Context: an optimization exercise on an open-source flow, tuned for small area. The choices shown serve that exercise and are no tape-out recipe. Function was checked by simulation only, so behaviour that the tests miss may differ from the original. The series may have gaps, and a smaller design here may also do less where the tests do not look. The clock cells of runs 16 and 17 come from the design's own scripts or RTL, not from TritonCTS. The clock input has no modelled driver; a real chip could not lean on it and would need a root buffer or a full tree. Power figures rest on the tool's default switching activity, not on a simulated workload.

### flow/design.v
module MainLogic(
    clk_50M,rst,clear,start,stop,CounterFlag,ErrorFlag,LED,LED_InRuning
);
input clk_50M,rst,clear,start,stop;
output reg [1:0]CounterFlag;
output reg ErrorFlag;
output reg LED;
output reg LED_InRuning;
localparam [21:0] RAND_RANGE = 22'd200000;   
localparam [21:0] RAND_BASE  = 22'd100000;   
reg [21:0]RandomGenerator;
reg [21:0]RandomNum;
reg clear_temp,start_temp,stop_temp;
reg [21:0]counter;
always @(posedge clk_50M) begin
    if (rst) begin
        clear_temp <= 1'b0;
        start_temp <= 1'b0;
        stop_temp <= 1'b0;
        CounterFlag <= 2'b00;
        ErrorFlag <= 1'b0;
        LED <= 1'b0;
        LED_InRuning <= 1'b0;
        counter <= 22'b0;
        RandomNum <= 22'b0;
        RandomGenerator <= 22'b0;
    end else begin
    RandomGenerator <= RandomGenerator + 1;
    if(clear_temp == 1'b0 && clear == 1'b1) begin
        CounterFlag <= 2'b00;
        ErrorFlag <= 1'b0;
        LED <= 1'b0;
        LED_InRuning <= 1'b0;
        counter <= 22'b0;
        RandomNum <= 22'b0;
    end
    if(start_temp == 1'b0 && start == 1'b1) begin
        LED_InRuning <= 1'b1;
        RandomNum <= RandomGenerator % RAND_RANGE + RAND_BASE;
    end
    if(stop_temp == 1'b0 && stop == 1'b1) begin
        CounterFlag <= 2'b01;
        LED_InRuning <= 1'b0;
        LED <= 1'b0;
    end
    if (RandomNum != 0 && counter == RandomNum && CounterFlag == 2'b00) begin
        CounterFlag <= 2'b10;
        LED <= 1'b1;
    end
    else if (RandomNum != 0 && counter != RandomNum && CounterFlag == 2'b00) begin
        counter <= counter + 1;
    end
    else if (RandomNum != 0 && CounterFlag == 2'b01) begin
        if (counter < RandomNum) begin
            ErrorFlag <= 1'b1;
        end
        else begin
            ErrorFlag <= 1'b0;
        end
    end
    clear_temp <= clear;
    start_temp <= start;
    stop_temp <= stop;
    end
end
endmodule
module Counter(
    clk_50M,rst,CounterFlag,CounterOut
);
input clk_50M,rst;
input [1:0]CounterFlag;
output reg [9:0]CounterOut;
localparam [31:0] MS_LAST = 32'd50;
reg [31:0]counter;
always @(posedge clk_50M) begin
    if (rst) begin
        counter <= 32'b0;
        CounterOut <= 10'b0;
    end else
    case(CounterFlag)
        2'b00:begin
            counter <= 32'b0;
            CounterOut <= 10'b0;
        end
        2'b01:begin
            counter <= counter;
            CounterOut <= CounterOut;
        end
        2'b10:begin
            if (counter != MS_LAST) begin
                counter <= counter + 1;
            end
            else begin
                counter <= 32'b0;
                if (CounterOut != 10'd999) begin
                    CounterOut <= CounterOut + 1;
                end
                else begin
                    CounterOut <= 10'd999;
                end
            end
        end
        default:begin
            counter <= counter;
            CounterOut <= CounterOut;
        end
    endcase
end
endmodule
module DynamicScanTubes(clk_50M, rst, DataIn, ErrorFlag, DIG, codeout);
    input clk_50M;
    input rst;
    input ErrorFlag;      
    input [9:0] DataIn;   
    output reg[7:0] DIG;
    output reg[6:0] codeout;
    localparam [15:0] SCAN_LAST = 16'd15;
    reg [1:0] SEL;
    reg [9:0] Y;
    reg new_clk;
    reg [15:0] counter;
    always @(posedge clk_50M) begin
        if (rst) begin
            counter <= 0;
            new_clk <= 0;
            SEL <= 2'b00;
        end else begin
            if (counter == SCAN_LAST) begin
                counter <= 0;
                new_clk <= ~new_clk;
            end else begin
                counter <= counter + 1;
            end
            if (counter == SCAN_LAST && new_clk == 1'b0) begin
                if (SEL == 2'd2)
                    SEL <= 2'd0;
                else
                    SEL <= SEL + 1;
            end
        end
    end
    always @(*)
    begin
        case (SEL)
            2'd0: Y = DataIn % 10;           
            2'd1: Y = (DataIn / 10) % 10;    
            2'd2: Y = DataIn / 100;          
            default: Y = 4'b0000;
        endcase
    end
    always @(*)
    begin
        if (ErrorFlag == 1)
            codeout = 7'b1111001; 
        else
            case(Y)
            4'd0 : codeout = 7'b0111111; 
            4'd1 : codeout = 7'b0000110;
            4'd2 : codeout = 7'b1011011;
            4'd3 : codeout = 7'b1001111;
            4'd4 : codeout = 7'b1100110;
            4'd5 : codeout = 7'b1101101;
            4'd6 : codeout = 7'b1111101;
            4'd7 : codeout = 7'b0000111;
            4'd8 : codeout = 7'b1111111;
            4'd9 : codeout = 7'b1101111;
            default: codeout = 7'b0000000;
            endcase
    end
    always @(*)
    begin
        case (SEL)
            2'd0: DIG = 8'b0000_0001;
            2'd1: DIG = 8'b0000_0010;
            2'd2: DIG = 8'b0000_0100;
            default: DIG = 8'b0000_0000;
        endcase
    end
endmodule
module FinalDesign (
    clk_50M,rst,clear,start,stop,DIG,codeout,LED,LED_InRuning
);
input clk_50M,rst,clear,start,stop;
output wire[7:0] DIG;
output wire[6:0] codeout;
output wire LED;
output wire LED_InRuning;
wire [9:0]CounterOut_wire;
wire [1:0]CounterFlag_wire;
wire ErrorFlag_wire;
MainLogic ML(
    .clk_50M(clk_50M),
    .rst(rst),
    .clear(clear),
    .start(start),
    .stop(stop),
    .CounterFlag(CounterFlag_wire),
    .ErrorFlag(ErrorFlag_wire),
    .LED(LED),
    .LED_InRuning(LED_InRuning)
);
Counter C(
    .clk_50M(clk_50M),
    .rst(rst),
    .CounterFlag(CounterFlag_wire),
    .CounterOut(CounterOut_wire)
);
DynamicScanTubes DST(
    .clk_50M(clk_50M),
    .rst(rst),
    .DataIn(CounterOut_wire),
    .ErrorFlag(ErrorFlag_wire),
    .DIG(DIG),
    .codeout(codeout)
);
endmodule
### flow/constraint.sdc
create_clock -name core_clock -period 25.0 [get_ports {clk_50M}]
set_input_delay 5.0000 -clock core_clock [delete_from_list [all_inputs] [get_ports {clk_50M}]]
set_output_delay 5.0000 -clock core_clock [all_outputs]
set_load 0.01 [all_outputs]
### flow/run.sh
#!/bin/bash
# synth_recipe.tcl (not shown) runs the flow's synth.tcl, then flattens the netlist and writes it again
# the make line also repeats each setting of config.mk as NAME=value (left out here)
make -C /OpenROAD-flow-scripts/flow DESIGN_CONFIG=/design/flow/config.mk WORK_HOME=/design/flow/orfs CLKGATE_MAP_FILE= SYNTH_SCRIPT=/design/flow/synth_recipe.tcl finish
### flow/config.mk
export PLATFORM = sky130hd
export DESIGN_NAME = FinalDesign
export DESIGN_NICKNAME = FinalDesign
export VERILOG_FILES = /design/flow/design.v
export SDC_FILE = /design/flow/constraint.sdc
export NUM_CORES = 4
export LEC_CHECK = 0
export CAP_MARGIN = 20
export CORE_MARGIN = 2
export CORE_UTILIZATION = 40
export SLEW_MARGIN = 20
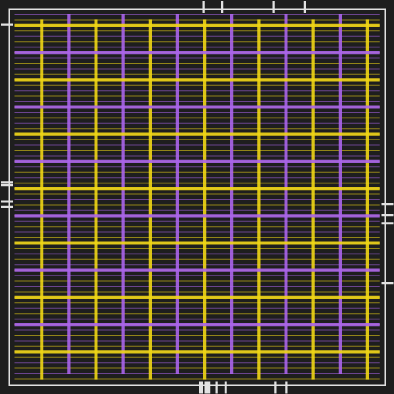
Figure 1: run 1, supply network.
Drawn at 2 px/um. Pins as bars on the die edge.
Key: VDD = purple; VSS = yellow
The core has 67 rows. 13 straps on met4. 13 straps on met5. 22 signal pins sit on the boundary.

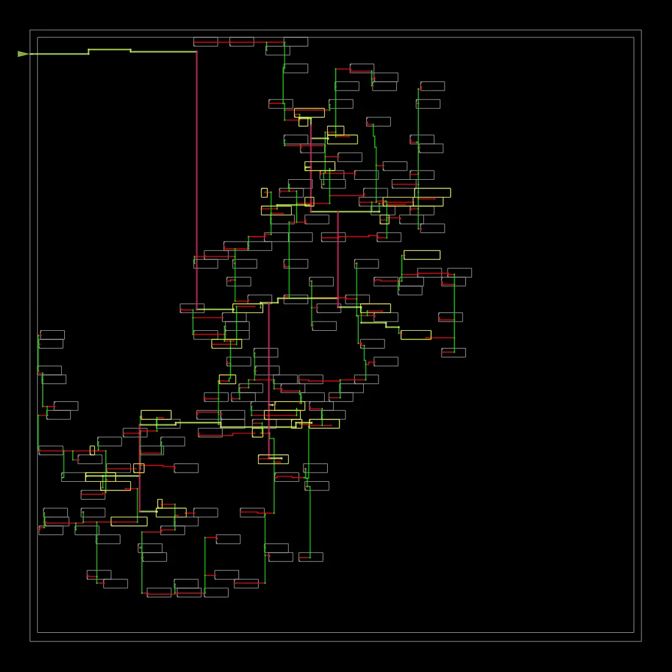
Figure 2: run 1, the clock network.
Num CTS Buffers: 17
latest clock arrival within the worst-skew pair: 420 ps
clk_skew: 7.49 ps
Clock Sinks: 134
Clk power: 0.267 mW

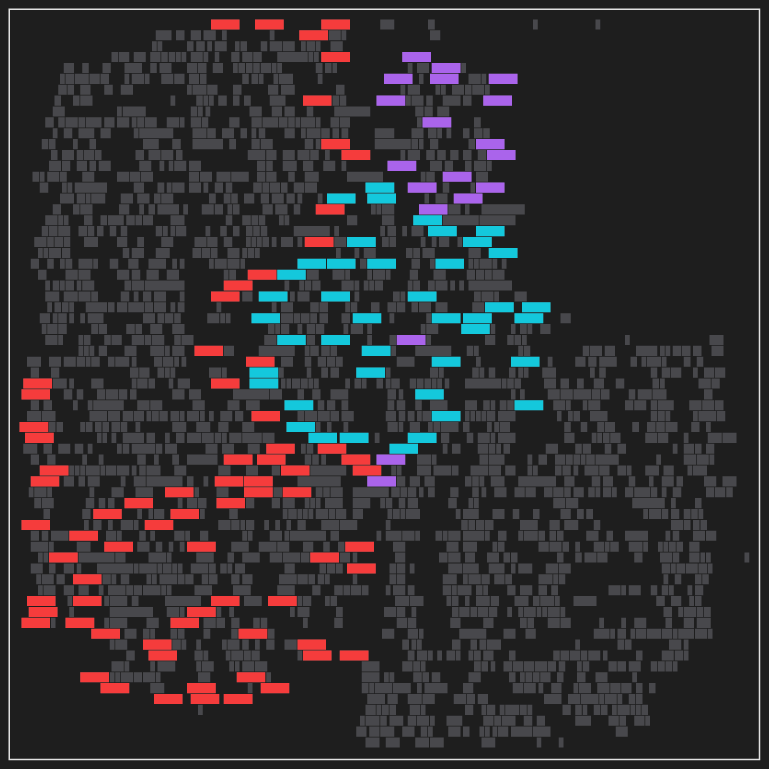
Figure 3: run 1, flops by top-level scope.
Drawn at 4 px/um. Other cells in grey.
Key: ML = red [placed flops 73]; DST = purple [placed flops 19, where top centre]; C = cyan [placed flops 42, where centre]

==> results by group, run 1 <==
Worst setup path
  – Crit path max-delay cell type: dfxtp_1
  – Origin of the worst setup path: C.CounterOut[6]
  – Buf/Inv on CP: 4
  – Worst reg-to-reg path cell count: 25
  – Max incr delay on CP: 980 ps
  – Crit path max-delay family: simple AND/OR/NAND/NOR gates
  – FF-to-FF setup slack: 17060 ps
  – WP data required: 20000 ps
  – Setup crit start kind: flop
  – CP Class: reg2out

Timing
  – Slew Limit Headroom: 26.5%
  – Fin crit share: 60.1%
  – Achievable Freq: 66.6 MHz
  – Setup Viol. Count Final: 0
  – Final Hold Viols: 0
  – Worst Slack Setup Final: 9980 ps

Yosys
  – Mapped Area: 0.0134 sq mm
  – Compound-Gate Fraction of Synth Area: 28.6%
  – Mapped Cells: 1855
  – Yosys cell types: 122
  – Xor/xnor cell area share of the yosys netlist: 8.74%
  – Simple-gate share of the synthesized area: 29.4%

Layout
  – Max reg flops: 32
  – Fillers: 3433
  – Register Area: 0.00268 sq mm
  – Sequential cell area share: 18.7%
  – Inverters: 75
  – P&R area growth vs syn: 7.11%
  – Non-Filler Instances: 2258
  – Clock buf/inv share: 4.41%

Status
  – Status: complete, no violations

Placement
  – Gpl congestion: 0.911
  – Dpl ws: 10660 ps
  – DP Area: 0.0137 sq mm

Min path
  – Beginning of the worst hold path: DST.counter[0]

Pwr
  – Top pwr grp: the clock network
  – Sw Share: 22.9%
  – Internal power: 0.402 mW
  – Net Switching: 0.119 mW
  – VDD IR max: 0.0489 mV
  – Sequential Power Share: 42.7%
  – Leakage: 5.24 nW
  – Comb pwr: 0.0317 mW
  – Clock share of power: 51.2%

Floorplanning
  – Tap cells: 448
  – Core area: 0.0333 sq mm
  – # IOs: 22

Detailed routing
  – M1 WL: 17.3 mm
  – Vias per inst: 5.98
  – First-pass DRT Iterations: 5

Global route
  – First-pass GRT wire length: 61.5 mm
  – GR peak layer: met2

Clock tree
  – Clk buf depth: 2
## Run 2: files that changed since run 1, shown whole
==> flow/design.v <==
module MainLogic(
    clk_50M,rst,clear,start,stop,CounterFlag,ErrorFlag,LED,LED_InRuning,ScanCnt
);
input clk_50M,rst,clear,start,stop;
output reg [1:0]CounterFlag;
output reg ErrorFlag;
output wire LED;
output reg LED_InRuning;
output wire [4:0]ScanCnt;
localparam [13:0] HP_FIRST = 14'd3125;    
localparam [13:0] HP_LAST  = 14'd9374;    
localparam [13:0] HP_WRAP  = 14'd9196;    
localparam [4:0]  Q_WRAP   = 5'd20;
reg [4:0]Lo;
reg [13:0]Hp;
reg [4:0]Q;
reg [18:0]RandomNum;
reg clear_temp,start_temp,stop_temp;
reg [21:0]counter;
assign LED = CounterFlag[1];
assign ScanCnt = Lo;
wire clear_e = clear & ~clear_temp;
wire start_e = start & ~start_temp;
wire stop_e  = stop & ~stop_temp;
wire drawn = |RandomNum[18:16];
wire idle  = ~CounterFlag[1] & ~CounterFlag[0];
wire stopped = CounterFlag[0];
wire hit   = (counter == {3'b000, RandomNum});
wire early = (counter < {3'b000, RandomNum});
always @(posedge clk_50M) begin
    if (rst) begin
        Lo <= 5'd0;
        Hp <= HP_FIRST;
        Q <= 5'd0;
    end else begin
        Lo <= Lo + 5'd1;
        if (&Lo) begin
            if (Q == Q_WRAP && Hp == HP_WRAP) begin
                Hp <= HP_FIRST;
                Q <= 5'd0;
            end else if (Hp == HP_LAST) begin
                Hp <= HP_FIRST;
                Q <= Q + 5'd1;
            end else begin
                Hp <= Hp + 14'd1;
            end
        end
    end
end
always @(posedge clk_50M) begin
    if (start_e)
        RandomNum[15:0] <= {Hp[10:0], Lo};
end
always @(posedge clk_50M) begin
    if (rst) begin
        clear_temp <= 1'b0;
        start_temp <= 1'b0;
        stop_temp <= 1'b0;
        CounterFlag <= 2'b00;
        ErrorFlag <= 1'b0;
        LED_InRuning <= 1'b0;
        counter <= 22'b0;
        RandomNum[18:16] <= 3'b0;
    end else begin
        if (clear_e) begin
            CounterFlag <= 2'b00;
            ErrorFlag <= 1'b0;
            LED_InRuning <= 1'b0;
            counter <= 22'b0;
            RandomNum[18:16] <= 3'b0;
        end
        if (start_e) begin
            LED_InRuning <= 1'b1;
            RandomNum[18:16] <= Hp[13:11];
        end
        if (stop_e) begin
            CounterFlag <= 2'b01;
            LED_InRuning <= 1'b0;
        end
        if (drawn && idle) begin
            if (hit)
                CounterFlag <= 2'b10;
            else
                counter <= counter + 22'd1;
        end else if (drawn && stopped) begin
            ErrorFlag <= early;
        end
        clear_temp <= clear;
        start_temp <= start;
        stop_temp <= stop;
    end
end
endmodule
module Counter(
    clk_50M,rst,CounterFlag,CounterOut
);
input clk_50M,rst;
input [1:0]CounterFlag;
output reg [11:0]CounterOut;
reg [5:0]counter;
wire run = CounterFlag[1];
wire idle = ~CounterFlag[1] & ~CounterFlag[0];
wire tick = counter[5] & counter[4] & counter[1];
wire nine0 = CounterOut[3] & CounterOut[0];
wire nine1 = CounterOut[7] & CounterOut[4];
wire nine2 = CounterOut[11] & CounterOut[8];
always @(posedge clk_50M) begin
    if (run)
        counter <= tick ? 6'd0 : counter + 6'd1;
    else
        counter <= 6'd0;
end
always @(posedge clk_50M) begin
    if (rst || idle) begin
        CounterOut <= 12'b0;
    end else if (run && tick && !(nine0 && nine1 && nine2)) begin
        if (!nine0) begin
            CounterOut[3:0] <= CounterOut[3:0] + 4'd1;
        end else begin
            CounterOut[3:0] <= 4'd0;
            if (!nine1) begin
                CounterOut[7:4] <= CounterOut[7:4] + 4'd1;
            end else begin
                CounterOut[7:4] <= 4'd0;
                CounterOut[11:8] <= CounterOut[11:8] + 4'd1;
            end
        end
    end
end
endmodule
module DynamicScanTubes(clk_50M, rst, DataIn, ErrorFlag, ScanCnt, DIG, codeout);
    input clk_50M;
    input rst;
    input ErrorFlag;      
    input [11:0] DataIn;  
    input [4:0] ScanCnt;  
    output wire [7:0] DIG;
    output wire [6:0] codeout;
    reg [1:0] SEL;
    always @(posedge clk_50M) begin
        if (rst)
            SEL <= 2'b00;
        else if (ScanCnt == 5'd15)
            SEL <= {SEL[0], ~SEL[1] & ~SEL[0]};
    end
    wire [3:0] Y = SEL[1] ? DataIn[11:8] : (SEL[0] ? DataIn[7:4] : DataIn[3:0]);
    wire A = Y[3], B = Y[2], C = Y[1], D = Y[0];
    wire sa = A | C | (B & D) | (~B & ~D);
    wire sb = ~B | (~C & ~D) | (C & D);
    wire sc = B | ~C | D;
    wire sd = A | (~B & ~D) | (C & ~D) | (B & ~C & D) | (~B & C);
    wire se = (~B & ~D) | (C & ~D);
    wire sf = A | (~C & ~D) | (B & ~C) | (B & ~D);
    wire sg = A | (B & ~C) | (~B & C) | (C & ~D);
    assign codeout = ErrorFlag ? 7'b1111001 : {sg, sf, se, sd, sc, sb, sa};
    assign DIG = {5'b00000, SEL[1], SEL[0], ~SEL[1] & ~SEL[0]};
endmodule
module FinalDesign (
    clk_50M,rst,clear,start,stop,DIG,codeout,LED,LED_InRuning
);
input clk_50M,rst,clear,start,stop;
output wire[7:0] DIG;
output wire[6:0] codeout;
output wire LED;
output wire LED_InRuning;
wire [11:0]CounterOut_wire;
wire [1:0]CounterFlag_wire;
wire ErrorFlag_wire;
wire [4:0]ScanCnt_wire;
MainLogic ML(
    .clk_50M(clk_50M),
    .rst(rst),
    .clear(clear),
    .start(start),
    .stop(stop),
    .CounterFlag(CounterFlag_wire),
    .ErrorFlag(ErrorFlag_wire),
    .LED(LED),
    .LED_InRuning(LED_InRuning),
    .ScanCnt(ScanCnt_wire)
);
Counter C(
    .clk_50M(clk_50M),
    .rst(rst),
    .CounterFlag(CounterFlag_wire),
    .CounterOut(CounterOut_wire)
);
DynamicScanTubes DST(
    .clk_50M(clk_50M),
    .rst(rst),
    .DataIn(CounterOut_wire),
    .ErrorFlag(ErrorFlag_wire),
    .ScanCnt(ScanCnt_wire),
    .DIG(DIG),
    .codeout(codeout)
);
endmodule
==> flow/config.mk <==
export PLATFORM = sky130hd
export DESIGN_NAME = FinalDesign
export DESIGN_NICKNAME = FinalDesign
export VERILOG_FILES = /design/flow/design.v
export SDC_FILE = /design/flow/constraint.sdc
export NUM_CORES = 4
export LEC_CHECK = 0
export ABC_AREA = 1
export CAP_MARGIN = 20
export CORE_MARGIN = 2
export CORE_UTILIZATION = 40
export SLEW_MARGIN = 20
==> results by group, run 2 <==
Status
  – Status: complete, no violations

Floorplanning
  – # IOs: 22
  – Tap cells: 172

Detailed routing
  – Vias per inst: 4.94
  – First-pass DRT Iterations: 4
  – M1 WL: 5.18 mm

Pwr
  – Comb pwr: 0.0163 mW
  – Net Switching: 0.0771 mW
  – Sequential Power Share: 49.8%
  – Clock share of power: 45.0%
  – Leakage: 2.36 nW
  – Internal power: 0.234 mW
  – Top pwr grp: registers
  – VDD IR max: 0.0375 mV

Clock tree
  – Clk buf depth: 2
  – Latest clock arrival within the worst-skew pair: 350 ps
  – Clock Sinks: 92

Worst setup path
  – Setup crit start kind: flop
  – Worst reg-to-reg path cell count: 11
  – Crit path max-delay family: buffers and inverters
  – Origin of the worst setup path: DST.SEL[0]
  – Crit path max-delay cell type: dfxtp_1
  – FF-to-FF setup slack: 22810 ps
  – Max incr delay on CP: 520 ps
  – Buf/Inv on CP: 3
  – CP Class: reg2out

Layout
  – P&R area growth vs syn: 11.8%
  – Fillers: 1271
  – Clock buf/inv share: 5.42%
  – Sequential cell area share: 34.8%
  – Non-Filler Instances: 905
  – Top cell category: multi-input combinational cells
  – Inverters: 119
  – Max reg flops: 22

Global route
  – GR peak layer: met2
  – First-pass GRT wire length: 19.4 mm

Yosys
  – Yosys cell types: 38
  – Simple-gate share of the synthesized area: 29.3%
  – Mapped Area: 0.00514 sq mm
  – Sequential area share after synthesis: 38.9%
  – Compound-Gate Fraction of Synth Area: 11.3%
  – Mapped Cells: 711

Timing
  – Worst Slack Setup Final: 17620 ps
  – Final Hold Viols: 0
  – Slew Limit Headroom: 52.2%
  – Fin crit share: 29.5%

Placement
  – DP Area: 0.00544 sq mm
  – Dpl ws: 17890 ps
  – Gpl congestion: 0.896

Min path
  – Beginning of the worst hold path: C.counter[0]
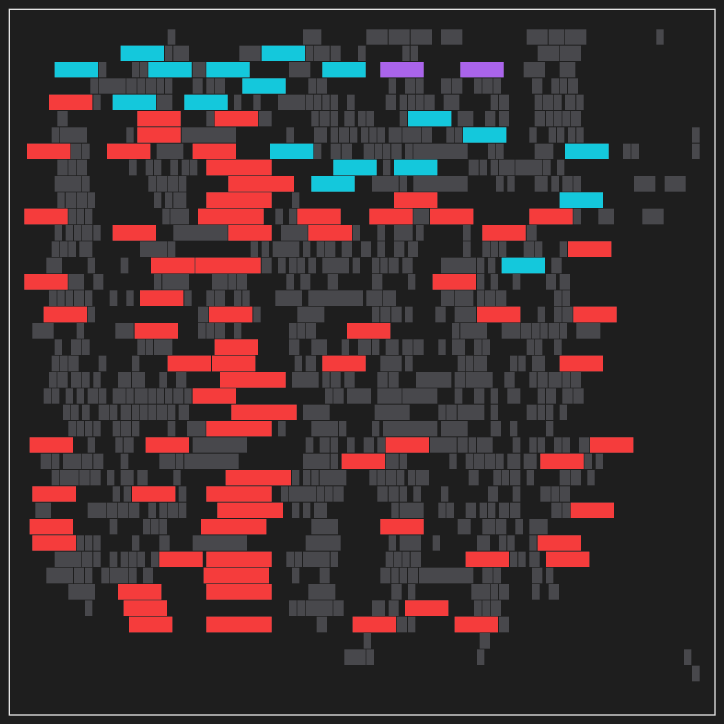
Figure 4: run 2, flops by top-level scope.
Drawn at 6 px/um. Other cells in grey.
Layout Utilization: 45.7%
die area: 0.0138 sq mm

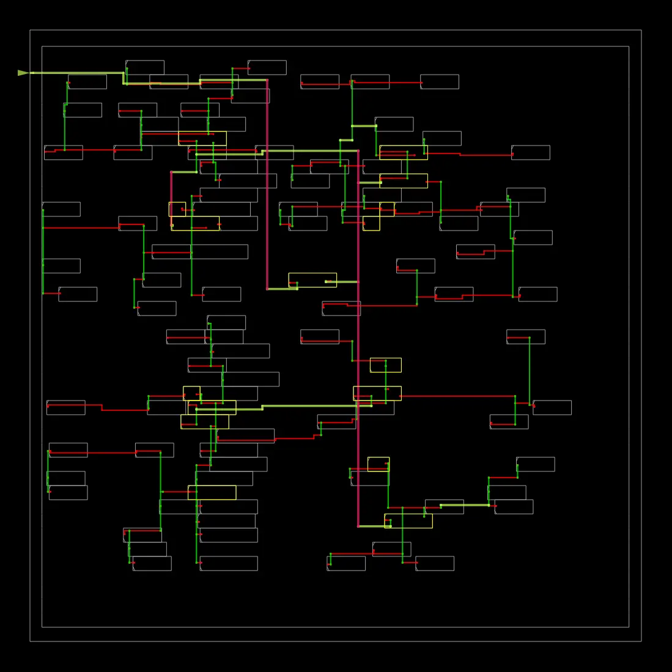
Figure 5: run 2, the clock network.
clk_skew: 10.2 ps
Num CTS Buffers: 9
Clk power: 0.140 mW

==> run 3, diff against run 2 <==
--- a/flow/config.mk
+++ b/flow/config.mk
@@ -5,7 +5,6 @@
 export SDC_FILE = /design/flow/constraint.sdc
 export NUM_CORES = 4
 export LEC_CHECK = 0
-export ABC_AREA = 1
 export CAP_MARGIN = 20
 export CORE_MARGIN = 2
 export CORE_UTILIZATION = 40
==> results by group, run 3 <==
Worst setup path
  – Setup crit start kind: flop
  – Buf/Inv on CP: 1
  – Worst reg-to-reg path cell count: 7
  – Crit path max-delay family: multiplexers
  – Max incr delay on CP: 560 ps

Floorplanning
  – Core area: 0.0115 sq mm
  – Tap cells: 143
  – Die area: 0.0127 sq mm

Pwr
  – Sw Share: 22.1%
  – Internal power: 0.233 mW
  – VDD IR max: 0.0471 mV
  – Clk power: 0.134 mW
  – Sequential Power Share: 51.6%
  – Net Switching: 0.0659 mW
  – Top pwr grp: registers
  – Comb pwr: 0.0108 mW

Yosys
  – Yosys cell types: 58
  – Mapped Area: 0.00473 sq mm
  – Simple-gate share of the synthesized area: 23.1%
  – Mapped Cells: 520

Layout
  – Clock buf/inv share: 5.63%
  – Sequential cell area share: 37.8%
  – Top cell category: multi-input combinational cells
  – Non-Filler Instances: 681
  – Fillers: 1087
  – Max reg flops: 22
  – Inverters: 33

Detailed routing
  – First-pass DRT Iterations: 4
  – M1 WL: 4.83 mm
  – Vias per inst: 5.38

Timing
  – Slew Limit Headroom: 41.4%
  – Fin crit share: 30.9%
  – Worst Slack Setup Final: 17280 ps
  – Setup Viol. Count Final: 0
  – Clk_skew: 4.87 ps

Clock tree
  – Clk buf depth: 2
  – Clock Sinks: 92
  – Num CTS Buffers: 9
  – Latest clock arrival within the worst-skew pair: 340 ps

Placement
  – Gpl congestion: 0.823
  – Dpl ws: 17650 ps

Global route
  – First-pass GRT wire length: 16.6 mm

Min path
  – Beginning of the worst hold path: C.counter[0]

Status
  – Status: complete, no violations
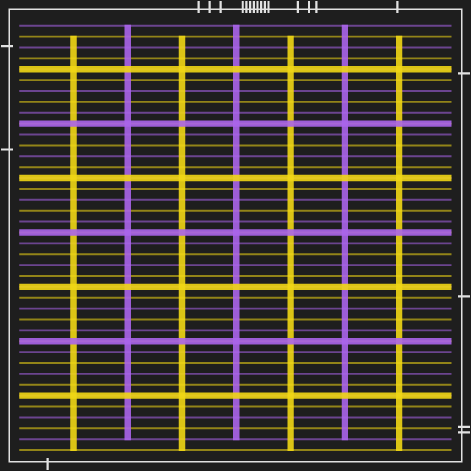
Figure 6: run 3, supply network.
Drawn at 4 px/um. Pins as bars on the die edge.
Key: VDD = purple; VSS = yellow
The core has 39 rows. 7 straps on met5. 22 signal pins sit on the boundary. 40 met1 rails follow the rows.

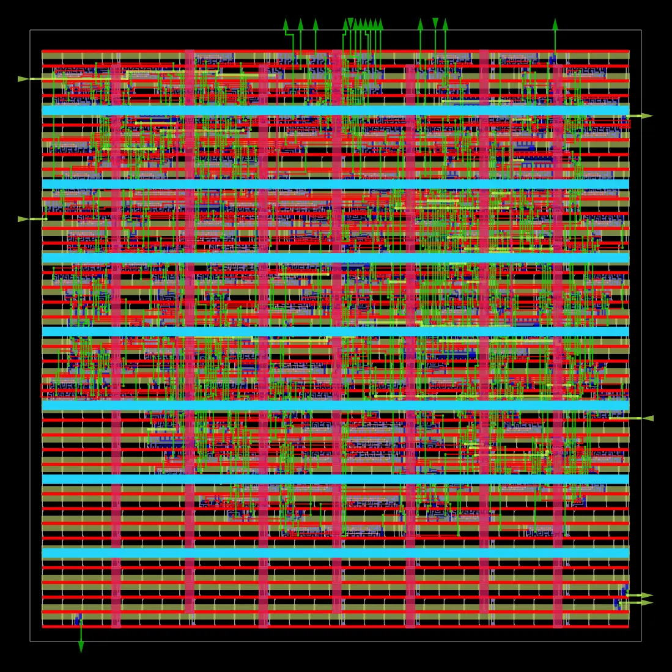
Figure 7: run 3, top view of the die.
WL final: 9.77 mm
Die Width: 113 um
Layout Utilization: 46.1%
final instance area: 0.00529 sq mm
Row Count: 39

==> run 4, diff against run 3 <==
--- a/flow/design.v
+++ b/flow/design.v
@@ -8,12 +8,13 @@
 output reg LED_InRuning;
 output wire [4:0]ScanCnt;
 localparam [13:0] HP_FIRST = 14'd3125;    
-localparam [13:0] HP_LAST  = 14'd9374;    
-localparam [13:0] HP_WRAP  = 14'd9196;    
-localparam [4:0]  Q_WRAP   = 5'd20;
 reg [4:0]Lo;
 reg [13:0]Hp;
 reg [4:0]Q;
+wire hp_last = Hp[13] & Hp[10] & Hp[7] & Hp[4] & Hp[3] & Hp[2] & Hp[1];
+wire hp_wrap = Hp[13] & Hp[9] & Hp[8] & Hp[7] & Hp[6] & Hp[5] & Hp[3] & Hp[2]
+             & ~Hp[4] & ~Hp[1] & ~Hp[0];
+wire q_last = Q[4] & ~Q[3] & ~Q[1] & ~Q[0];
 reg [18:0]RandomNum;
 reg clear_temp,start_temp,stop_temp;
 reg [21:0]counter;
@@ -35,12 +36,12 @@
     end else begin
         Lo <= Lo + 5'd1;
         if (&Lo) begin
-            if (Q == Q_WRAP && Hp == HP_WRAP) begin
+            if (q_last && hp_wrap) begin
                 Hp <= HP_FIRST;
                 Q <= 5'd0;
-            end else if (Hp == HP_LAST) begin
+            end else if (hp_last) begin
                 Hp <= HP_FIRST;
-                Q <= Q + 5'd1;
+                Q <= {Q[3:0], ~(Q[4] ^ Q[0])};
             end else begin
                 Hp <= Hp + 14'd1;
             end
@@ -100,13 +101,13 @@
 reg [5:0]counter;
 wire run = CounterFlag[1];
 wire idle = ~CounterFlag[1] & ~CounterFlag[0];
-wire tick = counter[5] & counter[4] & counter[1];
+wire tick = counter[5] & counter[2] & counter[1] & counter[0];
 wire nine0 = CounterOut[3] & CounterOut[0];
 wire nine1 = CounterOut[7] & CounterOut[4];
 wire nine2 = CounterOut[11] & CounterOut[8];
 always @(posedge clk_50M) begin
     if (run)
-        counter <= tick ? 6'd0 : counter + 6'd1;
+        counter <= tick ? 6'd0 : {counter[4:0], ~(counter[5] ^ counter[0])};
     else
         counter <= 6'd0;
 end
--- a/flow/config.mk
+++ b/flow/config.mk
@@ -7,5 +7,6 @@
 export LEC_CHECK = 0
 export CAP_MARGIN = 20
 export CORE_MARGIN = 2
-export CORE_UTILIZATION = 40
+export CORE_UTILIZATION = 70
+export PLACE_DENSITY = 0.85
 export SLEW_MARGIN = 20
==> results by group, run 4 <==
Status
  – Status: complete, no violations

Layout
  – Inverters: 29
  – Final instance area: 0.00490 sq mm
  – Clock buf/inv share: 3.42%
  – Register Area: 0.00200 sq mm

Detailed routing
  – First-pass DRT Iterations: 5
  – M1 WL: 4.09 mm
  – WL final: 9.62 mm

Floorplanning
  – Tap cells: 77
  – Row Count: 29
  – Die area: 0.00718 sq mm
  – Die Width: 84.7 um

Worst setup path
  – Buf/Inv on CP: 1
  – Origin of the worst setup path: DST.SEL[0]
  – Max incr delay on CP: 570 ps
  – WP data required: 20000 ps
  – CP Class: reg2out

Pwr
  – Top pwr grp: registers
  – Comb pwr: 0.0107 mW

Global route
  – First-pass GRT wire length: 16.3 mm
  – GR peak layer: met2

Yosys
  – Mapped Cells: 490

Clock tree
  – Num CTS Buffers: 9
  – Clk buf depth: 2

Placement
  – DP Area: 0.00474 sq mm

Timing
  – Setup Viol. Count Final: 0
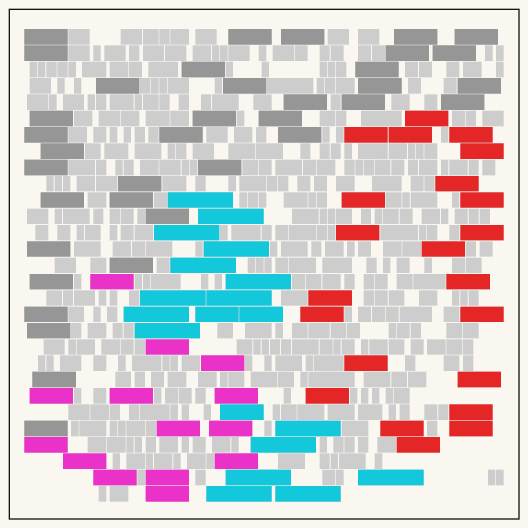
Figure 8: run 4, sequential cells grouped by signal name.
Drawn at 6 px/um. Other sequential cells in the stronger grey, the rest of the logic in the fainter grey.
Key: ML.RandomNum = cyan [placed flops 19]; ML.counter = red [placed flops 22]; ML.Hp = magenta [placed flops 14]
Another 37 sequential cells are not coloured.

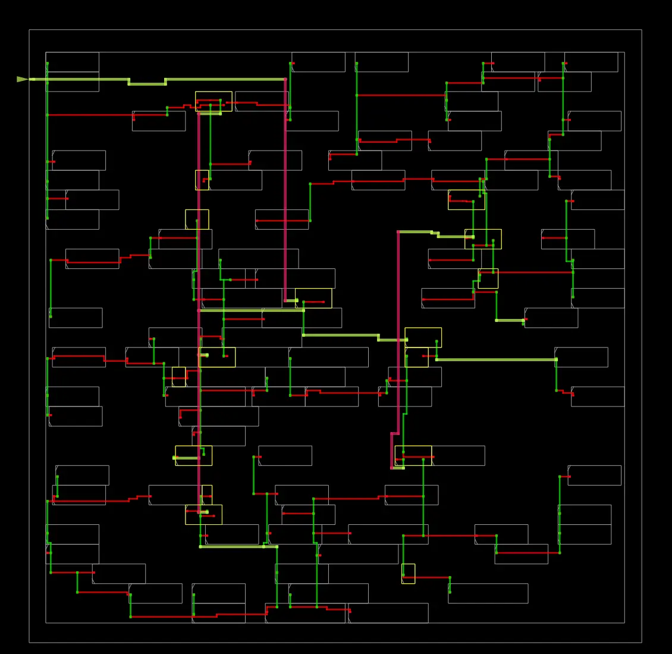
Figure 9: run 4, the clock network.
clk_skew: 13.5 ps
latest clock arrival within the worst-skew pair: 360 ps
Clk power: 0.0889 mW
clkbuf count: 10

==> run 5, diff against run 4 <==
==> flow/flow/run.sh (new file) <==
#!/bin/bash
# Standard ORFS layout with smaller port buffers and a clock tree without dummy loads.
bash standard.sh \
  BUFFER_PORTS_ARGS="-buffer_cell sky130_fd_sc_hd__buf_1" \
  CTS_ARGS="-sink_clustering_enable -repair_clock_nets -dont_use_dummy_load -buf_list sky130_fd_sc_hd__clkbuf_8" \
  finish > standard.log 2>&1
==> flow/standard.sh (new file) <==
#!/bin/bash
# synth_recipe.tcl (not shown) runs the flow's synth.tcl, then flattens the netlist and writes it again
# the make line also repeats each setting of config.mk as NAME=value (left out here)
make -C /OpenROAD-flow-scripts/flow DESIGN_CONFIG=/design/flow/config.mk WORK_HOME=/design/flow/orfs CLKGATE_MAP_FILE= SYNTH_SCRIPT=/design/flow/synth_recipe.tcl "${@:-finish}"
--- a/flow/config.mk
+++ b/flow/config.mk
@@ -7,6 +7,5 @@
 export LEC_CHECK = 0
 export CAP_MARGIN = 20
 export CORE_MARGIN = 2
-export CORE_UTILIZATION = 70
-export PLACE_DENSITY = 0.85
+export CORE_UTILIZATION = 40
 export SLEW_MARGIN = 20
removed: flow/run.sh
==> results by group, run 5 <==
Yosys
  – Xor/xnor cell area share of the yosys netlist: 5.95%
  – Simple-gate share of the synthesized area: 22.0%
  – Mapped Area: 0.00456 sq mm

Detailed routing
  – M1 WL: 4.60 mm
  – Vias per inst: 5.37
  – First-pass DRT Iterations: 4
  – WL final: 9.14 mm

Global route
  – GR peak layer: met2
  – First-pass GRT wire length: 15.9 mm

Layout
  – Clkbuf count: 9
  – Max reg flops: 22
  – P&R area growth vs syn: 6.12%
  – Inverters: 29
  – Fillers: 1093
  – Sequential cell area share: 41.4%
  – Clock buf/inv share: 2.56%

Min path
  – Beginning of the worst hold path: ML.Lo[0]

Floorplanning
  – Die Width: 111 um
  – Core area: 0.0110 sq mm
  – Row Count: 38
  – # IOs: 22

Pwr
  – Sw Share: 21.9%
  – Clk power: 0.0771 mW
  – Top pwr grp: registers
  – Comb pwr: 0.00968 mW
  – Sequential Power Share: 63.9%
  – Leakage: 1.80 nW

Worst setup path
  – WP data required: 20000 ps
  – Setup crit start kind: flop
  – Crit path max-delay cell type: dfxtp_1
  – Buf/Inv on CP: 1
  – FF-to-FF setup slack: 22230 ps
  – CP Class: reg2out

Status
  – Status: complete, no violations

Clock tree
  – Clk buf depth: 2
  – Num CTS Buffers: 9

Timing
  – Clk_skew: 24.5 ps
  – Worst Slack Setup Final: 17610 ps
  – Fin crit share: 29.6%

Placement
  – Gpl congestion: 0.829
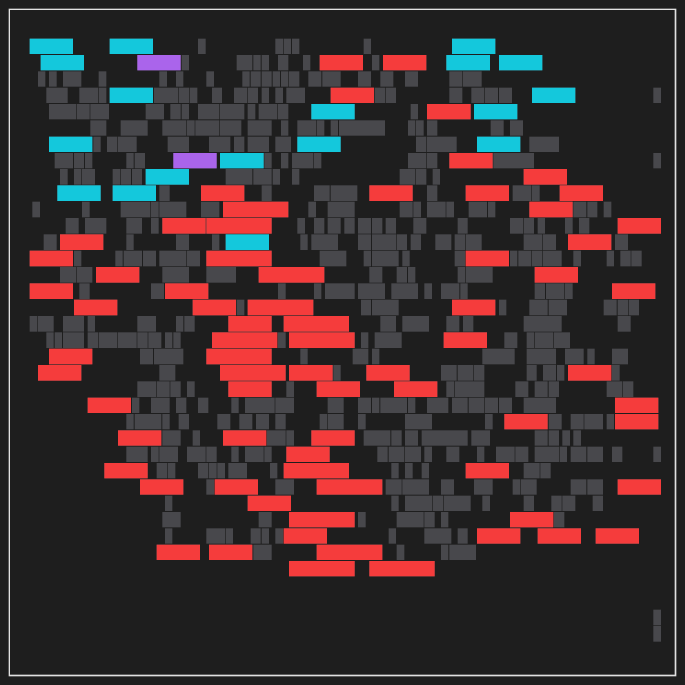
Figure 10: run 5, flops by top-level scope.
Drawn at 6 px/um. Other cells in grey.
Layout Utilization: 44.1%
die area: 0.0123 sq mm
Non-Filler Instances: 642

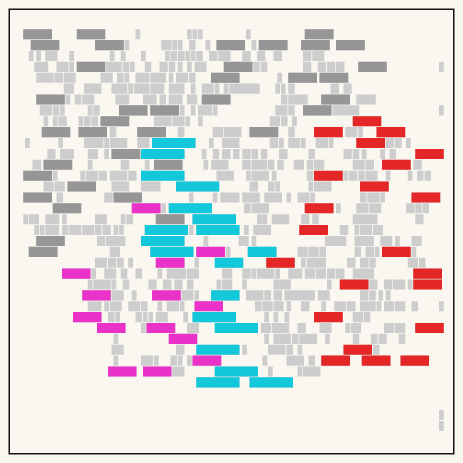
Figure 11: run 5, sequential cells grouped by signal name.
Drawn at 4 px/um. Other sequential cells in the stronger grey, the rest of the logic in the fainter grey.
Key: ML.Hp = magenta [placed flops 14]; ML.RandomNum = cyan [placed flops 19]; ML.counter = red [placed flops 22]
Another 37 sequential cells are not coloured.

==> run 6, diff against run 5 <==
==> flow/flow/run.sh (replaced) <==
#!/bin/bash
# Standard ORFS layout with smaller port buffers, a clock tree without dummy
# loads, and gate downsizing where timing allows.
bash standard.sh \
  BUFFER_PORTS_ARGS="-buffer_cell sky130_fd_sc_hd__buf_1" \
  CTS_ARGS="-sink_clustering_enable -repair_clock_nets -dont_use_dummy_load -buf_list sky130_fd_sc_hd__clkbuf_8" \
  RECOVER_POWER=100 \
  finish > standard.log 2>&1
--- a/flow/config.mk
+++ b/flow/config.mk
@@ -7,5 +7,7 @@
 export LEC_CHECK = 0
 export CAP_MARGIN = 20
 export CORE_MARGIN = 2
-export CORE_UTILIZATION = 40
+export CORE_UTILIZATION = 70
+export GPL_TIMING_DRIVEN = 0
+export PLACE_DENSITY = 0.85
 export SLEW_MARGIN = 20
==> results by group, run 6 <==
Floorplanning
  – Tap cells: 77

Clock tree
  – Latest clock arrival within the worst-skew pair: 360 ps
  – Num CTS Buffers: 9
  – Clk buf depth: 2

Detailed routing
  – Vias per inst: 6.06
  – First-pass DRT Iterations: 5

Layout
  – Inverters: 29
  – Clock buf/inv share: 2.55%
  – P&R area growth vs syn: 6.42%
  – Sequential cell area share: 41.2%
  – Final instance area: 0.00485 sq mm
  – Fillers: 443

Yosys
  – Compound-Gate Fraction of Synth Area: 11.6%
  – Sequential area share after synthesis: 43.9%
  – Yosys cell types: 51
  – Mapped Cells: 490

Worst setup path
  – Crit path max-delay cell type: mux2i_1
  – Origin of the worst setup path: DST.SEL[0]
  – CP Class: reg2out
  – Worst reg-to-reg path cell count: 7

Pwr
  – Net Switching: 0.0532 mW
  – Sequential Power Share: 63.7%
  – Sw Share: 22.0%
  – Internal power: 0.188 mW
  – Leakage: 1.85 nW
  – Comb pwr: 0.0106 mW

Timing
  – Fin crit share: 30.4%
  – Final Hold Viols: 0

Status
  – Status: complete, no violations

Min path
  – Beginning of the worst hold path: ML.Lo[0]

Global route
  – GR peak layer: met2
  – First-pass GRT wire length: 15.7 mm

Placement
  – Gpl congestion: 0.899
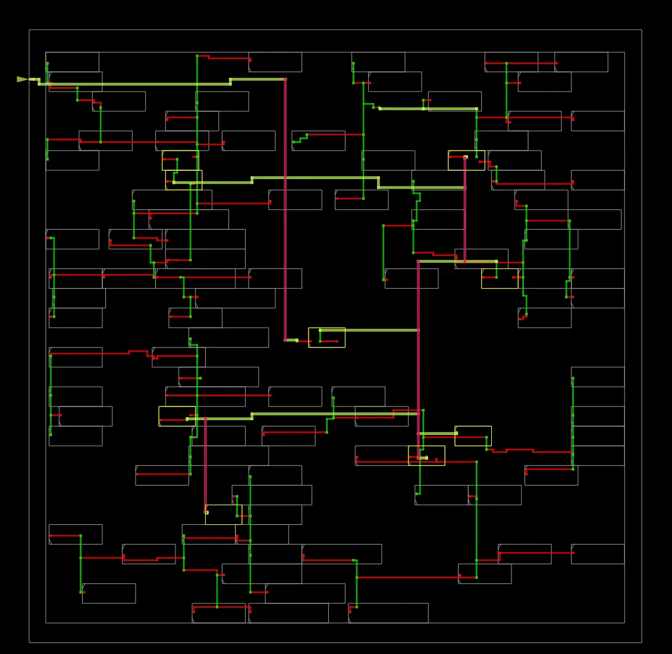
Figure 12: run 6, the clock network.
Clock Sinks: 92
Clk power: 0.0771 mW
clk_skew: 24.2 ps
Seq cells: 92
clkbuf count: 9

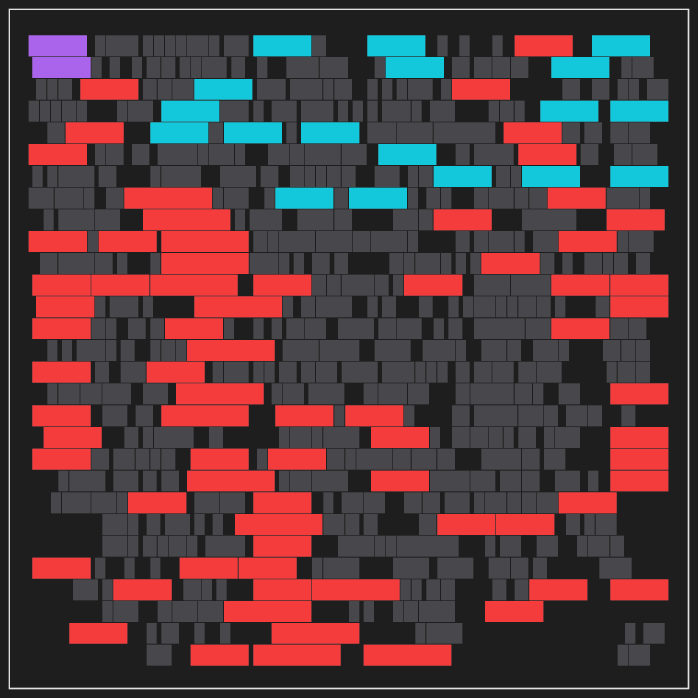
Figure 13: run 6, flops by top-level scope.
Drawn at 8 px/um. Other cells in grey.
die area: 0.00718 sq mm
Layout Utilization: 76.9%
Non-Filler Instances: 596

==> run 7, diff against run 6 <==
==> flow/flow/run.sh (replaced) <==
#!/bin/bash
# The standard ORFS layout (standard.sh), with these changes:
# - synthesis maps logic with an area-oriented ABC script and without ORFS's
#   half/full-adder cells (registers are mapped as in the standard synthesis)
# - port buffers are buf_1
# - the clock tree uses clkbuf_8 and no dummy loads
# Each tool's output goes to the ORFS logs under orfs/logs; make's output to standard.log.
set -euo pipefail
here=$(pwd)
export MY_ABC_SCRIPT=$here/flow/area.abc
bash standard.sh \
  SYNTH_SCRIPT=$here/flow/synth.tcl \
  ADDER_MAP_FILE= \
  REMOVE_ABC_BUFFERS=1 \
  BUFFER_PORTS_ARGS="-buffer_cell sky130_fd_sc_hd__buf_1" \
  CTS_ARGS="-sink_clustering_enable -repair_clock_nets -dont_use_dummy_load -buf_list sky130_fd_sc_hd__clkbuf_8" \
  finish > standard.log 2>&1
==> flow/flow/area.abc (new file) <==
strash; dc2; dc2; strash; &get -n; &dch -f; &nf -R 1000; &put; strash; dc2; strash; &get -n; &dch -f; &nf -R 1000; &put; strash; dc2; strash; &get -n; &dch -f; &nf -R 1000; &put;
==> flow/flow/synth.tcl (new file) <==
# synth_recipe.tcl with an area-oriented ABC script in place of ORFS's speed script.
# Registers are mapped exactly as in the standard synthesis; only the
# combinational mapping differs.
proc synth {args} { yosys synth -nofsm -noshare {*}$args }
proc abc {args} {
  set i [lsearch -exact $args -script]
  if {$i >= 0} { set args [lreplace $args $i [expr {$i + 1}] -script $::env(MY_ABC_SCRIPT)] }
  yosys abc {*}$args
}
source $::env(SCRIPTS_DIR)/synth.tcl
# left out here: clear keep_hierarchy, flatten, clean up, hide names made inside functions, write 1_2_yosys.v
--- a/flow/config.mk
+++ b/flow/config.mk
@@ -7,7 +7,7 @@
 export LEC_CHECK = 0
 export CAP_MARGIN = 20
 export CORE_MARGIN = 2
-export CORE_UTILIZATION = 70
+export CORE_UTILIZATION = 60
 export GPL_TIMING_DRIVEN = 0
-export PLACE_DENSITY = 0.85
+export PLACE_DENSITY = 0.75
 export SLEW_MARGIN = 20
==> results by group, run 7 <==
Status
  – Status: complete, no violations

Timing
  – Final Hold Viols: 0
  – Slew Limit Headroom: 36.4%
  – Worst Slack Setup Final: 17620 ps
  – Clk_skew: 36.1 ps
  – Fin crit share: 29.5%
  – Achievable Freq: 136 MHz

Layout
  – Layout Utilization: 67.2%
  – Non-Filler Instances: 515
  – Final instance area: 0.00403 sq mm
  – Sequential cell area share: 49.7%
  – Register Area: 0.00200 sq mm
  – Fillers: 470
  – Seq cells: 92
  – Clkbuf count: 9
  – Max reg flops: 22

Floorplanning
  – Row Count: 28
  – # IOs: 22
  – Die area: 0.00691 sq mm

Yosys
  – Xor/xnor cell area share of the yosys netlist: 1.40%
  – Sequential area share after synthesis: 53.3%
  – Mapped Cells: 415
  – Mapped Area: 0.00375 sq mm
  – Simple-gate share of the synthesized area: 22.8%
  – Compound-Gate Fraction of Synth Area: 17.5%

Worst setup path
  – WP data required: 20000 ps
  – FF-to-FF setup slack: 19700 ps
  – Setup crit start kind: flop
  – Crit path max-delay cell type: dfxtp_1
  – Buf/Inv on CP: 1

Placement
  – Dpl ws: 18060 ps
  – Gpl congestion: 0.805

Global route
  – First-pass GRT wire length: 12.1 mm
  – GR peak layer: met2

Detailed routing
  – WL final: 6.96 mm
  – M1 WL: 3.45 mm

Min path
  – Beginning of the worst hold path: ML.Lo[2]

Pwr
  – Internal power: 0.188 mW
  – VDD IR max: 0.0379 mV
  – Clock share of power: 31.5%

Clock tree
  – Latest clock arrival within the worst-skew pair: 360 ps
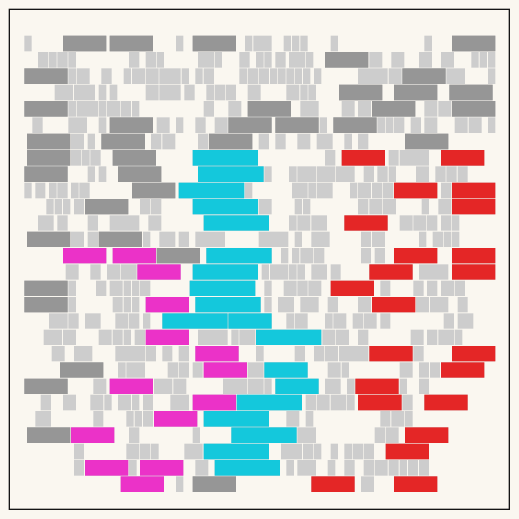
Figure 14: run 7, sequential cells grouped by signal name.
Drawn at 6 px/um. Other sequential cells in the stronger grey, the rest of the logic in the fainter grey.
Key: ML.counter = red [placed flops 22]; ML.RandomNum = cyan [placed flops 19]; ML.Hp = magenta [placed flops 14]
Another 37 sequential cells are not coloured.

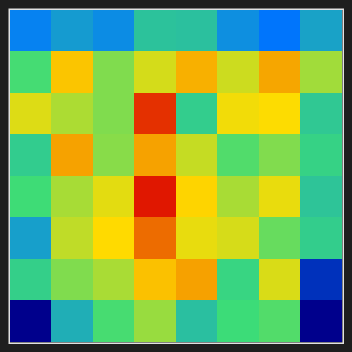
Figure 15: run 7, cell area per tile.
Drawn at 4 px/um. The die is cut into 8 by 8 equal tiles; dark blue is low, red is high, 0 to 100% covered.
3.1% of the tiles are nearly empty. The fullest tile reaches 97%. The mean over all tiles is 57%.

==> run 8, diff against run 7 <==
==> flow/flow/run.sh (replaced) <==
#!/bin/bash
# The standard ORFS layout (standard.sh), with these changes:
# - synthesis maps logic with an area-oriented ABC script and without ORFS's
#   half/full-adder cells (registers are mapped as in the standard synthesis)
# - port buffers are buf_1
# - the clock tree uses clkbuf_8 and no dummy loads; after CTS its buffers are
#   downsized while the flip-flop clock-pin slew stays under 115 ps (estimate)
# - one tie cell drives all the constant outputs
# Each tool's output goes to the ORFS logs under orfs/logs; make's output to standard.log.
set -euo pipefail
here=$(pwd)
export MY_ABC_SCRIPT=$here/flow/area.abc
export CLK_SLEW_TARGET_PS=115
bash standard.sh \
  SYNTH_SCRIPT=$here/flow/synth.tcl \
  ADDER_MAP_FILE= \
  REMOVE_ABC_BUFFERS=1 \
  SKIP_REPAIR_TIE_FANOUT=1 \
  BUFFER_PORTS_ARGS="-buffer_cell sky130_fd_sc_hd__buf_1" \
  CTS_ARGS="-sink_clustering_enable -repair_clock_nets -dont_use_dummy_load -buf_list sky130_fd_sc_hd__clkbuf_8" \
  POST_CTS_TCL=$here/flow/post_cts.tcl \
  finish > standard.log 2>&1
==> flow/flow/post_cts.tcl (new file) <==
# Downsize clock-tree buffers while every flip-flop clock pin keeps a slew
# (placement estimate) below the target, leaves first, then the root.
proc clk_pin_slew_max {} {
  worst_slack -max
  set mx 0
  foreach pin [all_registers -clock_pins -edge_triggered] {
    foreach e {rise fall} {
      foreach an {min max} {
        set s [sta::time_ui_sta [get_property $pin slew_${an}_$e]]
        if {$s > $mx} { set mx $s }
      }
    }
  }
  return $mx
}
set clk_slew_target [expr {([info exists ::env(CLK_SLEW_TARGET_PS)] ? $::env(CLK_SLEW_TARGET_PS) : 100) * 1e-12}]
estimate_parasitics -placement
set before [clk_pin_slew_max]
puts "clock slew before downsizing: [expr {$before * 1e12}] ps"
if {$before > $clk_slew_target} { set clk_slew_target $before }
set bufs [get_cells -filter "ref_name=~sky130_fd_sc_hd__clkbuf_*"]
set leaves {}
set roots {}
foreach b $bufs {
  if {![string match "clkbuf_*" [get_name $b]]} { continue }
  if {[string match "clkbuf_0_*" [get_name $b]]} { lappend roots $b } else { lappend leaves $b }
}
foreach b [concat $leaves $roots] {
  set orig [get_property $b ref_name]
  foreach size {1 2 4 8 16} {
    set cell sky130_fd_sc_hd__clkbuf_$size
    if {$cell eq $orig} { break }
    replace_cell $b $cell
    estimate_parasitics -placement
    if {[clk_pin_slew_max] <= $clk_slew_target} { break }
    replace_cell $b $orig
  }
  puts "clock buffer [get_name $b]: $orig -> [get_property $b ref_name]"
}
puts "clock slew after downsizing: [expr {[clk_pin_slew_max] * 1e12}] ps"
==> results by group, run 8 <==
Timing
  – Clk_skew: 29.0 ps
  – Fin crit share: 30.1%
  – Final Hold Viols: 0
  – Setup Viol. Count Final: 0

Placement
  – Dpl ws: 18050 ps

Status
  – Status: complete, no violations

Yosys
  – Mapped Cells: 415
  – Xor/xnor cell area share of the yosys netlist: 1.40%

Worst setup path
  – Worst reg-to-reg path cell count: 18
  – Origin of the worst setup path: DST.SEL[0]
  – Buf/Inv on CP: 1

Pwr
  – Comb pwr: 0.00872 mW
  – Net Switching: 0.0505 mW
  – Sequential Power Share: 67.5%
  – Sw Share: 22.1%
  – Clock share of power: 28.7%
  – Top pwr grp: registers

Layout
  – Register Area: 0.00200 sq mm
  – Clock buf/inv share: 2.27%
  – Max reg flops: 22
  – Fillers: 509
  – Non-Filler Instances: 511
  – Seq cells: 92
  – Top cell category: flip-flops and latches
  – Clkbuf count: 9
  – Layout Utilization: 66.4%
  – P&R area growth vs syn: 5.90%

Floorplanning
  – Die area: 0.00691 sq mm
  – Row Count: 28

Global route
  – GR peak layer: met2

Detailed routing
  – First-pass DRT Iterations: 4
  – M1 WL: 3.45 mm
  – WL final: 7.07 mm
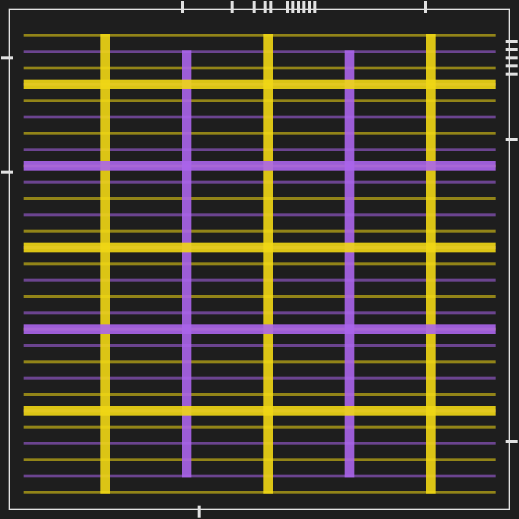
Figure 16: run 8, supply network.
Drawn at 6 px/um. Pins as bars on the die edge.
Key: VSS = yellow; VDD = purple
5 straps on met5. 29 met1 rails follow the rows. 22 signal pins sit on the boundary. 5 straps on met4. The core has 28 rows.

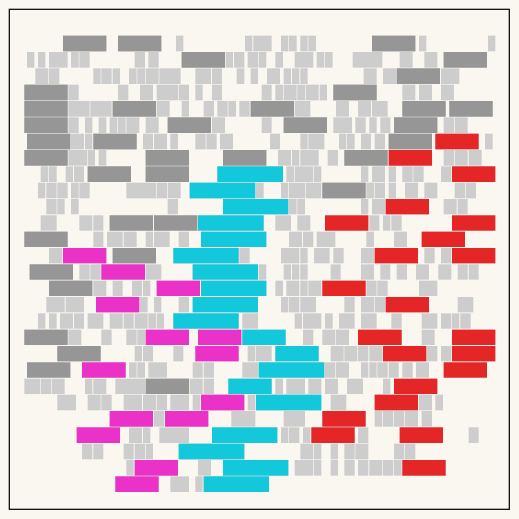
Figure 17: run 8, sequential cells grouped by signal name.
Drawn at 6 px/um. Other sequential cells in the stronger grey, the rest of the logic in the fainter grey.
Key: ML.Hp = magenta [placed flops 14]; ML.RandomNum = cyan [placed flops 19]; ML.counter = red [placed flops 22]
Another 37 sequential cells are not coloured.

==> run 9, diff against run 8 <==
--- a/flow/config.mk
+++ b/flow/config.mk
@@ -5,9 +5,9 @@
 export SDC_FILE = /design/flow/constraint.sdc
 export NUM_CORES = 4
 export LEC_CHECK = 0
-export CAP_MARGIN = 20
+export CAP_MARGIN = 0
 export CORE_MARGIN = 2
 export CORE_UTILIZATION = 60
 export GPL_TIMING_DRIVEN = 0
 export PLACE_DENSITY = 0.75
-export SLEW_MARGIN = 20
+export SLEW_MARGIN = 0
==> results by group, run 9 <==
Timing
  – Achievable Freq: 136 MHz
  – Worst Slack Setup Final: 17640 ps
  – Clk_skew: 37.0 ps
  – Slew Limit Headroom: 40.6%
  – Setup Viol. Count Final: 0

Floorplanning
  – # IOs: 22
  – Row Count: 28
  – Die Width: 83.1 um

Layout
  – P&R area growth vs syn: 5.66%
  – Clkbuf count: 9
  – Clock buf/inv share: 2.33%
  – Top cell category: flip-flops and latches
  – Final instance area: 0.00397 sq mm

Pwr
  – Leakage: 1.43 nW
  – Sequential Power Share: 67.5%
  – VDD IR max: 0.0565 mV

Yosys
  – Mapped Area: 0.00375 sq mm
  – Yosys cell types: 43
  – Simple-gate share of the synthesized area: 22.8%

Worst setup path
  – Origin of the worst setup path: DST.SEL[0]
  – FF-to-FF setup slack: 19780 ps
  – CP Class: reg2out
  – Setup crit start kind: flop
  – Buf/Inv on CP: 1
  – Crit path max-delay cell type: dfxtp_1
  – Worst reg-to-reg path cell count: 18

Status
  – Status: complete, no violations

Clock tree
  – Latest clock arrival within the worst-skew pair: 360 ps

Placement
  – Gpl congestion: 0.821

Global route
  – First-pass GRT wire length: 12.4 mm

Detailed routing
  – Vias per inst: 5.74

Min path
  – Beginning of the worst hold path: ML.Q[2]
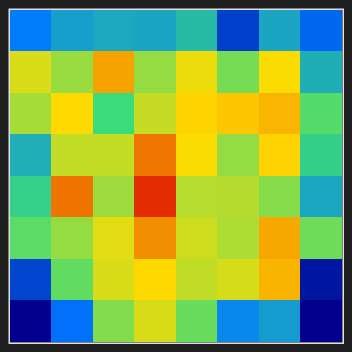
Figure 18: run 9, cell area per tile.
Drawn at 4 px/um. The die is cut into 8 by 8 equal tiles; dark blue is low, red is high, 0 to 100% covered.
Layout Utilization: 66.2%
Starting Density: 62.7%
core area: 0.00599 sq mm

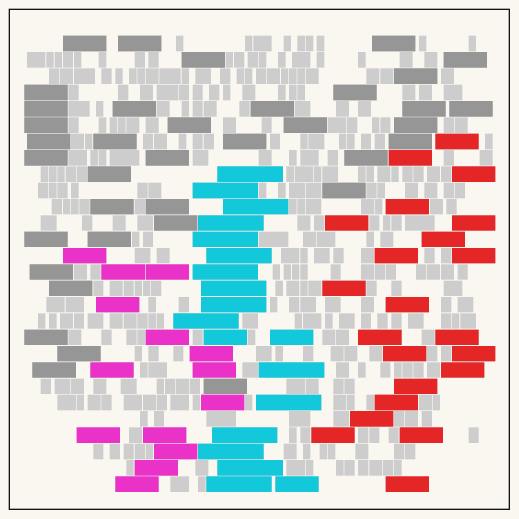
Figure 19: run 9, sequential cells grouped by signal name.
Drawn at 6 px/um. Other sequential cells in the stronger grey, the rest of the logic in the fainter grey.
Key: ML.RandomNum = cyan [placed flops 19]; ML.Hp = magenta [placed flops 14]; ML.counter = red [placed flops 22]
Another 37 sequential cells are not coloured.

==> run 10, diff against run 9 <==
--- a/flow/flow/run.sh
+++ b/flow/flow/run.sh
@@ -1,6 +1,7 @@
 #!/bin/bash
 # The standard ORFS layout (standard.sh), with these changes:
-# - synthesis maps logic with an area-oriented ABC script and without ORFS's
+# - synthesis maps logic with an area-oriented ABC script (deepsyn, 30 s, then
+#   rounds of dch + nf) and without ORFS's
 #   half/full-adder cells (registers are mapped as in the standard synthesis)
 # - port buffers are buf_1
 # - the clock tree uses clkbuf_8 and no dummy loads; after CTS its buffers are
==> flow/flow/area.abc (replaced) <==
strash; dc2; dc2; &get -n; &deepsyn -T 30 -S 1; &put; strash; &get -n; &dch -f; &nf -R 1000; &put; strash; dc2; strash; &get -n; &dch -f; &nf -R 1000; &put;
==> results by group, run 10 <==
Worst setup path
  – Max incr delay on CP: 470 ps
  – Origin of the worst setup path: DST.SEL[1]
  – Worst reg-to-reg path cell count: 26
  – Crit path max-delay family: compound AO/OA/AOI/OAI gates
  – Setup crit start kind: flop
  – Buf/Inv on CP: 1
  – WP data required: 20000 ps

Layout
  – Final instance area: 0.00386 sq mm
  – Fillers: 491
  – Top cell category: flip-flops and latches
  – Clkbuf count: 9
  – Max reg flops: 22
  – Non-Filler Instances: 482
  – Inverters: 28
  – Clock buf/inv share: 2.72%
  – P&R area growth vs syn: 6.27%

Timing
  – Worst Slack Setup Final: 17340 ps
  – Fin crit share: 30.6%
  – Setup Viol. Count Final: 0
  – Achievable Freq: 131 MHz

Min path
  – Beginning of the worst hold path: ML.stop_temp

Yosys
  – Simple-gate share of the synthesized area: 21.3%
  – Xor/xnor cell area share of the yosys netlist: 1.45%
  – Compound-Gate Fraction of Synth Area: 18.1%
  – Mapped Area: 0.00363 sq mm

Pwr
  – Leakage: 1.37 nW
  – Sw Share: 22.1%
  – VDD IR max: 0.0373 mV
  – Clock share of power: 29.7%
  – Sequential Power Share: 66.0%
  – Net Switching: 0.0524 mW
  – Clk power: 0.0703 mW

Floorplanning
  – Row Count: 28
  – # IOs: 22
  – Die Width: 81.8 um

Detailed routing
  – M1 WL: 3.23 mm
  – Vias per inst: 5.78

Global route
  – GR peak layer: met2
  – First-pass GRT wire length: 10.5 mm

Status
  – Status: complete, no violations

Placement
  – DP Area: 0.00375 sq mm

Clock tree
  – Latest clock arrival within the worst-skew pair: 370 ps
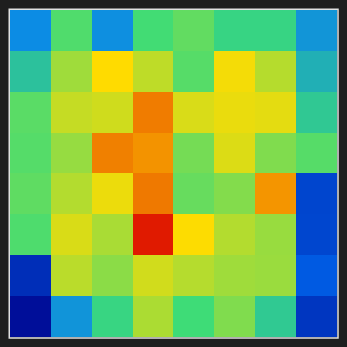
Figure 20: run 10, cell area per tile.
Drawn at 4 px/um. The die is cut into 8 by 8 equal tiles; dark blue is low, red is high, 0 to 100% covered.
Starting Density: 61.7%
core area: 0.00589 sq mm
Layout Utilization: 65.6%

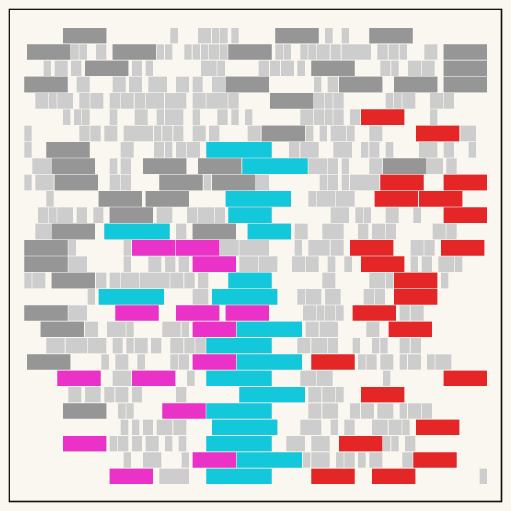
Figure 21: run 10, sequential cells grouped by signal name.
Drawn at 6 px/um. Other sequential cells in the stronger grey, the rest of the logic in the fainter grey.
total sequential power: 0.156 mW
sequential cell area share: 51.9%
Register Area: 0.00200 sq mm

==> run 11, diff against run 10 <==
--- a/flow/design.v
+++ b/flow/design.v
@@ -1,5 +1,5 @@
 module MainLogic(
-    clk_50M,rst,clear,start,stop,CounterFlag,ErrorFlag,LED,LED_InRuning,ScanCnt
+    clk_50M,rst,clear,start,stop,CounterFlag,ErrorFlag,LED,LED_InRuning,ScanCnt,MsTick
 );
 input clk_50M,rst,clear,start,stop;
 output reg [1:0]CounterFlag;
@@ -7,6 +7,7 @@
 output wire LED;
 output reg LED_InRuning;
 output wire [4:0]ScanCnt;
+output wire MsTick;
 localparam [13:0] HP_FIRST = 14'd3125;    
 reg [4:0]Lo;
 reg [13:0]Hp;
@@ -18,6 +19,10 @@
 reg [18:0]RandomNum;
 reg clear_temp,start_temp,stop_temp;
 reg [21:0]counter;
+reg [2:0]MsLo;
+wire [5:0]ms = {counter[21:19], MsLo};
+assign MsTick = ms[5] & ms[2] & ms[1] & ms[0];
+wire [5:0]ms_next = MsTick ? 6'd0 : {ms[4:0], ~(ms[5] ^ ms[0])};
 assign LED = CounterFlag[1];
 assign ScanCnt = Lo;
 wire clear_e = clear & ~clear_temp;
@@ -25,6 +30,7 @@
 wire stop_e  = stop & ~stop_temp;
 wire drawn = |RandomNum[18:16];
 wire idle  = ~CounterFlag[1] & ~CounterFlag[0];
+wire run   = CounterFlag[1];
 wire stopped = CounterFlag[0];
 wire hit   = (counter == {3'b000, RandomNum});
 wire early = (counter < {3'b000, RandomNum});
@@ -49,6 +55,9 @@
     end
 end
 always @(posedge clk_50M) begin
+    MsLo <= run ? ms_next[2:0] : 3'd0;
+end
+always @(posedge clk_50M) begin
     if (start_e)
         RandomNum[15:0] <= {Hp[10:0], Lo};
 end
@@ -86,6 +95,8 @@
         end else if (drawn && stopped) begin
             ErrorFlag <= early;
         end
+        if (run)
+            counter[21:19] <= (stop_e | clear_e) ? 3'b000 : ms_next[5:3];
         clear_temp <= clear;
         start_temp <= start;
         stop_temp <= stop;
@@ -93,24 +104,18 @@
 end
 endmodule
 module Counter(
-    clk_50M,rst,CounterFlag,CounterOut
+    clk_50M,rst,CounterFlag,MsTick,CounterOut
 );
 input clk_50M,rst;
 input [1:0]CounterFlag;
+input MsTick;
 output reg [11:0]CounterOut;
-reg [5:0]counter;
 wire run = CounterFlag[1];
 wire idle = ~CounterFlag[1] & ~CounterFlag[0];
-wire tick = counter[5] & counter[2] & counter[1] & counter[0];
+wire tick = MsTick;
 wire nine0 = CounterOut[3] & CounterOut[0];
 wire nine1 = CounterOut[7] & CounterOut[4];
 wire nine2 = CounterOut[11] & CounterOut[8];
-always @(posedge clk_50M) begin
-    if (run)
-        counter <= tick ? 6'd0 : {counter[4:0], ~(counter[5] ^ counter[0])};
-    else
-        counter <= 6'd0;
-end
 always @(posedge clk_50M) begin
     if (rst || idle) begin
         CounterOut <= 12'b0;
@@ -168,6 +173,7 @@
 wire [1:0]CounterFlag_wire;
 wire ErrorFlag_wire;
 wire [4:0]ScanCnt_wire;
+wire MsTick_wire;
 MainLogic ML(
     .clk_50M(clk_50M),
     .rst(rst),
@@ -178,12 +184,14 @@
     .ErrorFlag(ErrorFlag_wire),
     .LED(LED),
     .LED_InRuning(LED_InRuning),
-    .ScanCnt(ScanCnt_wire)
+    .ScanCnt(ScanCnt_wire),
+    .MsTick(MsTick_wire)
 );
 Counter C(
     .clk_50M(clk_50M),
     .rst(rst),
     .CounterFlag(CounterFlag_wire),
+    .MsTick(MsTick_wire),
     .CounterOut(CounterOut_wire)
 );
 DynamicScanTubes DST(
==> results by group, run 11 <==
Status
  – Status: complete, no violations

Worst setup path
  – Max incr delay on CP: 710 ps
  – Origin of the worst setup path: DST.SEL[1]
  – CP Class: reg2out
  – Worst reg-to-reg path cell count: 26
  – Crit path max-delay family: compound AO/OA/AOI/OAI gates
  – Crit path max-delay cell type: a222oi_1

Clock tree
  – Clock Sinks: 89

Placement
  – DP Area: 0.00370 sq mm
  – Gpl congestion: 0.793

Min path
  – Beginning of the worst hold path: ML.stop_temp

Yosys
  – Mapped Area: 0.00358 sq mm
  – Compound-Gate Fraction of Synth Area: 19.0%
  – Yosys cell types: 46
  – Mapped Cells: 378

Pwr
  – Internal power: 0.171 mW
  – Clk power: 0.0627 mW
  – Sequential Power Share: 67.8%

Floorplanning
  – Die Width: 81.2 um
  – Tap cells: 75
  – Row Count: 28
  – Die area: 0.00660 sq mm
  – # IOs: 22

Detailed routing
  – M1 WL: 3.42 mm
  – WL final: 6.78 mm

Layout
  – Non-Filler Instances: 473
  – Inverters: 23
  – Clock buf/inv share: 2.21%

Global route
  – GR peak layer: met2

Timing
  – Setup Viol. Count Final: 0
  – Slew Limit Headroom: 39.8%
  – Achievable Freq: 132 MHz
  – Fin crit share: 30.4%
  – Worst Slack Setup Final: 17410 ps
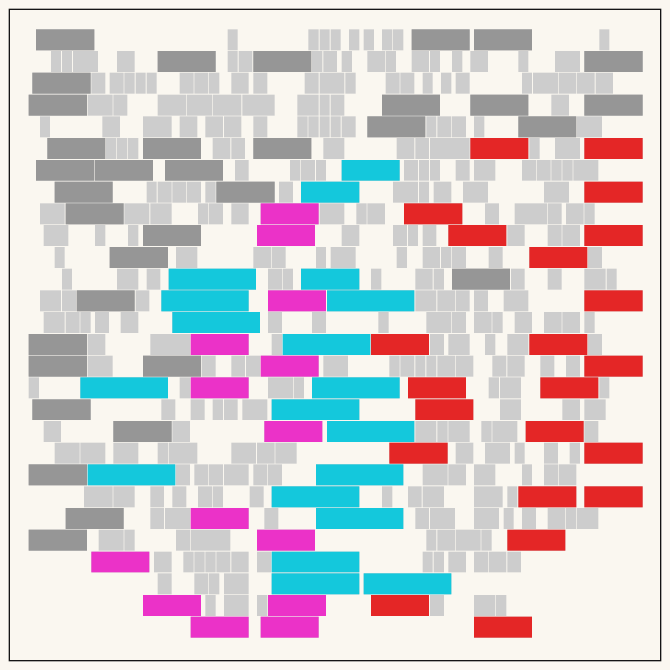
Figure 22: run 11, sequential cells grouped by signal name.
Drawn at 8 px/um. Other sequential cells in the stronger grey, the rest of the logic in the fainter grey.
total sequential power: 0.149 mW
Register Area: 0.00194 sq mm
Layout Utilization: 64.7%
sequential cell area share: 51.3%

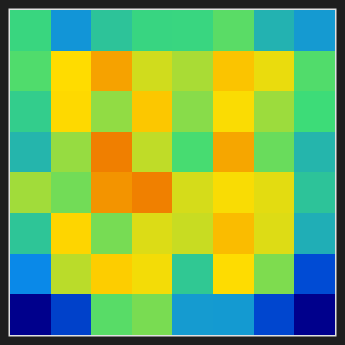
Figure 23: run 11, cell area per tile.
Drawn at 4 px/um. The die is cut into 8 by 8 equal tiles; dark blue is low, red is high, 0 to 100% covered.
The densest ninth of the die: centre. 19% of the tiles are over 75% full. The mean over all tiles is 56%. The fullest tile reaches 86%.

==> run 12, diff against run 11 <==
--- a/flow/flow/run.sh
+++ b/flow/flow/run.sh
@@ -5,13 +5,13 @@
 #   half/full-adder cells (registers are mapped as in the standard synthesis)
 # - port buffers are buf_1
 # - the clock tree uses clkbuf_8 and no dummy loads; after CTS its buffers are
-#   downsized while the flip-flop clock-pin slew stays under 115 ps (estimate)
+#   downsized while the flip-flop clock-pin slew stays under 108 ps (estimate)
 # - one tie cell drives all the constant outputs
 # Each tool's output goes to the ORFS logs under orfs/logs; make's output to standard.log.
 set -euo pipefail
 here=$(pwd)
 export MY_ABC_SCRIPT=$here/flow/area.abc
-export CLK_SLEW_TARGET_PS=115
+export CLK_SLEW_TARGET_PS=108
 bash standard.sh \
   SYNTH_SCRIPT=$here/flow/synth.tcl \
   ADDER_MAP_FILE= \
==> results by group, run 12 <==
Status
  – Status: complete, no violations

Floorplanning
  – # IOs: 22
  – Tap cells: 75
  – Row Count: 28
  – Starting Density: 61.2%

Worst setup path
  – Origin of the worst setup path: DST.SEL[1]
  – CP Class: reg2out
  – Buf/Inv on CP: 1
  – Crit path max-delay family: compound AO/OA/AOI/OAI gates
  – Max incr delay on CP: 710 ps
  – WP data required: 20000 ps

Pwr
  – Internal power: 0.175 mW
  – Net Switching: 0.0496 mW
  – Top pwr grp: registers
  – Sw Share: 22.0%
  – Sequential Power Share: 66.3%
  – Comb pwr: 0.00827 mW
  – Clock share of power: 30.0%
  – VDD IR max: 0.0456 mV

Global route
  – GR peak layer: met2

Layout
  – Seq cells: 89
  – Clkbuf count: 9
  – Top cell category: flip-flops and latches
  – Final instance area: 0.00380 sq mm
  – Fillers: 486
  – Register Area: 0.00194 sq mm

Yosys
  – Sequential area share after synthesis: 54.2%
  – Simple-gate share of the synthesized area: 21.5%
  – Compound-Gate Fraction of Synth Area: 19.0%
  – Mapped Area: 0.00358 sq mm
  – Mapped Cells: 378
  – Yosys cell types: 46

Timing
  – Final Hold Viols: 0
  – Slew Limit Headroom: 39.3%
  – Setup Viol. Count Final: 0

Min path
  – Beginning of the worst hold path: ML.stop_temp

Detailed routing
  – First-pass DRT Iterations: 7

Placement
  – Gpl congestion: 0.793
  – DP Area: 0.00370 sq mm

Clock tree
  – Latest clock arrival within the worst-skew pair: 430 ps
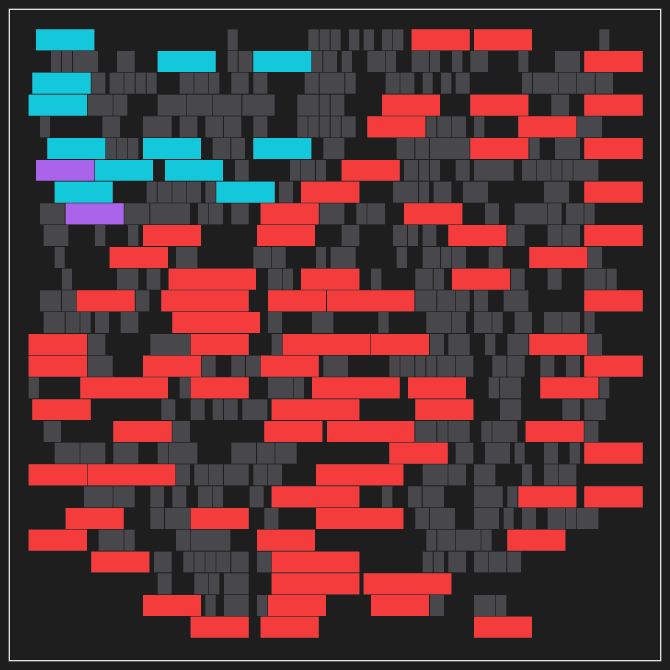
Figure 24: run 12, flops by top-level scope.
Drawn at 8 px/um. Other cells in grey.
die area: 0.00660 sq mm
Non-Filler Instances: 473
Layout Utilization: 65.0%

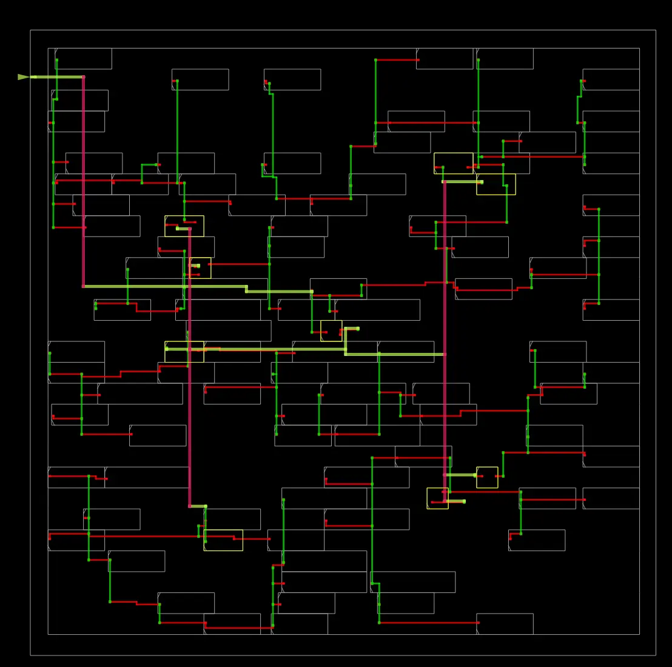
Figure 25: run 12, the clock network.
clk_skew: 31.7 ps
Clk power: 0.0675 mW
Clock Sinks: 89

==> run 13, diff against run 12 <==
--- a/flow/flow/run.sh
+++ b/flow/flow/run.sh
@@ -1,7 +1,7 @@
 #!/bin/bash
 # The standard ORFS layout (standard.sh), with these changes:
-# - synthesis maps logic with an area-oriented ABC script (deepsyn, 30 s, then
-#   rounds of dch + nf) and without ORFS's
+# - synthesis maps logic with an area-oriented ABC script (deepsyn, 25 s, then
+#   rounds of dch + nf; run with seeds 1-4, keeping the smallest) and without ORFS's
 #   half/full-adder cells (registers are mapped as in the standard synthesis)
 # - port buffers are buf_1
 # - the clock tree uses clkbuf_8 and no dummy loads; after CTS its buffers are
@@ -11,6 +11,7 @@
 set -euo pipefail
 here=$(pwd)
 export MY_ABC_SCRIPT=$here/flow/area.abc
+export MY_ABC_SEEDS="1 2 3 4"
 export CLK_SLEW_TARGET_PS=108
 bash standard.sh \
   SYNTH_SCRIPT=$here/flow/synth.tcl \
==> flow/flow/area.abc (replaced) <==
strash; dc2; dc2; &get -n; &deepsyn -T 25 -S SEED; &put; strash; &get -n; &dch -f; &nf -R 1000; &put; strash; dc2; strash; &get -n; &dch -f; &nf -R 1000; &put;
==> flow/flow/synth.tcl (replaced) <==
# synth_recipe.tcl with an area-oriented ABC script in place of ORFS's speed script.
# Registers are mapped exactly as in the standard synthesis; only the
# combinational mapping differs. The ABC script (MY_ABC_SCRIPT) is run once per
# seed in MY_ABC_SEEDS, with SEED in it replaced by the seed, and the mapping
# with the smallest cell area is kept.
proc synth {args} { yosys synth -nofsm -noshare {*}$args }
proc abc {args} {
  set i [lsearch -exact $args -script]
  if {$i < 0} { yosys abc {*}$args; return }
  set libs {}
  for {set j 0} {$j < [llength $args]} {incr j} {
    if {[lindex $args $j] eq "-liberty"} { lappend libs -liberty [lindex $args [expr {$j + 1}]] }
  }
  set template [read [open $::env(MY_ABC_SCRIPT)]]
  set best_area -1
  yosys design -save abc_pre
  foreach seed $::env(MY_ABC_SEEDS) {
    yosys design -load abc_pre
    set script $::env(RESULTS_DIR)/abc_seed_$seed.script
    set f [open $script w]
    puts $f [string map [list SEED $seed] $template]
    close $f
    yosys abc {*}[lreplace $args $i [expr {$i + 1}] -script $script]
    set statfile $::env(RESULTS_DIR)/abc_seed_$seed.stat
    yosys tee -q -o $statfile stat {*}$libs
    set area -1
    regexp {Chip area for module[^:]*:\s*([0-9.]+)} [read [open $statfile]] -> area
    puts "ABC seed $seed: area $area"
    if {$area >= 0 && ($best_area < 0 || $area < $best_area)} {
      set best_area $area
      yosys design -save abc_best
    }
  }
  yosys design -load abc_best
  puts "ABC kept area $best_area"
}
source $::env(SCRIPTS_DIR)/synth.tcl
# left out here: clear keep_hierarchy, flatten, clean up, hide names made inside functions, write 1_2_yosys.v
==> results by group, run 13 <==
Clock tree
  – Latest clock arrival within the worst-skew pair: 430 ps

Pwr
  – Comb pwr: 0.00827 mW
  – Internal power: 0.175 mW
  – Top pwr grp: registers
  – Leakage: 1.33 nW
  – Sw Share: 22.0%

Global route
  – GR peak layer: met2

Worst setup path
  – Crit path max-delay cell type: a222oi_1
  – Crit path max-delay family: compound AO/OA/AOI/OAI gates
  – FF-to-FF setup slack: 19480 ps
  – Worst reg-to-reg path cell count: 26
  – Max incr delay on CP: 710 ps
  – WP data required: 20000 ps

Layout
  – Seq cells: 89
  – P&R area growth vs syn: 6.19%
  – Final instance area: 0.00380 sq mm
  – Layout Utilization: 65.0%
  – Top cell category: flip-flops and latches
  – Clock buf/inv share: 2.60%
  – Non-Filler Instances: 473

Yosys
  – Simple-gate share of the synthesized area: 21.5%
  – Compound-Gate Fraction of Synth Area: 19.0%

Timing
  – Worst Slack Setup Final: 17530 ps

Floorplanning
  – Tap cells: 75
  – Die Width: 81.2 um
  – Die area: 0.00660 sq mm
  – # IOs: 22

Detailed routing
  – First-pass DRT Iterations: 7
  – M1 WL: 3.45 mm
  – WL final: 6.77 mm
  – Vias per inst: 5.93

Placement
  – Dpl ws: 17680 ps
  – Gpl congestion: 0.793

Status
  – Status: complete, no violations
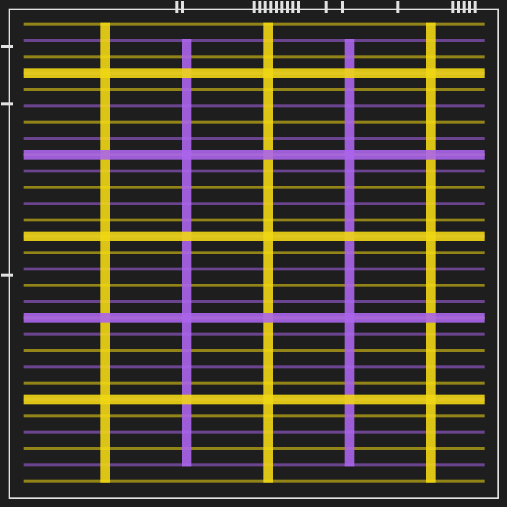
Figure 26: run 13, supply network.
Drawn at 6 px/um. Pins as bars on the die edge.
Key: VSS = yellow; VDD = purple
29 met1 rails follow the rows. The core has 28 rows. 5 straps on met5. 5 straps on met4. 22 signal pins sit on the boundary.

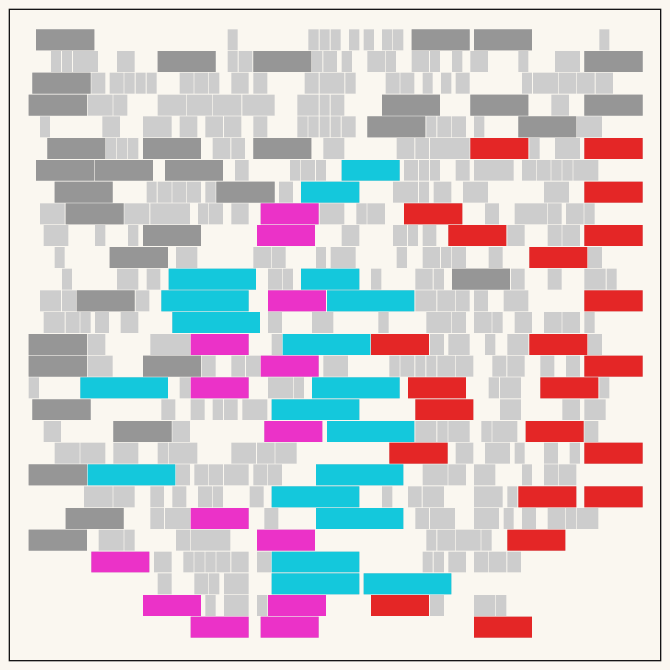
Figure 27: run 13, sequential cells grouped by signal name.
Drawn at 8 px/um. Other sequential cells in the stronger grey, the rest of the logic in the fainter grey.
sequential cell area share: 51.1%

==> run 14, diff against run 13 <==
--- a/flow/config.mk
+++ b/flow/config.mk
@@ -7,7 +7,7 @@
 export LEC_CHECK = 0
 export CAP_MARGIN = 0
 export CORE_MARGIN = 2
-export CORE_UTILIZATION = 60
+export CORE_UTILIZATION = 75
 export GPL_TIMING_DRIVEN = 0
-export PLACE_DENSITY = 0.75
+export PLACE_DENSITY = 0.9
 export SLEW_MARGIN = 0
==> results by group, run 14 <==
Yosys
  – Mapped Cells: 378
  – Simple-gate share of the synthesized area: 21.5%
  – Yosys cell types: 46

Pwr
  – Net Switching: 0.0497 mW
  – Clock share of power: 29.6%
  – Sw Share: 22.2%
  – Internal power: 0.174 mW
  – Total sequential power: 0.149 mW

Floorplanning
  – Tap cells: 54
  – Die area: 0.00534 sq mm
  – Row Count: 25
  – Die Width: 73.1 um
  – Core area: 0.00466 sq mm

Detailed routing
  – M1 WL: 3.29 mm
  – Vias per inst: 6.40

Layout
  – P&R area growth vs syn: 5.38%
  – Max reg flops: 22
  – Fillers: 313
  – Layout Utilization: 80.9%
  – Final instance area: 0.00377 sq mm
  – Sequential cell area share: 51.5%
  – Clock buf/inv share: 2.55%
  – Clkbuf count: 9
  – Top cell category: flip-flops and latches

Worst setup path
  – Buf/Inv on CP: 1
  – WP data required: 20000 ps
  – Origin of the worst setup path: DST.SEL[1]
  – Max incr delay on CP: 800 ps
  – Crit path max-delay cell type: a222oi_1
  – FF-to-FF setup slack: 19580 ps

Clock tree
  – Latest clock arrival within the worst-skew pair: 540 ps

Global route
  – First-pass GRT wire length: 11.3 mm

Timing
  – Worst Slack Setup Final: 17250 ps
  – Achievable Freq: 129 MHz
  – Setup Viol. Count Final: 0
  – Final Hold Viols: 0
  – Fin crit share: 31.0%
  – Slew Limit Headroom: 38.1%

Status
  – Status: complete, no violations
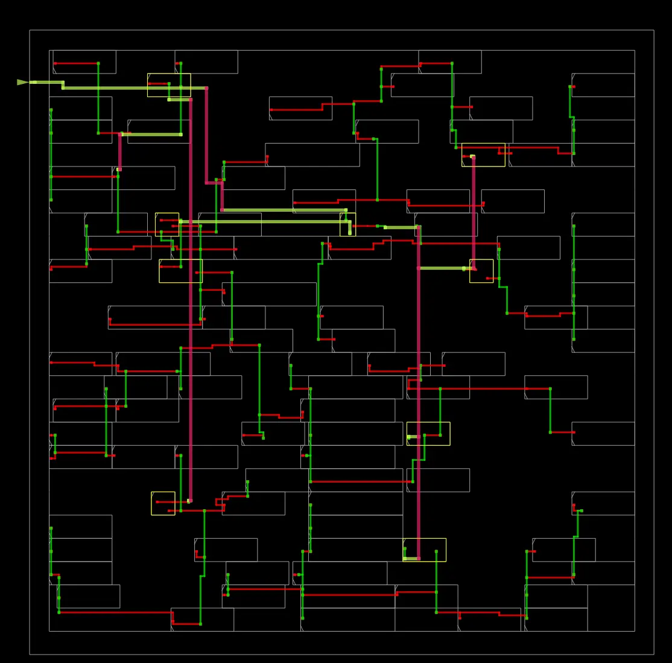
Figure 28: run 14, the clock network.
Seq cells: 89
clk_skew: 32.6 ps
Clk power: 0.0663 mW

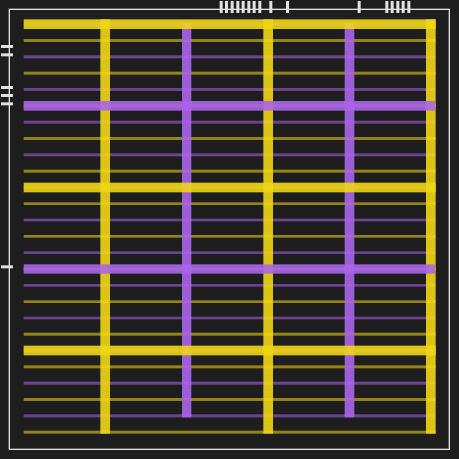
Figure 29: run 14, supply network.
Drawn at 6 px/um. Pins as bars on the die edge.
Key: VSS = yellow; VDD = purple
22 signal pins sit on the boundary. 26 met1 rails follow the rows. 5 straps on met5.

==> run 15, diff against run 14 <==
--- a/flow/flow/run.sh
+++ b/flow/flow/run.sh
@@ -5,14 +5,14 @@
 #   half/full-adder cells (registers are mapped as in the standard synthesis)
 # - port buffers are buf_1
 # - the clock tree uses clkbuf_8 and no dummy loads; after CTS its buffers are
-#   downsized while the flip-flop clock-pin slew stays under 108 ps (estimate)
+#   downsized while the flip-flop clock-pin slew stays under 112 ps (estimate)
 # - one tie cell drives all the constant outputs
 # Each tool's output goes to the ORFS logs under orfs/logs; make's output to standard.log.
 set -euo pipefail
 here=$(pwd)
 export MY_ABC_SCRIPT=$here/flow/area.abc
 export MY_ABC_SEEDS="1 2 3 4"
-export CLK_SLEW_TARGET_PS=108
+export CLK_SLEW_TARGET_PS=112
 bash standard.sh \
   SYNTH_SCRIPT=$here/flow/synth.tcl \
   ADDER_MAP_FILE= \
==> results by group, run 15 <==
Worst setup path
  – Crit path max-delay family: compound AO/OA/AOI/OAI gates
  – CP Class: reg2out
  – Buf/Inv on CP: 1
  – FF-to-FF setup slack: 19520 ps
  – Worst reg-to-reg path cell count: 26
  – WP data required: 20000 ps
  – Origin of the worst setup path: DST.SEL[1]
  – Setup crit start kind: flop

Layout
  – Seq cells: 89
  – Sequential cell area share: 51.6%
  – Top cell category: flip-flops and latches
  – Layout Utilization: 80.7%
  – Max reg flops: 22
  – Fillers: 316
  – Inverters: 23
  – Clkbuf count: 9

Floorplanning
  – Row Count: 25
  – Tap cells: 54
  – Die Width: 73.1 um
  – # IOs: 22
  – Core area: 0.00466 sq mm

Pwr
  – Clock share of power: 28.7%
  – Total sequential power: 0.149 mW
  – Net Switching: 0.0490 mW
  – Sequential Power Share: 67.6%
  – Comb pwr: 0.00834 mW
  – Top pwr grp: registers
  – Leakage: 1.32 nW
  – Sw Share: 22.1%

Yosys
  – Compound-Gate Fraction of Synth Area: 19.0%
  – Simple-gate share of the synthesized area: 21.5%
  – Mapped Cells: 378
  – Xor/xnor cell area share of the yosys netlist: 1.71%
  – Mapped Area: 0.00358 sq mm
  – Sequential area share after synthesis: 54.2%

Detailed routing
  – WL final: 7.00 mm
  – M1 WL: 3.26 mm
  – First-pass DRT Iterations: 7
  – Vias per inst: 6.39

Timing
  – Fin crit share: 30.6%
  – Worst Slack Setup Final: 17360 ps
  – Clk_skew: 34.9 ps
  – Slew Limit Headroom: 38.0%
  – Setup Viol. Count Final: 0

Clock tree
  – Clock Sinks: 89

Placement
  – Dpl ws: 17720 ps
  – DP Area: 0.00367 sq mm
  – Gpl congestion: 0.855

Status
  – Status: complete, no violations

Global route
  – GR peak layer: met2
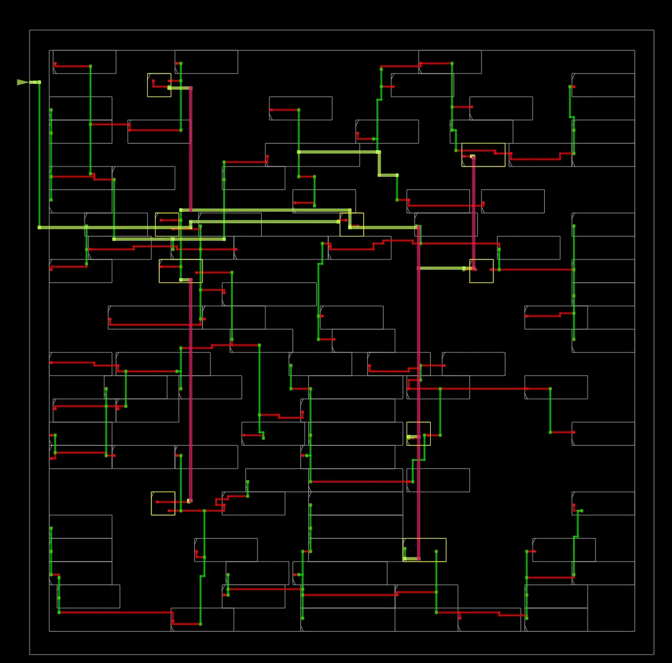
Figure 30: run 15, the clock network.
Clk power: 0.0634 mW
latest clock arrival within the worst-skew pair: 440 ps

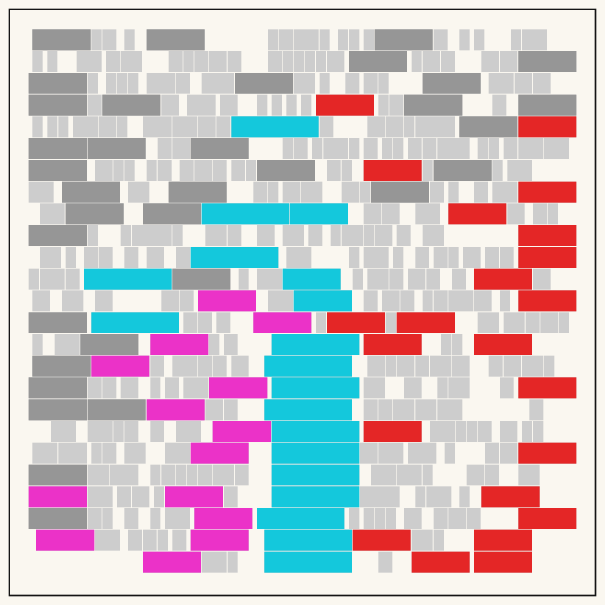
Figure 31: run 15, sequential cells grouped by signal name.
Drawn at 8 px/um. Other sequential cells in the stronger grey, the rest of the logic in the fainter grey.
Key: ML.Hp = magenta [placed flops 14]; ML.RandomNum = cyan [placed flops 19]; ML.counter = red [placed flops 22]
Another 34 sequential cells are not coloured.

## Run 16: files that changed since run 15, shown whole
==> flow/design.v <==
module MainLogic(
    clk_50M,rst,clear,start,stop,CounterFlag,ErrorFlag,LED,LED_InRuning,ScanCnt
);
input clk_50M,rst,clear,start,stop;
output reg [1:0]CounterFlag;
output reg ErrorFlag;
output wire LED;
output reg LED_InRuning;
output wire [4:0]ScanCnt;
localparam [13:0] HP_FIRST = 14'd3125;    
reg [4:0]Lo;
reg [13:0]Hp;
reg [4:0]Q;
wire hp_last = Hp[13] & Hp[10] & Hp[7] & Hp[4] & Hp[3] & Hp[2] & Hp[1];
wire hp_wrap = Hp[13] & Hp[9] & Hp[8] & Hp[7] & Hp[6] & Hp[5] & Hp[3] & Hp[2]
             & ~Hp[4] & ~Hp[1] & ~Hp[0];
wire q_last = Q[4] & ~Q[3] & ~Q[1] & ~Q[0];
reg [18:0]RandomNum;
reg clear_temp,start_temp,stop_temp;
reg [21:0]counter;
assign LED = CounterFlag[1];
assign ScanCnt = Lo;
wire clear_e = clear & ~clear_temp;
wire start_e = start & ~start_temp;
wire stop_e  = stop & ~stop_temp;
wire drawn = |RandomNum[18:16];
wire idle  = ~CounterFlag[1] & ~CounterFlag[0];
wire stopped = CounterFlag[0];
wire hit   = (counter == {3'b000, RandomNum});
wire early = (counter < {3'b000, RandomNum});
always @(posedge clk_50M) begin
    if (rst) begin
        Lo <= 5'd0;
        Hp <= HP_FIRST;
        Q <= 5'd0;
    end else begin
        Lo <= Lo + 5'd1;
        if (&Lo) begin
            if (q_last && hp_wrap) begin
                Hp <= HP_FIRST;
                Q <= 5'd0;
            end else if (hp_last) begin
                Hp <= HP_FIRST;
                Q <= {Q[3:0], ~(Q[4] ^ Q[0])};
            end else begin
                Hp <= Hp + 14'd1;
            end
        end
    end
end
always @(posedge clk_50M) begin
    if (start_e)
        RandomNum[15:0] <= {Hp[10:0], Lo};
end
always @(posedge clk_50M) begin
    if (rst) begin
        clear_temp <= 1'b0;
        start_temp <= 1'b0;
        stop_temp <= 1'b0;
        CounterFlag <= 2'b00;
        ErrorFlag <= 1'b0;
        LED_InRuning <= 1'b0;
        counter <= 22'b0;
        RandomNum[18:16] <= 3'b0;
    end else begin
        if (clear_e) begin
            CounterFlag <= 2'b00;
            ErrorFlag <= 1'b0;
            LED_InRuning <= 1'b0;
            counter <= 22'b0;
            RandomNum[18:16] <= 3'b0;
        end
        if (start_e) begin
            LED_InRuning <= 1'b1;
            RandomNum[18:16] <= Hp[13:11];
        end
        if (stop_e) begin
            CounterFlag <= 2'b01;
            LED_InRuning <= 1'b0;
        end
        if (drawn && idle) begin
            if (hit)
                CounterFlag <= 2'b10;
            else
                counter <= counter + 22'd1;
        end else if (drawn && stopped) begin
            ErrorFlag <= early;
        end
        clear_temp <= clear;
        start_temp <= start;
        stop_temp <= stop;
    end
end
endmodule
module Counter(
    clk_50M,rst,CounterFlag,CounterOut
);
input clk_50M,rst;
input [1:0]CounterFlag;
output reg [11:0]CounterOut;
reg [5:0]counter;
wire run = CounterFlag[1];
wire idle = ~CounterFlag[1] & ~CounterFlag[0];
wire tick = counter[5] & counter[2] & counter[1] & counter[0];
wire nine0 = CounterOut[3] & CounterOut[0];
wire nine1 = CounterOut[7] & CounterOut[4];
wire nine2 = CounterOut[11] & CounterOut[8];
always @(posedge clk_50M) begin
    if (run)
        counter <= tick ? 6'd0 : {counter[4:0], ~(counter[5] ^ counter[0])};
    else
        counter <= 6'd0;
end
always @(posedge clk_50M) begin
    if (rst || idle) begin
        CounterOut <= 12'b0;
    end else if (run && tick && !(nine0 && nine1 && nine2)) begin
        if (!nine0) begin
            CounterOut[3:0] <= CounterOut[3:0] + 4'd1;
        end else begin
            CounterOut[3:0] <= 4'd0;
            if (!nine1) begin
                CounterOut[7:4] <= CounterOut[7:4] + 4'd1;
            end else begin
                CounterOut[7:4] <= 4'd0;
                CounterOut[11:8] <= CounterOut[11:8] + 4'd1;
            end
        end
    end
end
endmodule
module DynamicScanTubes(clk_50M, rst, DataIn, ErrorFlag, ScanCnt, DIG, codeout);
    input clk_50M;
    input rst;
    input ErrorFlag;      
    input [11:0] DataIn;  
    input [4:0] ScanCnt;  
    output wire [7:0] DIG;
    output wire [6:0] codeout;
    reg [1:0] SEL;
    always @(posedge clk_50M) begin
        if (rst)
            SEL <= 2'b00;
        else if (ScanCnt == 5'd15)
            SEL <= {SEL[0], ~SEL[1] & ~SEL[0]};
    end
    wire [3:0] Y = SEL[1] ? DataIn[11:8] : (SEL[0] ? DataIn[7:4] : DataIn[3:0]);
    wire A = Y[3], B = Y[2], C = Y[1], D = Y[0];
    wire sa = A | C | (B & D) | (~B & ~D);
    wire sb = ~B | (~C & ~D) | (C & D);
    wire sc = B | ~C | D;
    wire sd = A | (~B & ~D) | (C & ~D) | (B & ~C & D) | (~B & C);
    wire se = (~B & ~D) | (C & ~D);
    wire sf = A | (~C & ~D) | (B & ~C) | (B & ~D);
    wire sg = A | (B & ~C) | (~B & C) | (C & ~D);
    assign codeout = ErrorFlag ? 7'b1111001 : {sg, sf, se, sd, sc, sb, sa};
    assign DIG = {5'b00000, SEL[1], SEL[0], ~SEL[1] & ~SEL[0]};
endmodule
module FinalDesign (
    clk_50M,rst,clear,start,stop,DIG,codeout,LED,LED_InRuning
);
input clk_50M,rst,clear,start,stop;
output wire[7:0] DIG;
output wire[6:0] codeout;
output wire LED;
output wire LED_InRuning;
wire [11:0]CounterOut_wire;
wire [1:0]CounterFlag_wire;
wire ErrorFlag_wire;
wire [4:0]ScanCnt_wire;
MainLogic ML(
    .clk_50M(clk_50M),
    .rst(rst),
    .clear(clear),
    .start(start),
    .stop(stop),
    .CounterFlag(CounterFlag_wire),
    .ErrorFlag(ErrorFlag_wire),
    .LED(LED),
    .LED_InRuning(LED_InRuning),
    .ScanCnt(ScanCnt_wire)
);
Counter C(
    .clk_50M(clk_50M),
    .rst(rst),
    .CounterFlag(CounterFlag_wire),
    .CounterOut(CounterOut_wire)
);
DynamicScanTubes DST(
    .clk_50M(clk_50M),
    .rst(rst),
    .DataIn(CounterOut_wire),
    .ErrorFlag(ErrorFlag_wire),
    .ScanCnt(ScanCnt_wire),
    .DIG(DIG),
    .codeout(codeout)
);
endmodule
==> flow/flow/run.sh <==
#!/bin/bash
# The standard ORFS layout (standard.sh), with these changes:
# - synthesis maps logic with an area-oriented ABC script and without ORFS's
#   half/full-adder cells (registers are mapped as in the standard synthesis)
# - port buffers are buf_1
# - after CTS, its tree is replaced by CLK_K clkbuf_16 buffers on the clock port,
#   each driving one cluster of flip-flops; they are then
#   downsized while the flip-flop clock-pin slew stays under 115 ps (estimate)
# - one tie cell drives all the constant outputs
# Each tool's output goes to the ORFS logs under orfs/logs; make's output to standard.log.
set -euo pipefail
here=$(pwd)
export MY_ABC_SCRIPT=$here/flow/area.abc
export CLK_SLEW_TARGET_PS=115
export CLK_K=3
export CLK_LEAF=sky130_fd_sc_hd__clkbuf_16
bash standard.sh \
  SYNTH_SCRIPT=$here/flow/synth.tcl \
  ADDER_MAP_FILE= \
  REMOVE_ABC_BUFFERS=1 \
  SKIP_REPAIR_TIE_FANOUT=1 \
  BUFFER_PORTS_ARGS="-buffer_cell sky130_fd_sc_hd__buf_1" \
  CTS_ARGS="-sink_clustering_enable -repair_clock_nets -dont_use_dummy_load -buf_list sky130_fd_sc_hd__clkbuf_8" \
  POST_CTS_TCL=$here/flow/post_cts.tcl \
  finish > standard.log 2>&1
==> flow/flow/area.abc <==
strash; dc2; dc2; strash; &get -n; &dch -f; &nf -R 1000; &put; strash; dc2; strash; &get -n; &dch -f; &nf -R 1000; &put; strash; dc2; strash; &get -n; &dch -f; &nf -R 1000; &put;
==> flow/flow/post_cts.tcl <==
# Replace CTS's clock tree by one level of CLK_K buffers (CLK_LEAF cells), each
# driving the flip-flops of one k-means cluster of their positions and driven by
# the clock port. CLK_K must stay within the clock port's fanout limit (4).
proc kmeans {pts k iters} {
  # pts: list of {x y item}; returns list of k groups (lists of pts)
  set n [llength $pts]
  set sorted [lsort -integer -index 0 $pts]
  set cents {}
  for {set i 0} {$i < $k} {incr i} {
    set p [lindex $sorted [expr {int(($i + 0.5) * $n / $k)}]]
    lappend cents [list [lindex $p 0] [lindex $p 1]]
  }
  for {set it 0} {$it < $iters} {incr it} {
    set groups {}
    for {set i 0} {$i < $k} {incr i} { lappend groups {} }
    foreach p $pts {
      set best 0; set bd 1e30
      for {set i 0} {$i < $k} {incr i} {
        set c [lindex $cents $i]
        set d [expr {abs([lindex $p 0] - [lindex $c 0]) + abs([lindex $p 1] - [lindex $c 1])}]
        if {$d < $bd} { set bd $d; set best $i }
      }
      lset groups $best [concat [lindex $groups $best] [list $p]]
    }
    set cents {}
    foreach g $groups {
      set sx 0; set sy 0
      foreach p $g { set sx [expr {$sx + [lindex $p 0]}]; set sy [expr {$sy + [lindex $p 1]}] }
      set m [expr {max(1, [llength $g])}]
      lappend cents [list [expr {$sx / $m}] [expr {$sy / $m}]]
    }
  }
  return [list $groups $cents]
}
set block [ord::get_db_block]
set dbu [$block getDbUnitsPerMicron]
# remove the existing clock buffers
set old {}
foreach inst [$block getInsts] {
  if {[string match "clkbuf_*" [$inst getName]]} { lappend old [get_cells [$inst getName]] }
}
if {[llength $old]} { remove_buffers $old }
set clknet [$block findNet clk_50M]
set pts {}
foreach it [$clknet getITerms] {
  if {![$it isInputSignal]} { continue }
  set inst [$it getInst]
  set bb [$inst getBBox]
  lappend pts [list [expr {([$bb xMin] + [$bb xMax]) / 2}] [expr {([$bb yMin] + [$bb yMax]) / 2}] "[$inst getName]/[[$it getMTerm] getName]"]
}
puts "clock sinks [llength $pts]"
set K $::env(CLK_K)
lassign [kmeans $pts $K 20] groups cents
set i 0
set rx 0; set ry 0
foreach g $groups c $cents {
  set pins {}
  foreach p $g { lappend pins [get_pins [lindex $p 2]] }
  insert_buffer -buffer_cell $::env(CLK_LEAF) -net clk_50M -load_pins $pins -location [list [expr {[lindex $c 0] / double($dbu)}] [expr {[lindex $c 1] / double($dbu)}]] -buffer_name clkleaf_$i -net_name clk_leaf_$i
  puts "leaf $i: [llength $g] sinks"
  set rx [expr {$rx + [lindex $c 0]}]; set ry [expr {$ry + [lindex $c 1]}]
  incr i
}
detailed_placement

# Then downsize the clock buffers while every flip-flop clock pin keeps a slew
# (placement estimate) below CLK_SLEW_TARGET_PS.
proc clk_pin_slew_max {} {
  worst_slack -max
  set mx 0
  foreach pin [all_registers -clock_pins -edge_triggered] {
    foreach e {rise fall} {
      foreach an {min max} {
        set s [sta::time_ui_sta [get_property $pin slew_${an}_$e]]
        if {$s > $mx} { set mx $s }
      }
    }
  }
  return $mx
}
set clk_slew_target [expr {([info exists ::env(CLK_SLEW_TARGET_PS)] ? $::env(CLK_SLEW_TARGET_PS) : 100) * 1e-12}]
estimate_parasitics -placement
set before [clk_pin_slew_max]
puts "clock slew before downsizing: [expr {$before * 1e12}] ps"
if {$before > $clk_slew_target} { set clk_slew_target $before }
set bufs [get_cells -filter "ref_name=~sky130_fd_sc_hd__clkbuf_*"]
set leaves {}
set roots {}
foreach b $bufs {
  if {![string match "clkleaf*" [get_name $b]]} { continue }
  if {[string match "clkroot*" [get_name $b]]} { lappend roots $b } else { lappend leaves $b }
}
foreach b [concat $leaves $roots] {
  set orig [get_property $b ref_name]
  foreach size {1 2 4 8 16} {
    set cell sky130_fd_sc_hd__clkbuf_$size
    if {$cell eq $orig} { break }
    replace_cell $b $cell
    estimate_parasitics -placement
    if {[clk_pin_slew_max] <= $clk_slew_target} { break }
    replace_cell $b $orig
  }
  puts "clock buffer [get_name $b]: $orig -> [get_property $b ref_name]"
}
puts "clock slew after downsizing: [expr {[clk_pin_slew_max] * 1e12}] ps"
==> flow/flow/synth.tcl <==
# synth_recipe.tcl with an area-oriented ABC script in place of ORFS's speed script.
# Registers are mapped exactly as in the standard synthesis; only the
# combinational mapping differs.
proc synth {args} { yosys synth -nofsm -noshare {*}$args }
proc abc {args} {
  set i [lsearch -exact $args -script]
  if {$i >= 0} { set args [lreplace $args $i [expr {$i + 1}] -script $::env(MY_ABC_SCRIPT)] }
  yosys abc {*}$args
}
source $::env(SCRIPTS_DIR)/synth.tcl
# left out here: clear keep_hierarchy, flatten, clean up, hide names made inside functions, write 1_2_yosys.v
==> flow/config.mk <==
export PLATFORM = sky130hd
export DESIGN_NAME = FinalDesign
export DESIGN_NICKNAME = FinalDesign
export VERILOG_FILES = /design/flow/design.v
export SDC_FILE = /design/flow/constraint.sdc
export NUM_CORES = 4
export LEC_CHECK = 0
export CAP_MARGIN = 20
export CORE_MARGIN = 2
export CORE_UTILIZATION = 60
export GPL_TIMING_DRIVEN = 0
export PLACE_DENSITY = 0.75
export SLEW_MARGIN = 20
==> results by group, run 16 <==
Status
  – Status: complete, no violations

Detailed routing
  – M1 WL: 3.28 mm
  – First-pass DRT Iterations: 8
  – WL final: 7.16 mm
  – Vias per inst: 6.15

Layout
  – Max reg flops: 22
  – Register Area: 0.00200 sq mm
  – Seq cells: 92
  – Inverters: 25
  – Top cell category: flip-flops and latches
  – Fillers: 505

Placement
  – DP Area: 0.00389 sq mm
  – Dpl ws: 18050 ps

Floorplanning
  – Die Width: 83.1 um
  – Core area: 0.00599 sq mm
  – Starting Density: 62.7%
  – Tap cells: 75
  – Die area: 0.00691 sq mm
  – Die height: 83.1 um

Worst setup path
  – FF-to-FF setup slack: 19740 ps
  – Crit path max-delay family: compound AO/OA/AOI/OAI gates
  – Worst reg-to-reg path cell count: 19
  – CP Class: reg2out
  – Setup crit start kind: flop
  – Buf/Inv on CP: 0
  – Max incr delay on CP: 590 ps
  – Origin of the worst setup path: DST.SEL[0]
  – WP data required: 20000 ps

Yosys
  – Xor/xnor cell area share of the yosys netlist: 1.40%
  – Compound-Gate Fraction of Synth Area: 17.5%
  – Mapped Area: 0.00375 sq mm
  – Mapped Cells: 415
  – Sequential area share after synthesis: 53.3%
  – Yosys cell types: 43

Pwr
  – Clock share of power: 26.2%
  – Total sequential power: 0.154 mW
  – Net Switching: 0.0412 mW
  – Top pwr grp: registers
  – Sw Share: 18.9%
  – Sequential Power Share: 70.5%
  – Leakage: 1.40 nW
  – Comb pwr: 0.00707 mW
  – Internal power: 0.177 mW
  – Clk power: 0.0573 mW

Timing
  – Worst Slack Setup Final: 17760 ps
  – Fin crit share: 29.0%
  – Setup Viol. Count Final: 0
  – Clk_skew: 9.70 ps
  – Slew Limit Headroom: 38.9%
  – Achievable Freq: 138 MHz

Global route
  – GR peak layer: met2
  – Total track usage: 24.5%

Min path
  – Beginning of the worst hold path: ML.Q[3]

Clock tree
  – Clock Sinks: 92
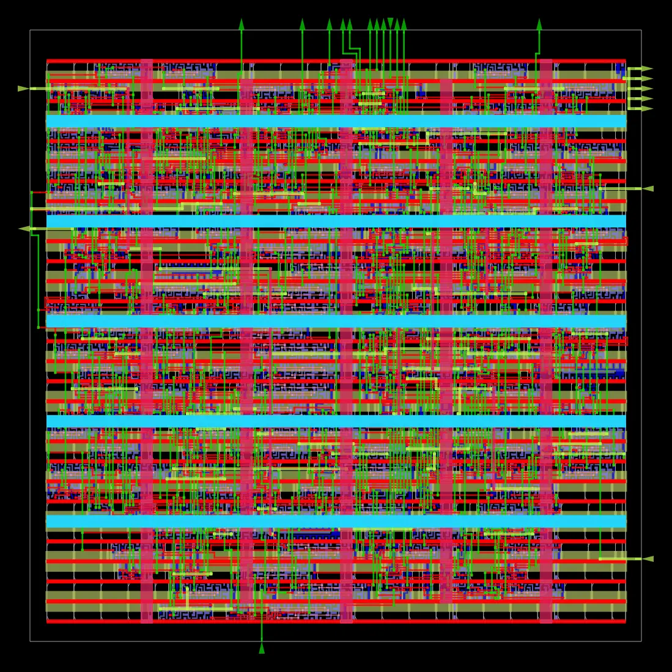
Figure 32: run 16, top view of the die.
Layout Utilization: 64.9%
Non-Filler Instances: 488
# IOs: 22
final instance area: 0.00389 sq mm
Row Count: 28

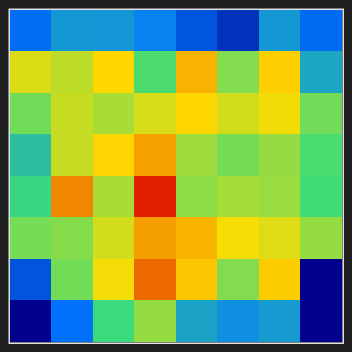
Figure 33: run 16, cell area per tile.
Drawn at 4 px/um. The die is cut into 8 by 8 equal tiles; dark blue is low, red is high, 0 to 100% covered.
4.7% of the tiles are nearly empty. The fullest tile reaches 96%. 20% of the tiles are over 75% full. The mean over all tiles is 55%. The densest ninth of the die: centre.

==> run 17, diff against run 16 <==
--- a/flow/flow/run.sh
+++ b/flow/flow/run.sh
@@ -1,6 +1,7 @@
 #!/bin/bash
 # The standard ORFS layout (standard.sh), with these changes:
-# - synthesis maps logic with an area-oriented ABC script and without ORFS's
+# - synthesis maps logic with an area-oriented ABC script (deepsyn, 30 s, then
+#   rounds of dch + nf) and without ORFS's
 #   half/full-adder cells (registers are mapped as in the standard synthesis)
 # - port buffers are buf_1
 # - after CTS, its tree is replaced by CLK_K clkbuf_16 buffers on the clock port,
==> flow/flow/area.abc (replaced) <==
strash; dc2; dc2; &get -n; &deepsyn -T 30 -S 1; &put; strash; &get -n; &dch -f; &nf -R 1000; &put; strash; dc2; strash; &get -n; &dch -f; &nf -R 1000; &put;
--- a/flow/config.mk
+++ b/flow/config.mk
@@ -5,9 +5,9 @@
 export SDC_FILE = /design/flow/constraint.sdc
 export NUM_CORES = 4
 export LEC_CHECK = 0
-export CAP_MARGIN = 20
+export CAP_MARGIN = 0
 export CORE_MARGIN = 2
 export CORE_UTILIZATION = 60
 export GPL_TIMING_DRIVEN = 0
 export PLACE_DENSITY = 0.75
-export SLEW_MARGIN = 20
+export SLEW_MARGIN = 0
==> results by group, run 17 <==
Pwr
  – Clock share of power: 25.6%
  – Net Switching: 0.0435 mW
  – Internal power: 0.179 mW
  – Top pwr grp: registers
  – Comb pwr: 0.00942 mW
  – Leakage: 1.33 nW

Layout
  – Sequential cell area share: 53.1%
  – Max reg flops: 22
  – Multi-input combinational area share: 39.6%
  – Non-Filler Instances: 460
  – Register Area: 0.00200 sq mm
  – Final instance area: 0.00377 sq mm
  – Seq cells: 92
  – Layout Utilization: 64.0%
  – Top cell category: flip-flops and latches
  – P&R area growth vs syn: 3.79%

Yosys
  – Sequential area share after synthesis: 55.1%
  – Compound-Gate Fraction of Synth Area: 18.1%
  – Yosys cell types: 39
  – Mapped Cells: 387
  – Leading area contributor after synthesis: dfxtp_1
  – Mapped Area: 0.00363 sq mm

Detailed routing
  – M1 WL: 3.03 mm
  – First-pass DRT Iterations: 10
  – Vias per inst: 6.10

Timing
  – Setup Viol. Count Final: 0
  – Slew Limit Headroom: 34.8%
  – Fin crit share: 31.3%
  – Final Hold Viols: 0
  – Achievable Freq: 128 MHz

Floorplanning
  – # IOs: 22
  – Tap cells: 75
  – Core area: 0.00589 sq mm
  – Die area: 0.00669 sq mm
  – Die Width: 81.8 um
  – Die height: 81.8 um
  – Row Count: 28

Placement
  – Gpl congestion: 0.871
  – Dpl ws: 17750 ps
  – DP Area: 0.00375 sq mm

Global route
  – GR peak layer: met2
  – First-pass GRT wire length: 10.4 mm
  – Total track usage: 23.2%

Worst setup path
  – Crit path max-delay cell type: dfxtp_1
  – Crit path max-delay family: compound AO/OA/AOI/OAI gates
  – Setup crit start kind: flop
  – WP data required: 20000 ps
  – Buf/Inv on CP: 0
  – CP Class: reg2out

Min path
  – Worst hold path class: reg2reg
  – Beginning of the worst hold path: ML.stop_temp

Status
  – Status: complete, no violations
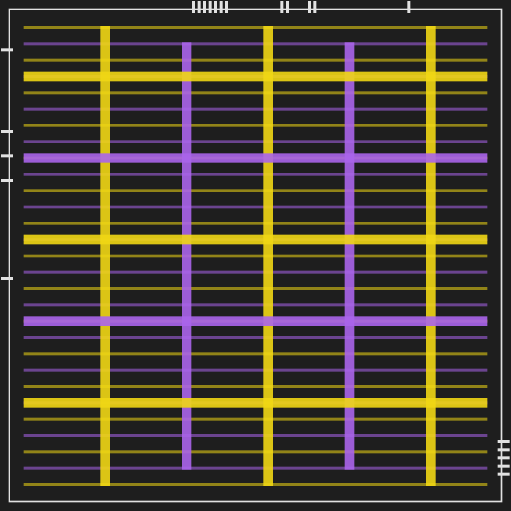
Figure 34: run 17, supply network.
Drawn at 6 px/um. Pins as bars on the die edge.
Key: VSS = yellow; VDD = purple
The core has 28 rows. 22 signal pins sit on the boundary. 5 straps on met4. 5 straps on met5.

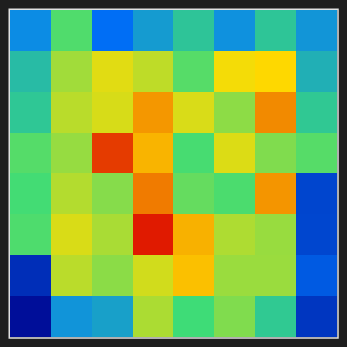
Figure 35: run 17, cell area per tile.
Drawn at 4 px/um. The die is cut into 8 by 8 equal tiles; dark blue is low, red is high, 0 to 100% covered.
The mean over all tiles is 55%. The fullest tile reaches 97%. 16% of the tiles are over 75% full.


==> notes/layouts.md <==
Pictures saved along the way, in no particular order.

Cell area per tile.
panel A
Drawn at 4 px/um. The die is cut into 7 by 7 equal tiles; dark blue is low, red is high, 0 to 100% covered.
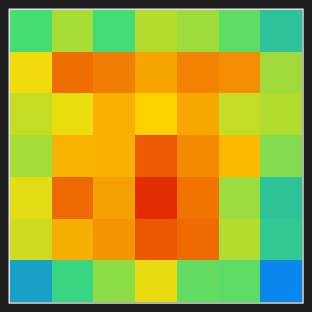
panel B
Drawn at 4 px/um. The die is cut into 8 by 8 equal tiles; dark blue is low, red is high, 0 to 100% covered.
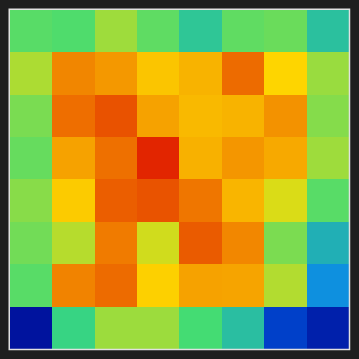
panel C
Drawn at 4 px/um. The die is cut into 8 by 8 equal tiles; dark blue is low, red is high, 0 to 100% covered.
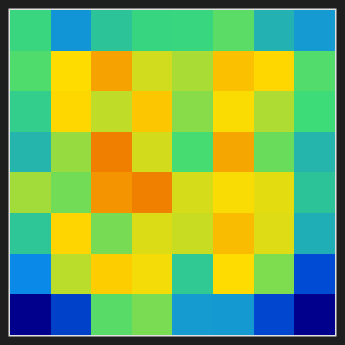
panel D
Drawn at 2 px/um. The die is cut into 19 by 19 equal tiles; dark blue is low, red is high, 0 to 100% covered.
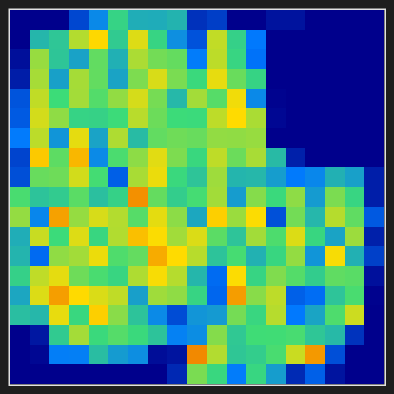
panel E
Drawn at 4 px/um. The die is cut into 8 by 8 equal tiles; dark blue is low, red is high, 0 to 100% covered.
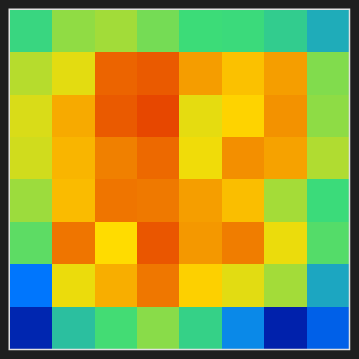
panel F
Drawn at 3 px/um. The die is cut into 12 by 12 equal tiles; dark blue is low, red is high, 0 to 100% covered.
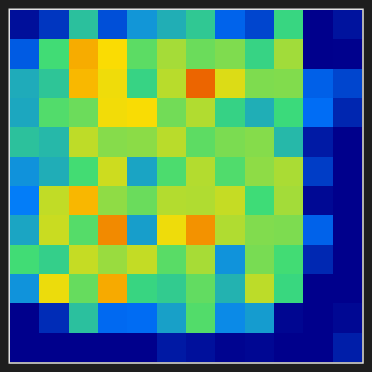
| picture | from |
|---|---|
| panel A | run 14 |
| panel D | run 1 |
| panel F | run 2 |
| panel E | run 6 |
| panel C | run 13 |
| panel B | run 4 |
Of these, largest die: panel D
Of these, smallest die: panel A

Key to panel B:
The mean over all tiles is 67%. The emptiest ninth of the die: lower right. 48% of the tiles are over 75% full. The densest ninth of the die: centre. The fullest tile reaches 96%.


==> gallery <==
Supply network.
(a)
Drawn at 4 px/um. Pins as bars on the die edge.
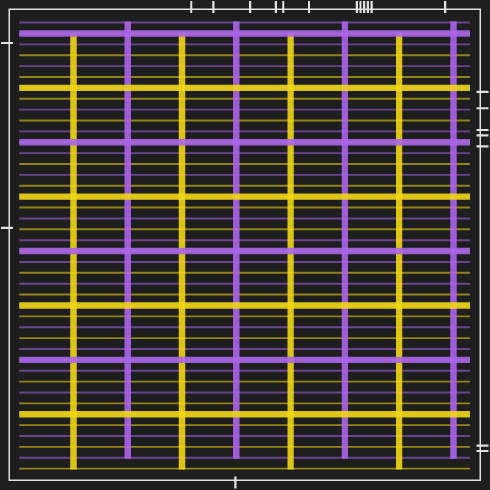
(b)
Drawn at 6 px/um. Pins as bars on the die edge.
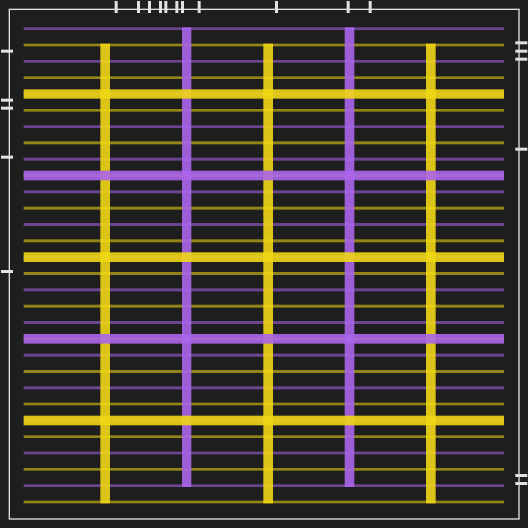
(c)
Drawn at 4 px/um. Pins as bars on the die edge.
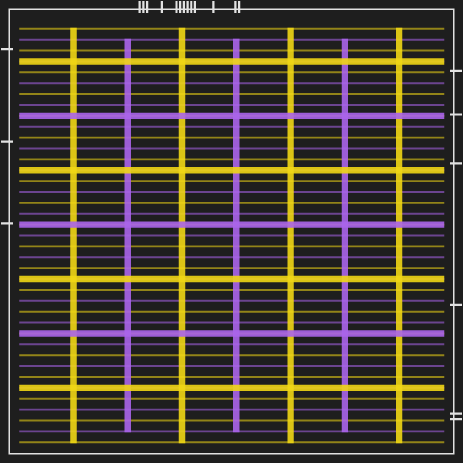
(d)
Drawn at 6 px/um. Pins as bars on the die edge.
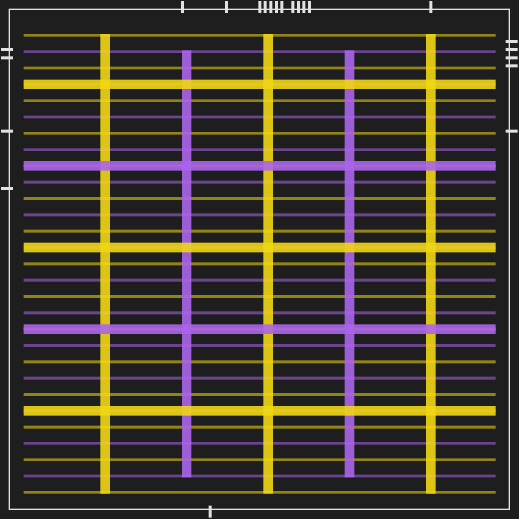
| picture | from |
|---|---|
| (c) | run 5 |
| (d) | run 7 |
| (b) | run 4 |
| (a) | run 2 |

Key to (a):
Key: VDD = purple; VSS = yellow
22 signal pins sit on the boundary. 42 met1 rails follow the rows. 8 straps on met5. The core has 41 rows. 8 straps on met4.

-- afterwards: timing with drivers on the ports --
How much do the figures lean on ideal ports? The routed layouts below were timed once more, with nothing changed but the port constraints. Step 1: set_driving_cell puts a clkbuf_16 on clk_50M and a buf_2 on each other input, an assumption about the parent block. Step 2 times the ports against the registers' clock, not the clock port: input delays grow and output delays shrink by t, the midpoint of the rising clock arrivals with the driver on. a / b / c = no drivers / after step 1 / after step 2; a / b = the first two.
| run | t (ns) | slack for setup (ns) | worst setup path at the end | worst slew at a driven data input, ns | cell pins on the clock port's net |
|---|---|---|---|---|---|
| run 1 | 0.466 | 9.984 / 9.936 / 10.402 | register to output | 0.03 | 1 |
| run 2 | 0.385 | 17.622 / 17.583 / 17.898 | input to register | 0.03 | 1 |
| run 3 | 0.379 | 17.284 / 17.247 / 17.625 | register to output | 0.04 | 1 |
| run 4 | 0.387 | 17.120 / 17.090 / 17.477 | register to output | 0.03 | 1 |
| run 5 | 0.382 | 17.612 / 17.579 / 17.961 | register to output | 0.03 | 1 |
| run 6 | 0.384 | 17.393 / 17.361 / 17.744 | register to output | 0.03 | 1 |
| run 7 | 0.376 | 17.623 / 17.591 / 17.967 | register to output | 0.03 | 1 |
| run 8 | 0.540 | 17.468 / 17.442 / 17.982 | register to output | 0.03 | 1 |
| run 9 | 0.371 | 17.639 / 17.606 / 17.977 | register to output | 0.03 | 1 |
| run 10 | 0.380 | 17.343 / 17.313 / 17.692 | register to output | 0.03 | 1 |
| run 11 | 0.516 | 17.409 / 17.383 / 17.682 | input to register | 0.03 | 1 |
| run 12 | 0.441 | 17.529 / 17.503 / 17.681 | input to register | 0.03 | 1 |
| run 13 | 0.441 | 17.529 / 17.503 / 17.681 | input to register | 0.03 | 1 |
| run 14 | 0.543 | 17.255 / 17.230 / 17.692 | input to register | 0.03 | 1 |
| run 15 | 0.442 | 17.362 / 17.339 / 17.682 | input to register | 0.03 | 1 |
| run 16 | 0.229 | 17.758 / 17.695 / 17.924 | register to output | 0.74 | 3 |
| run 17 | 0.227 | 17.182 / 17.120 / 17.348 | register to output | 0.33 | 3 |
After both steps every run listed still meets setup and hold.
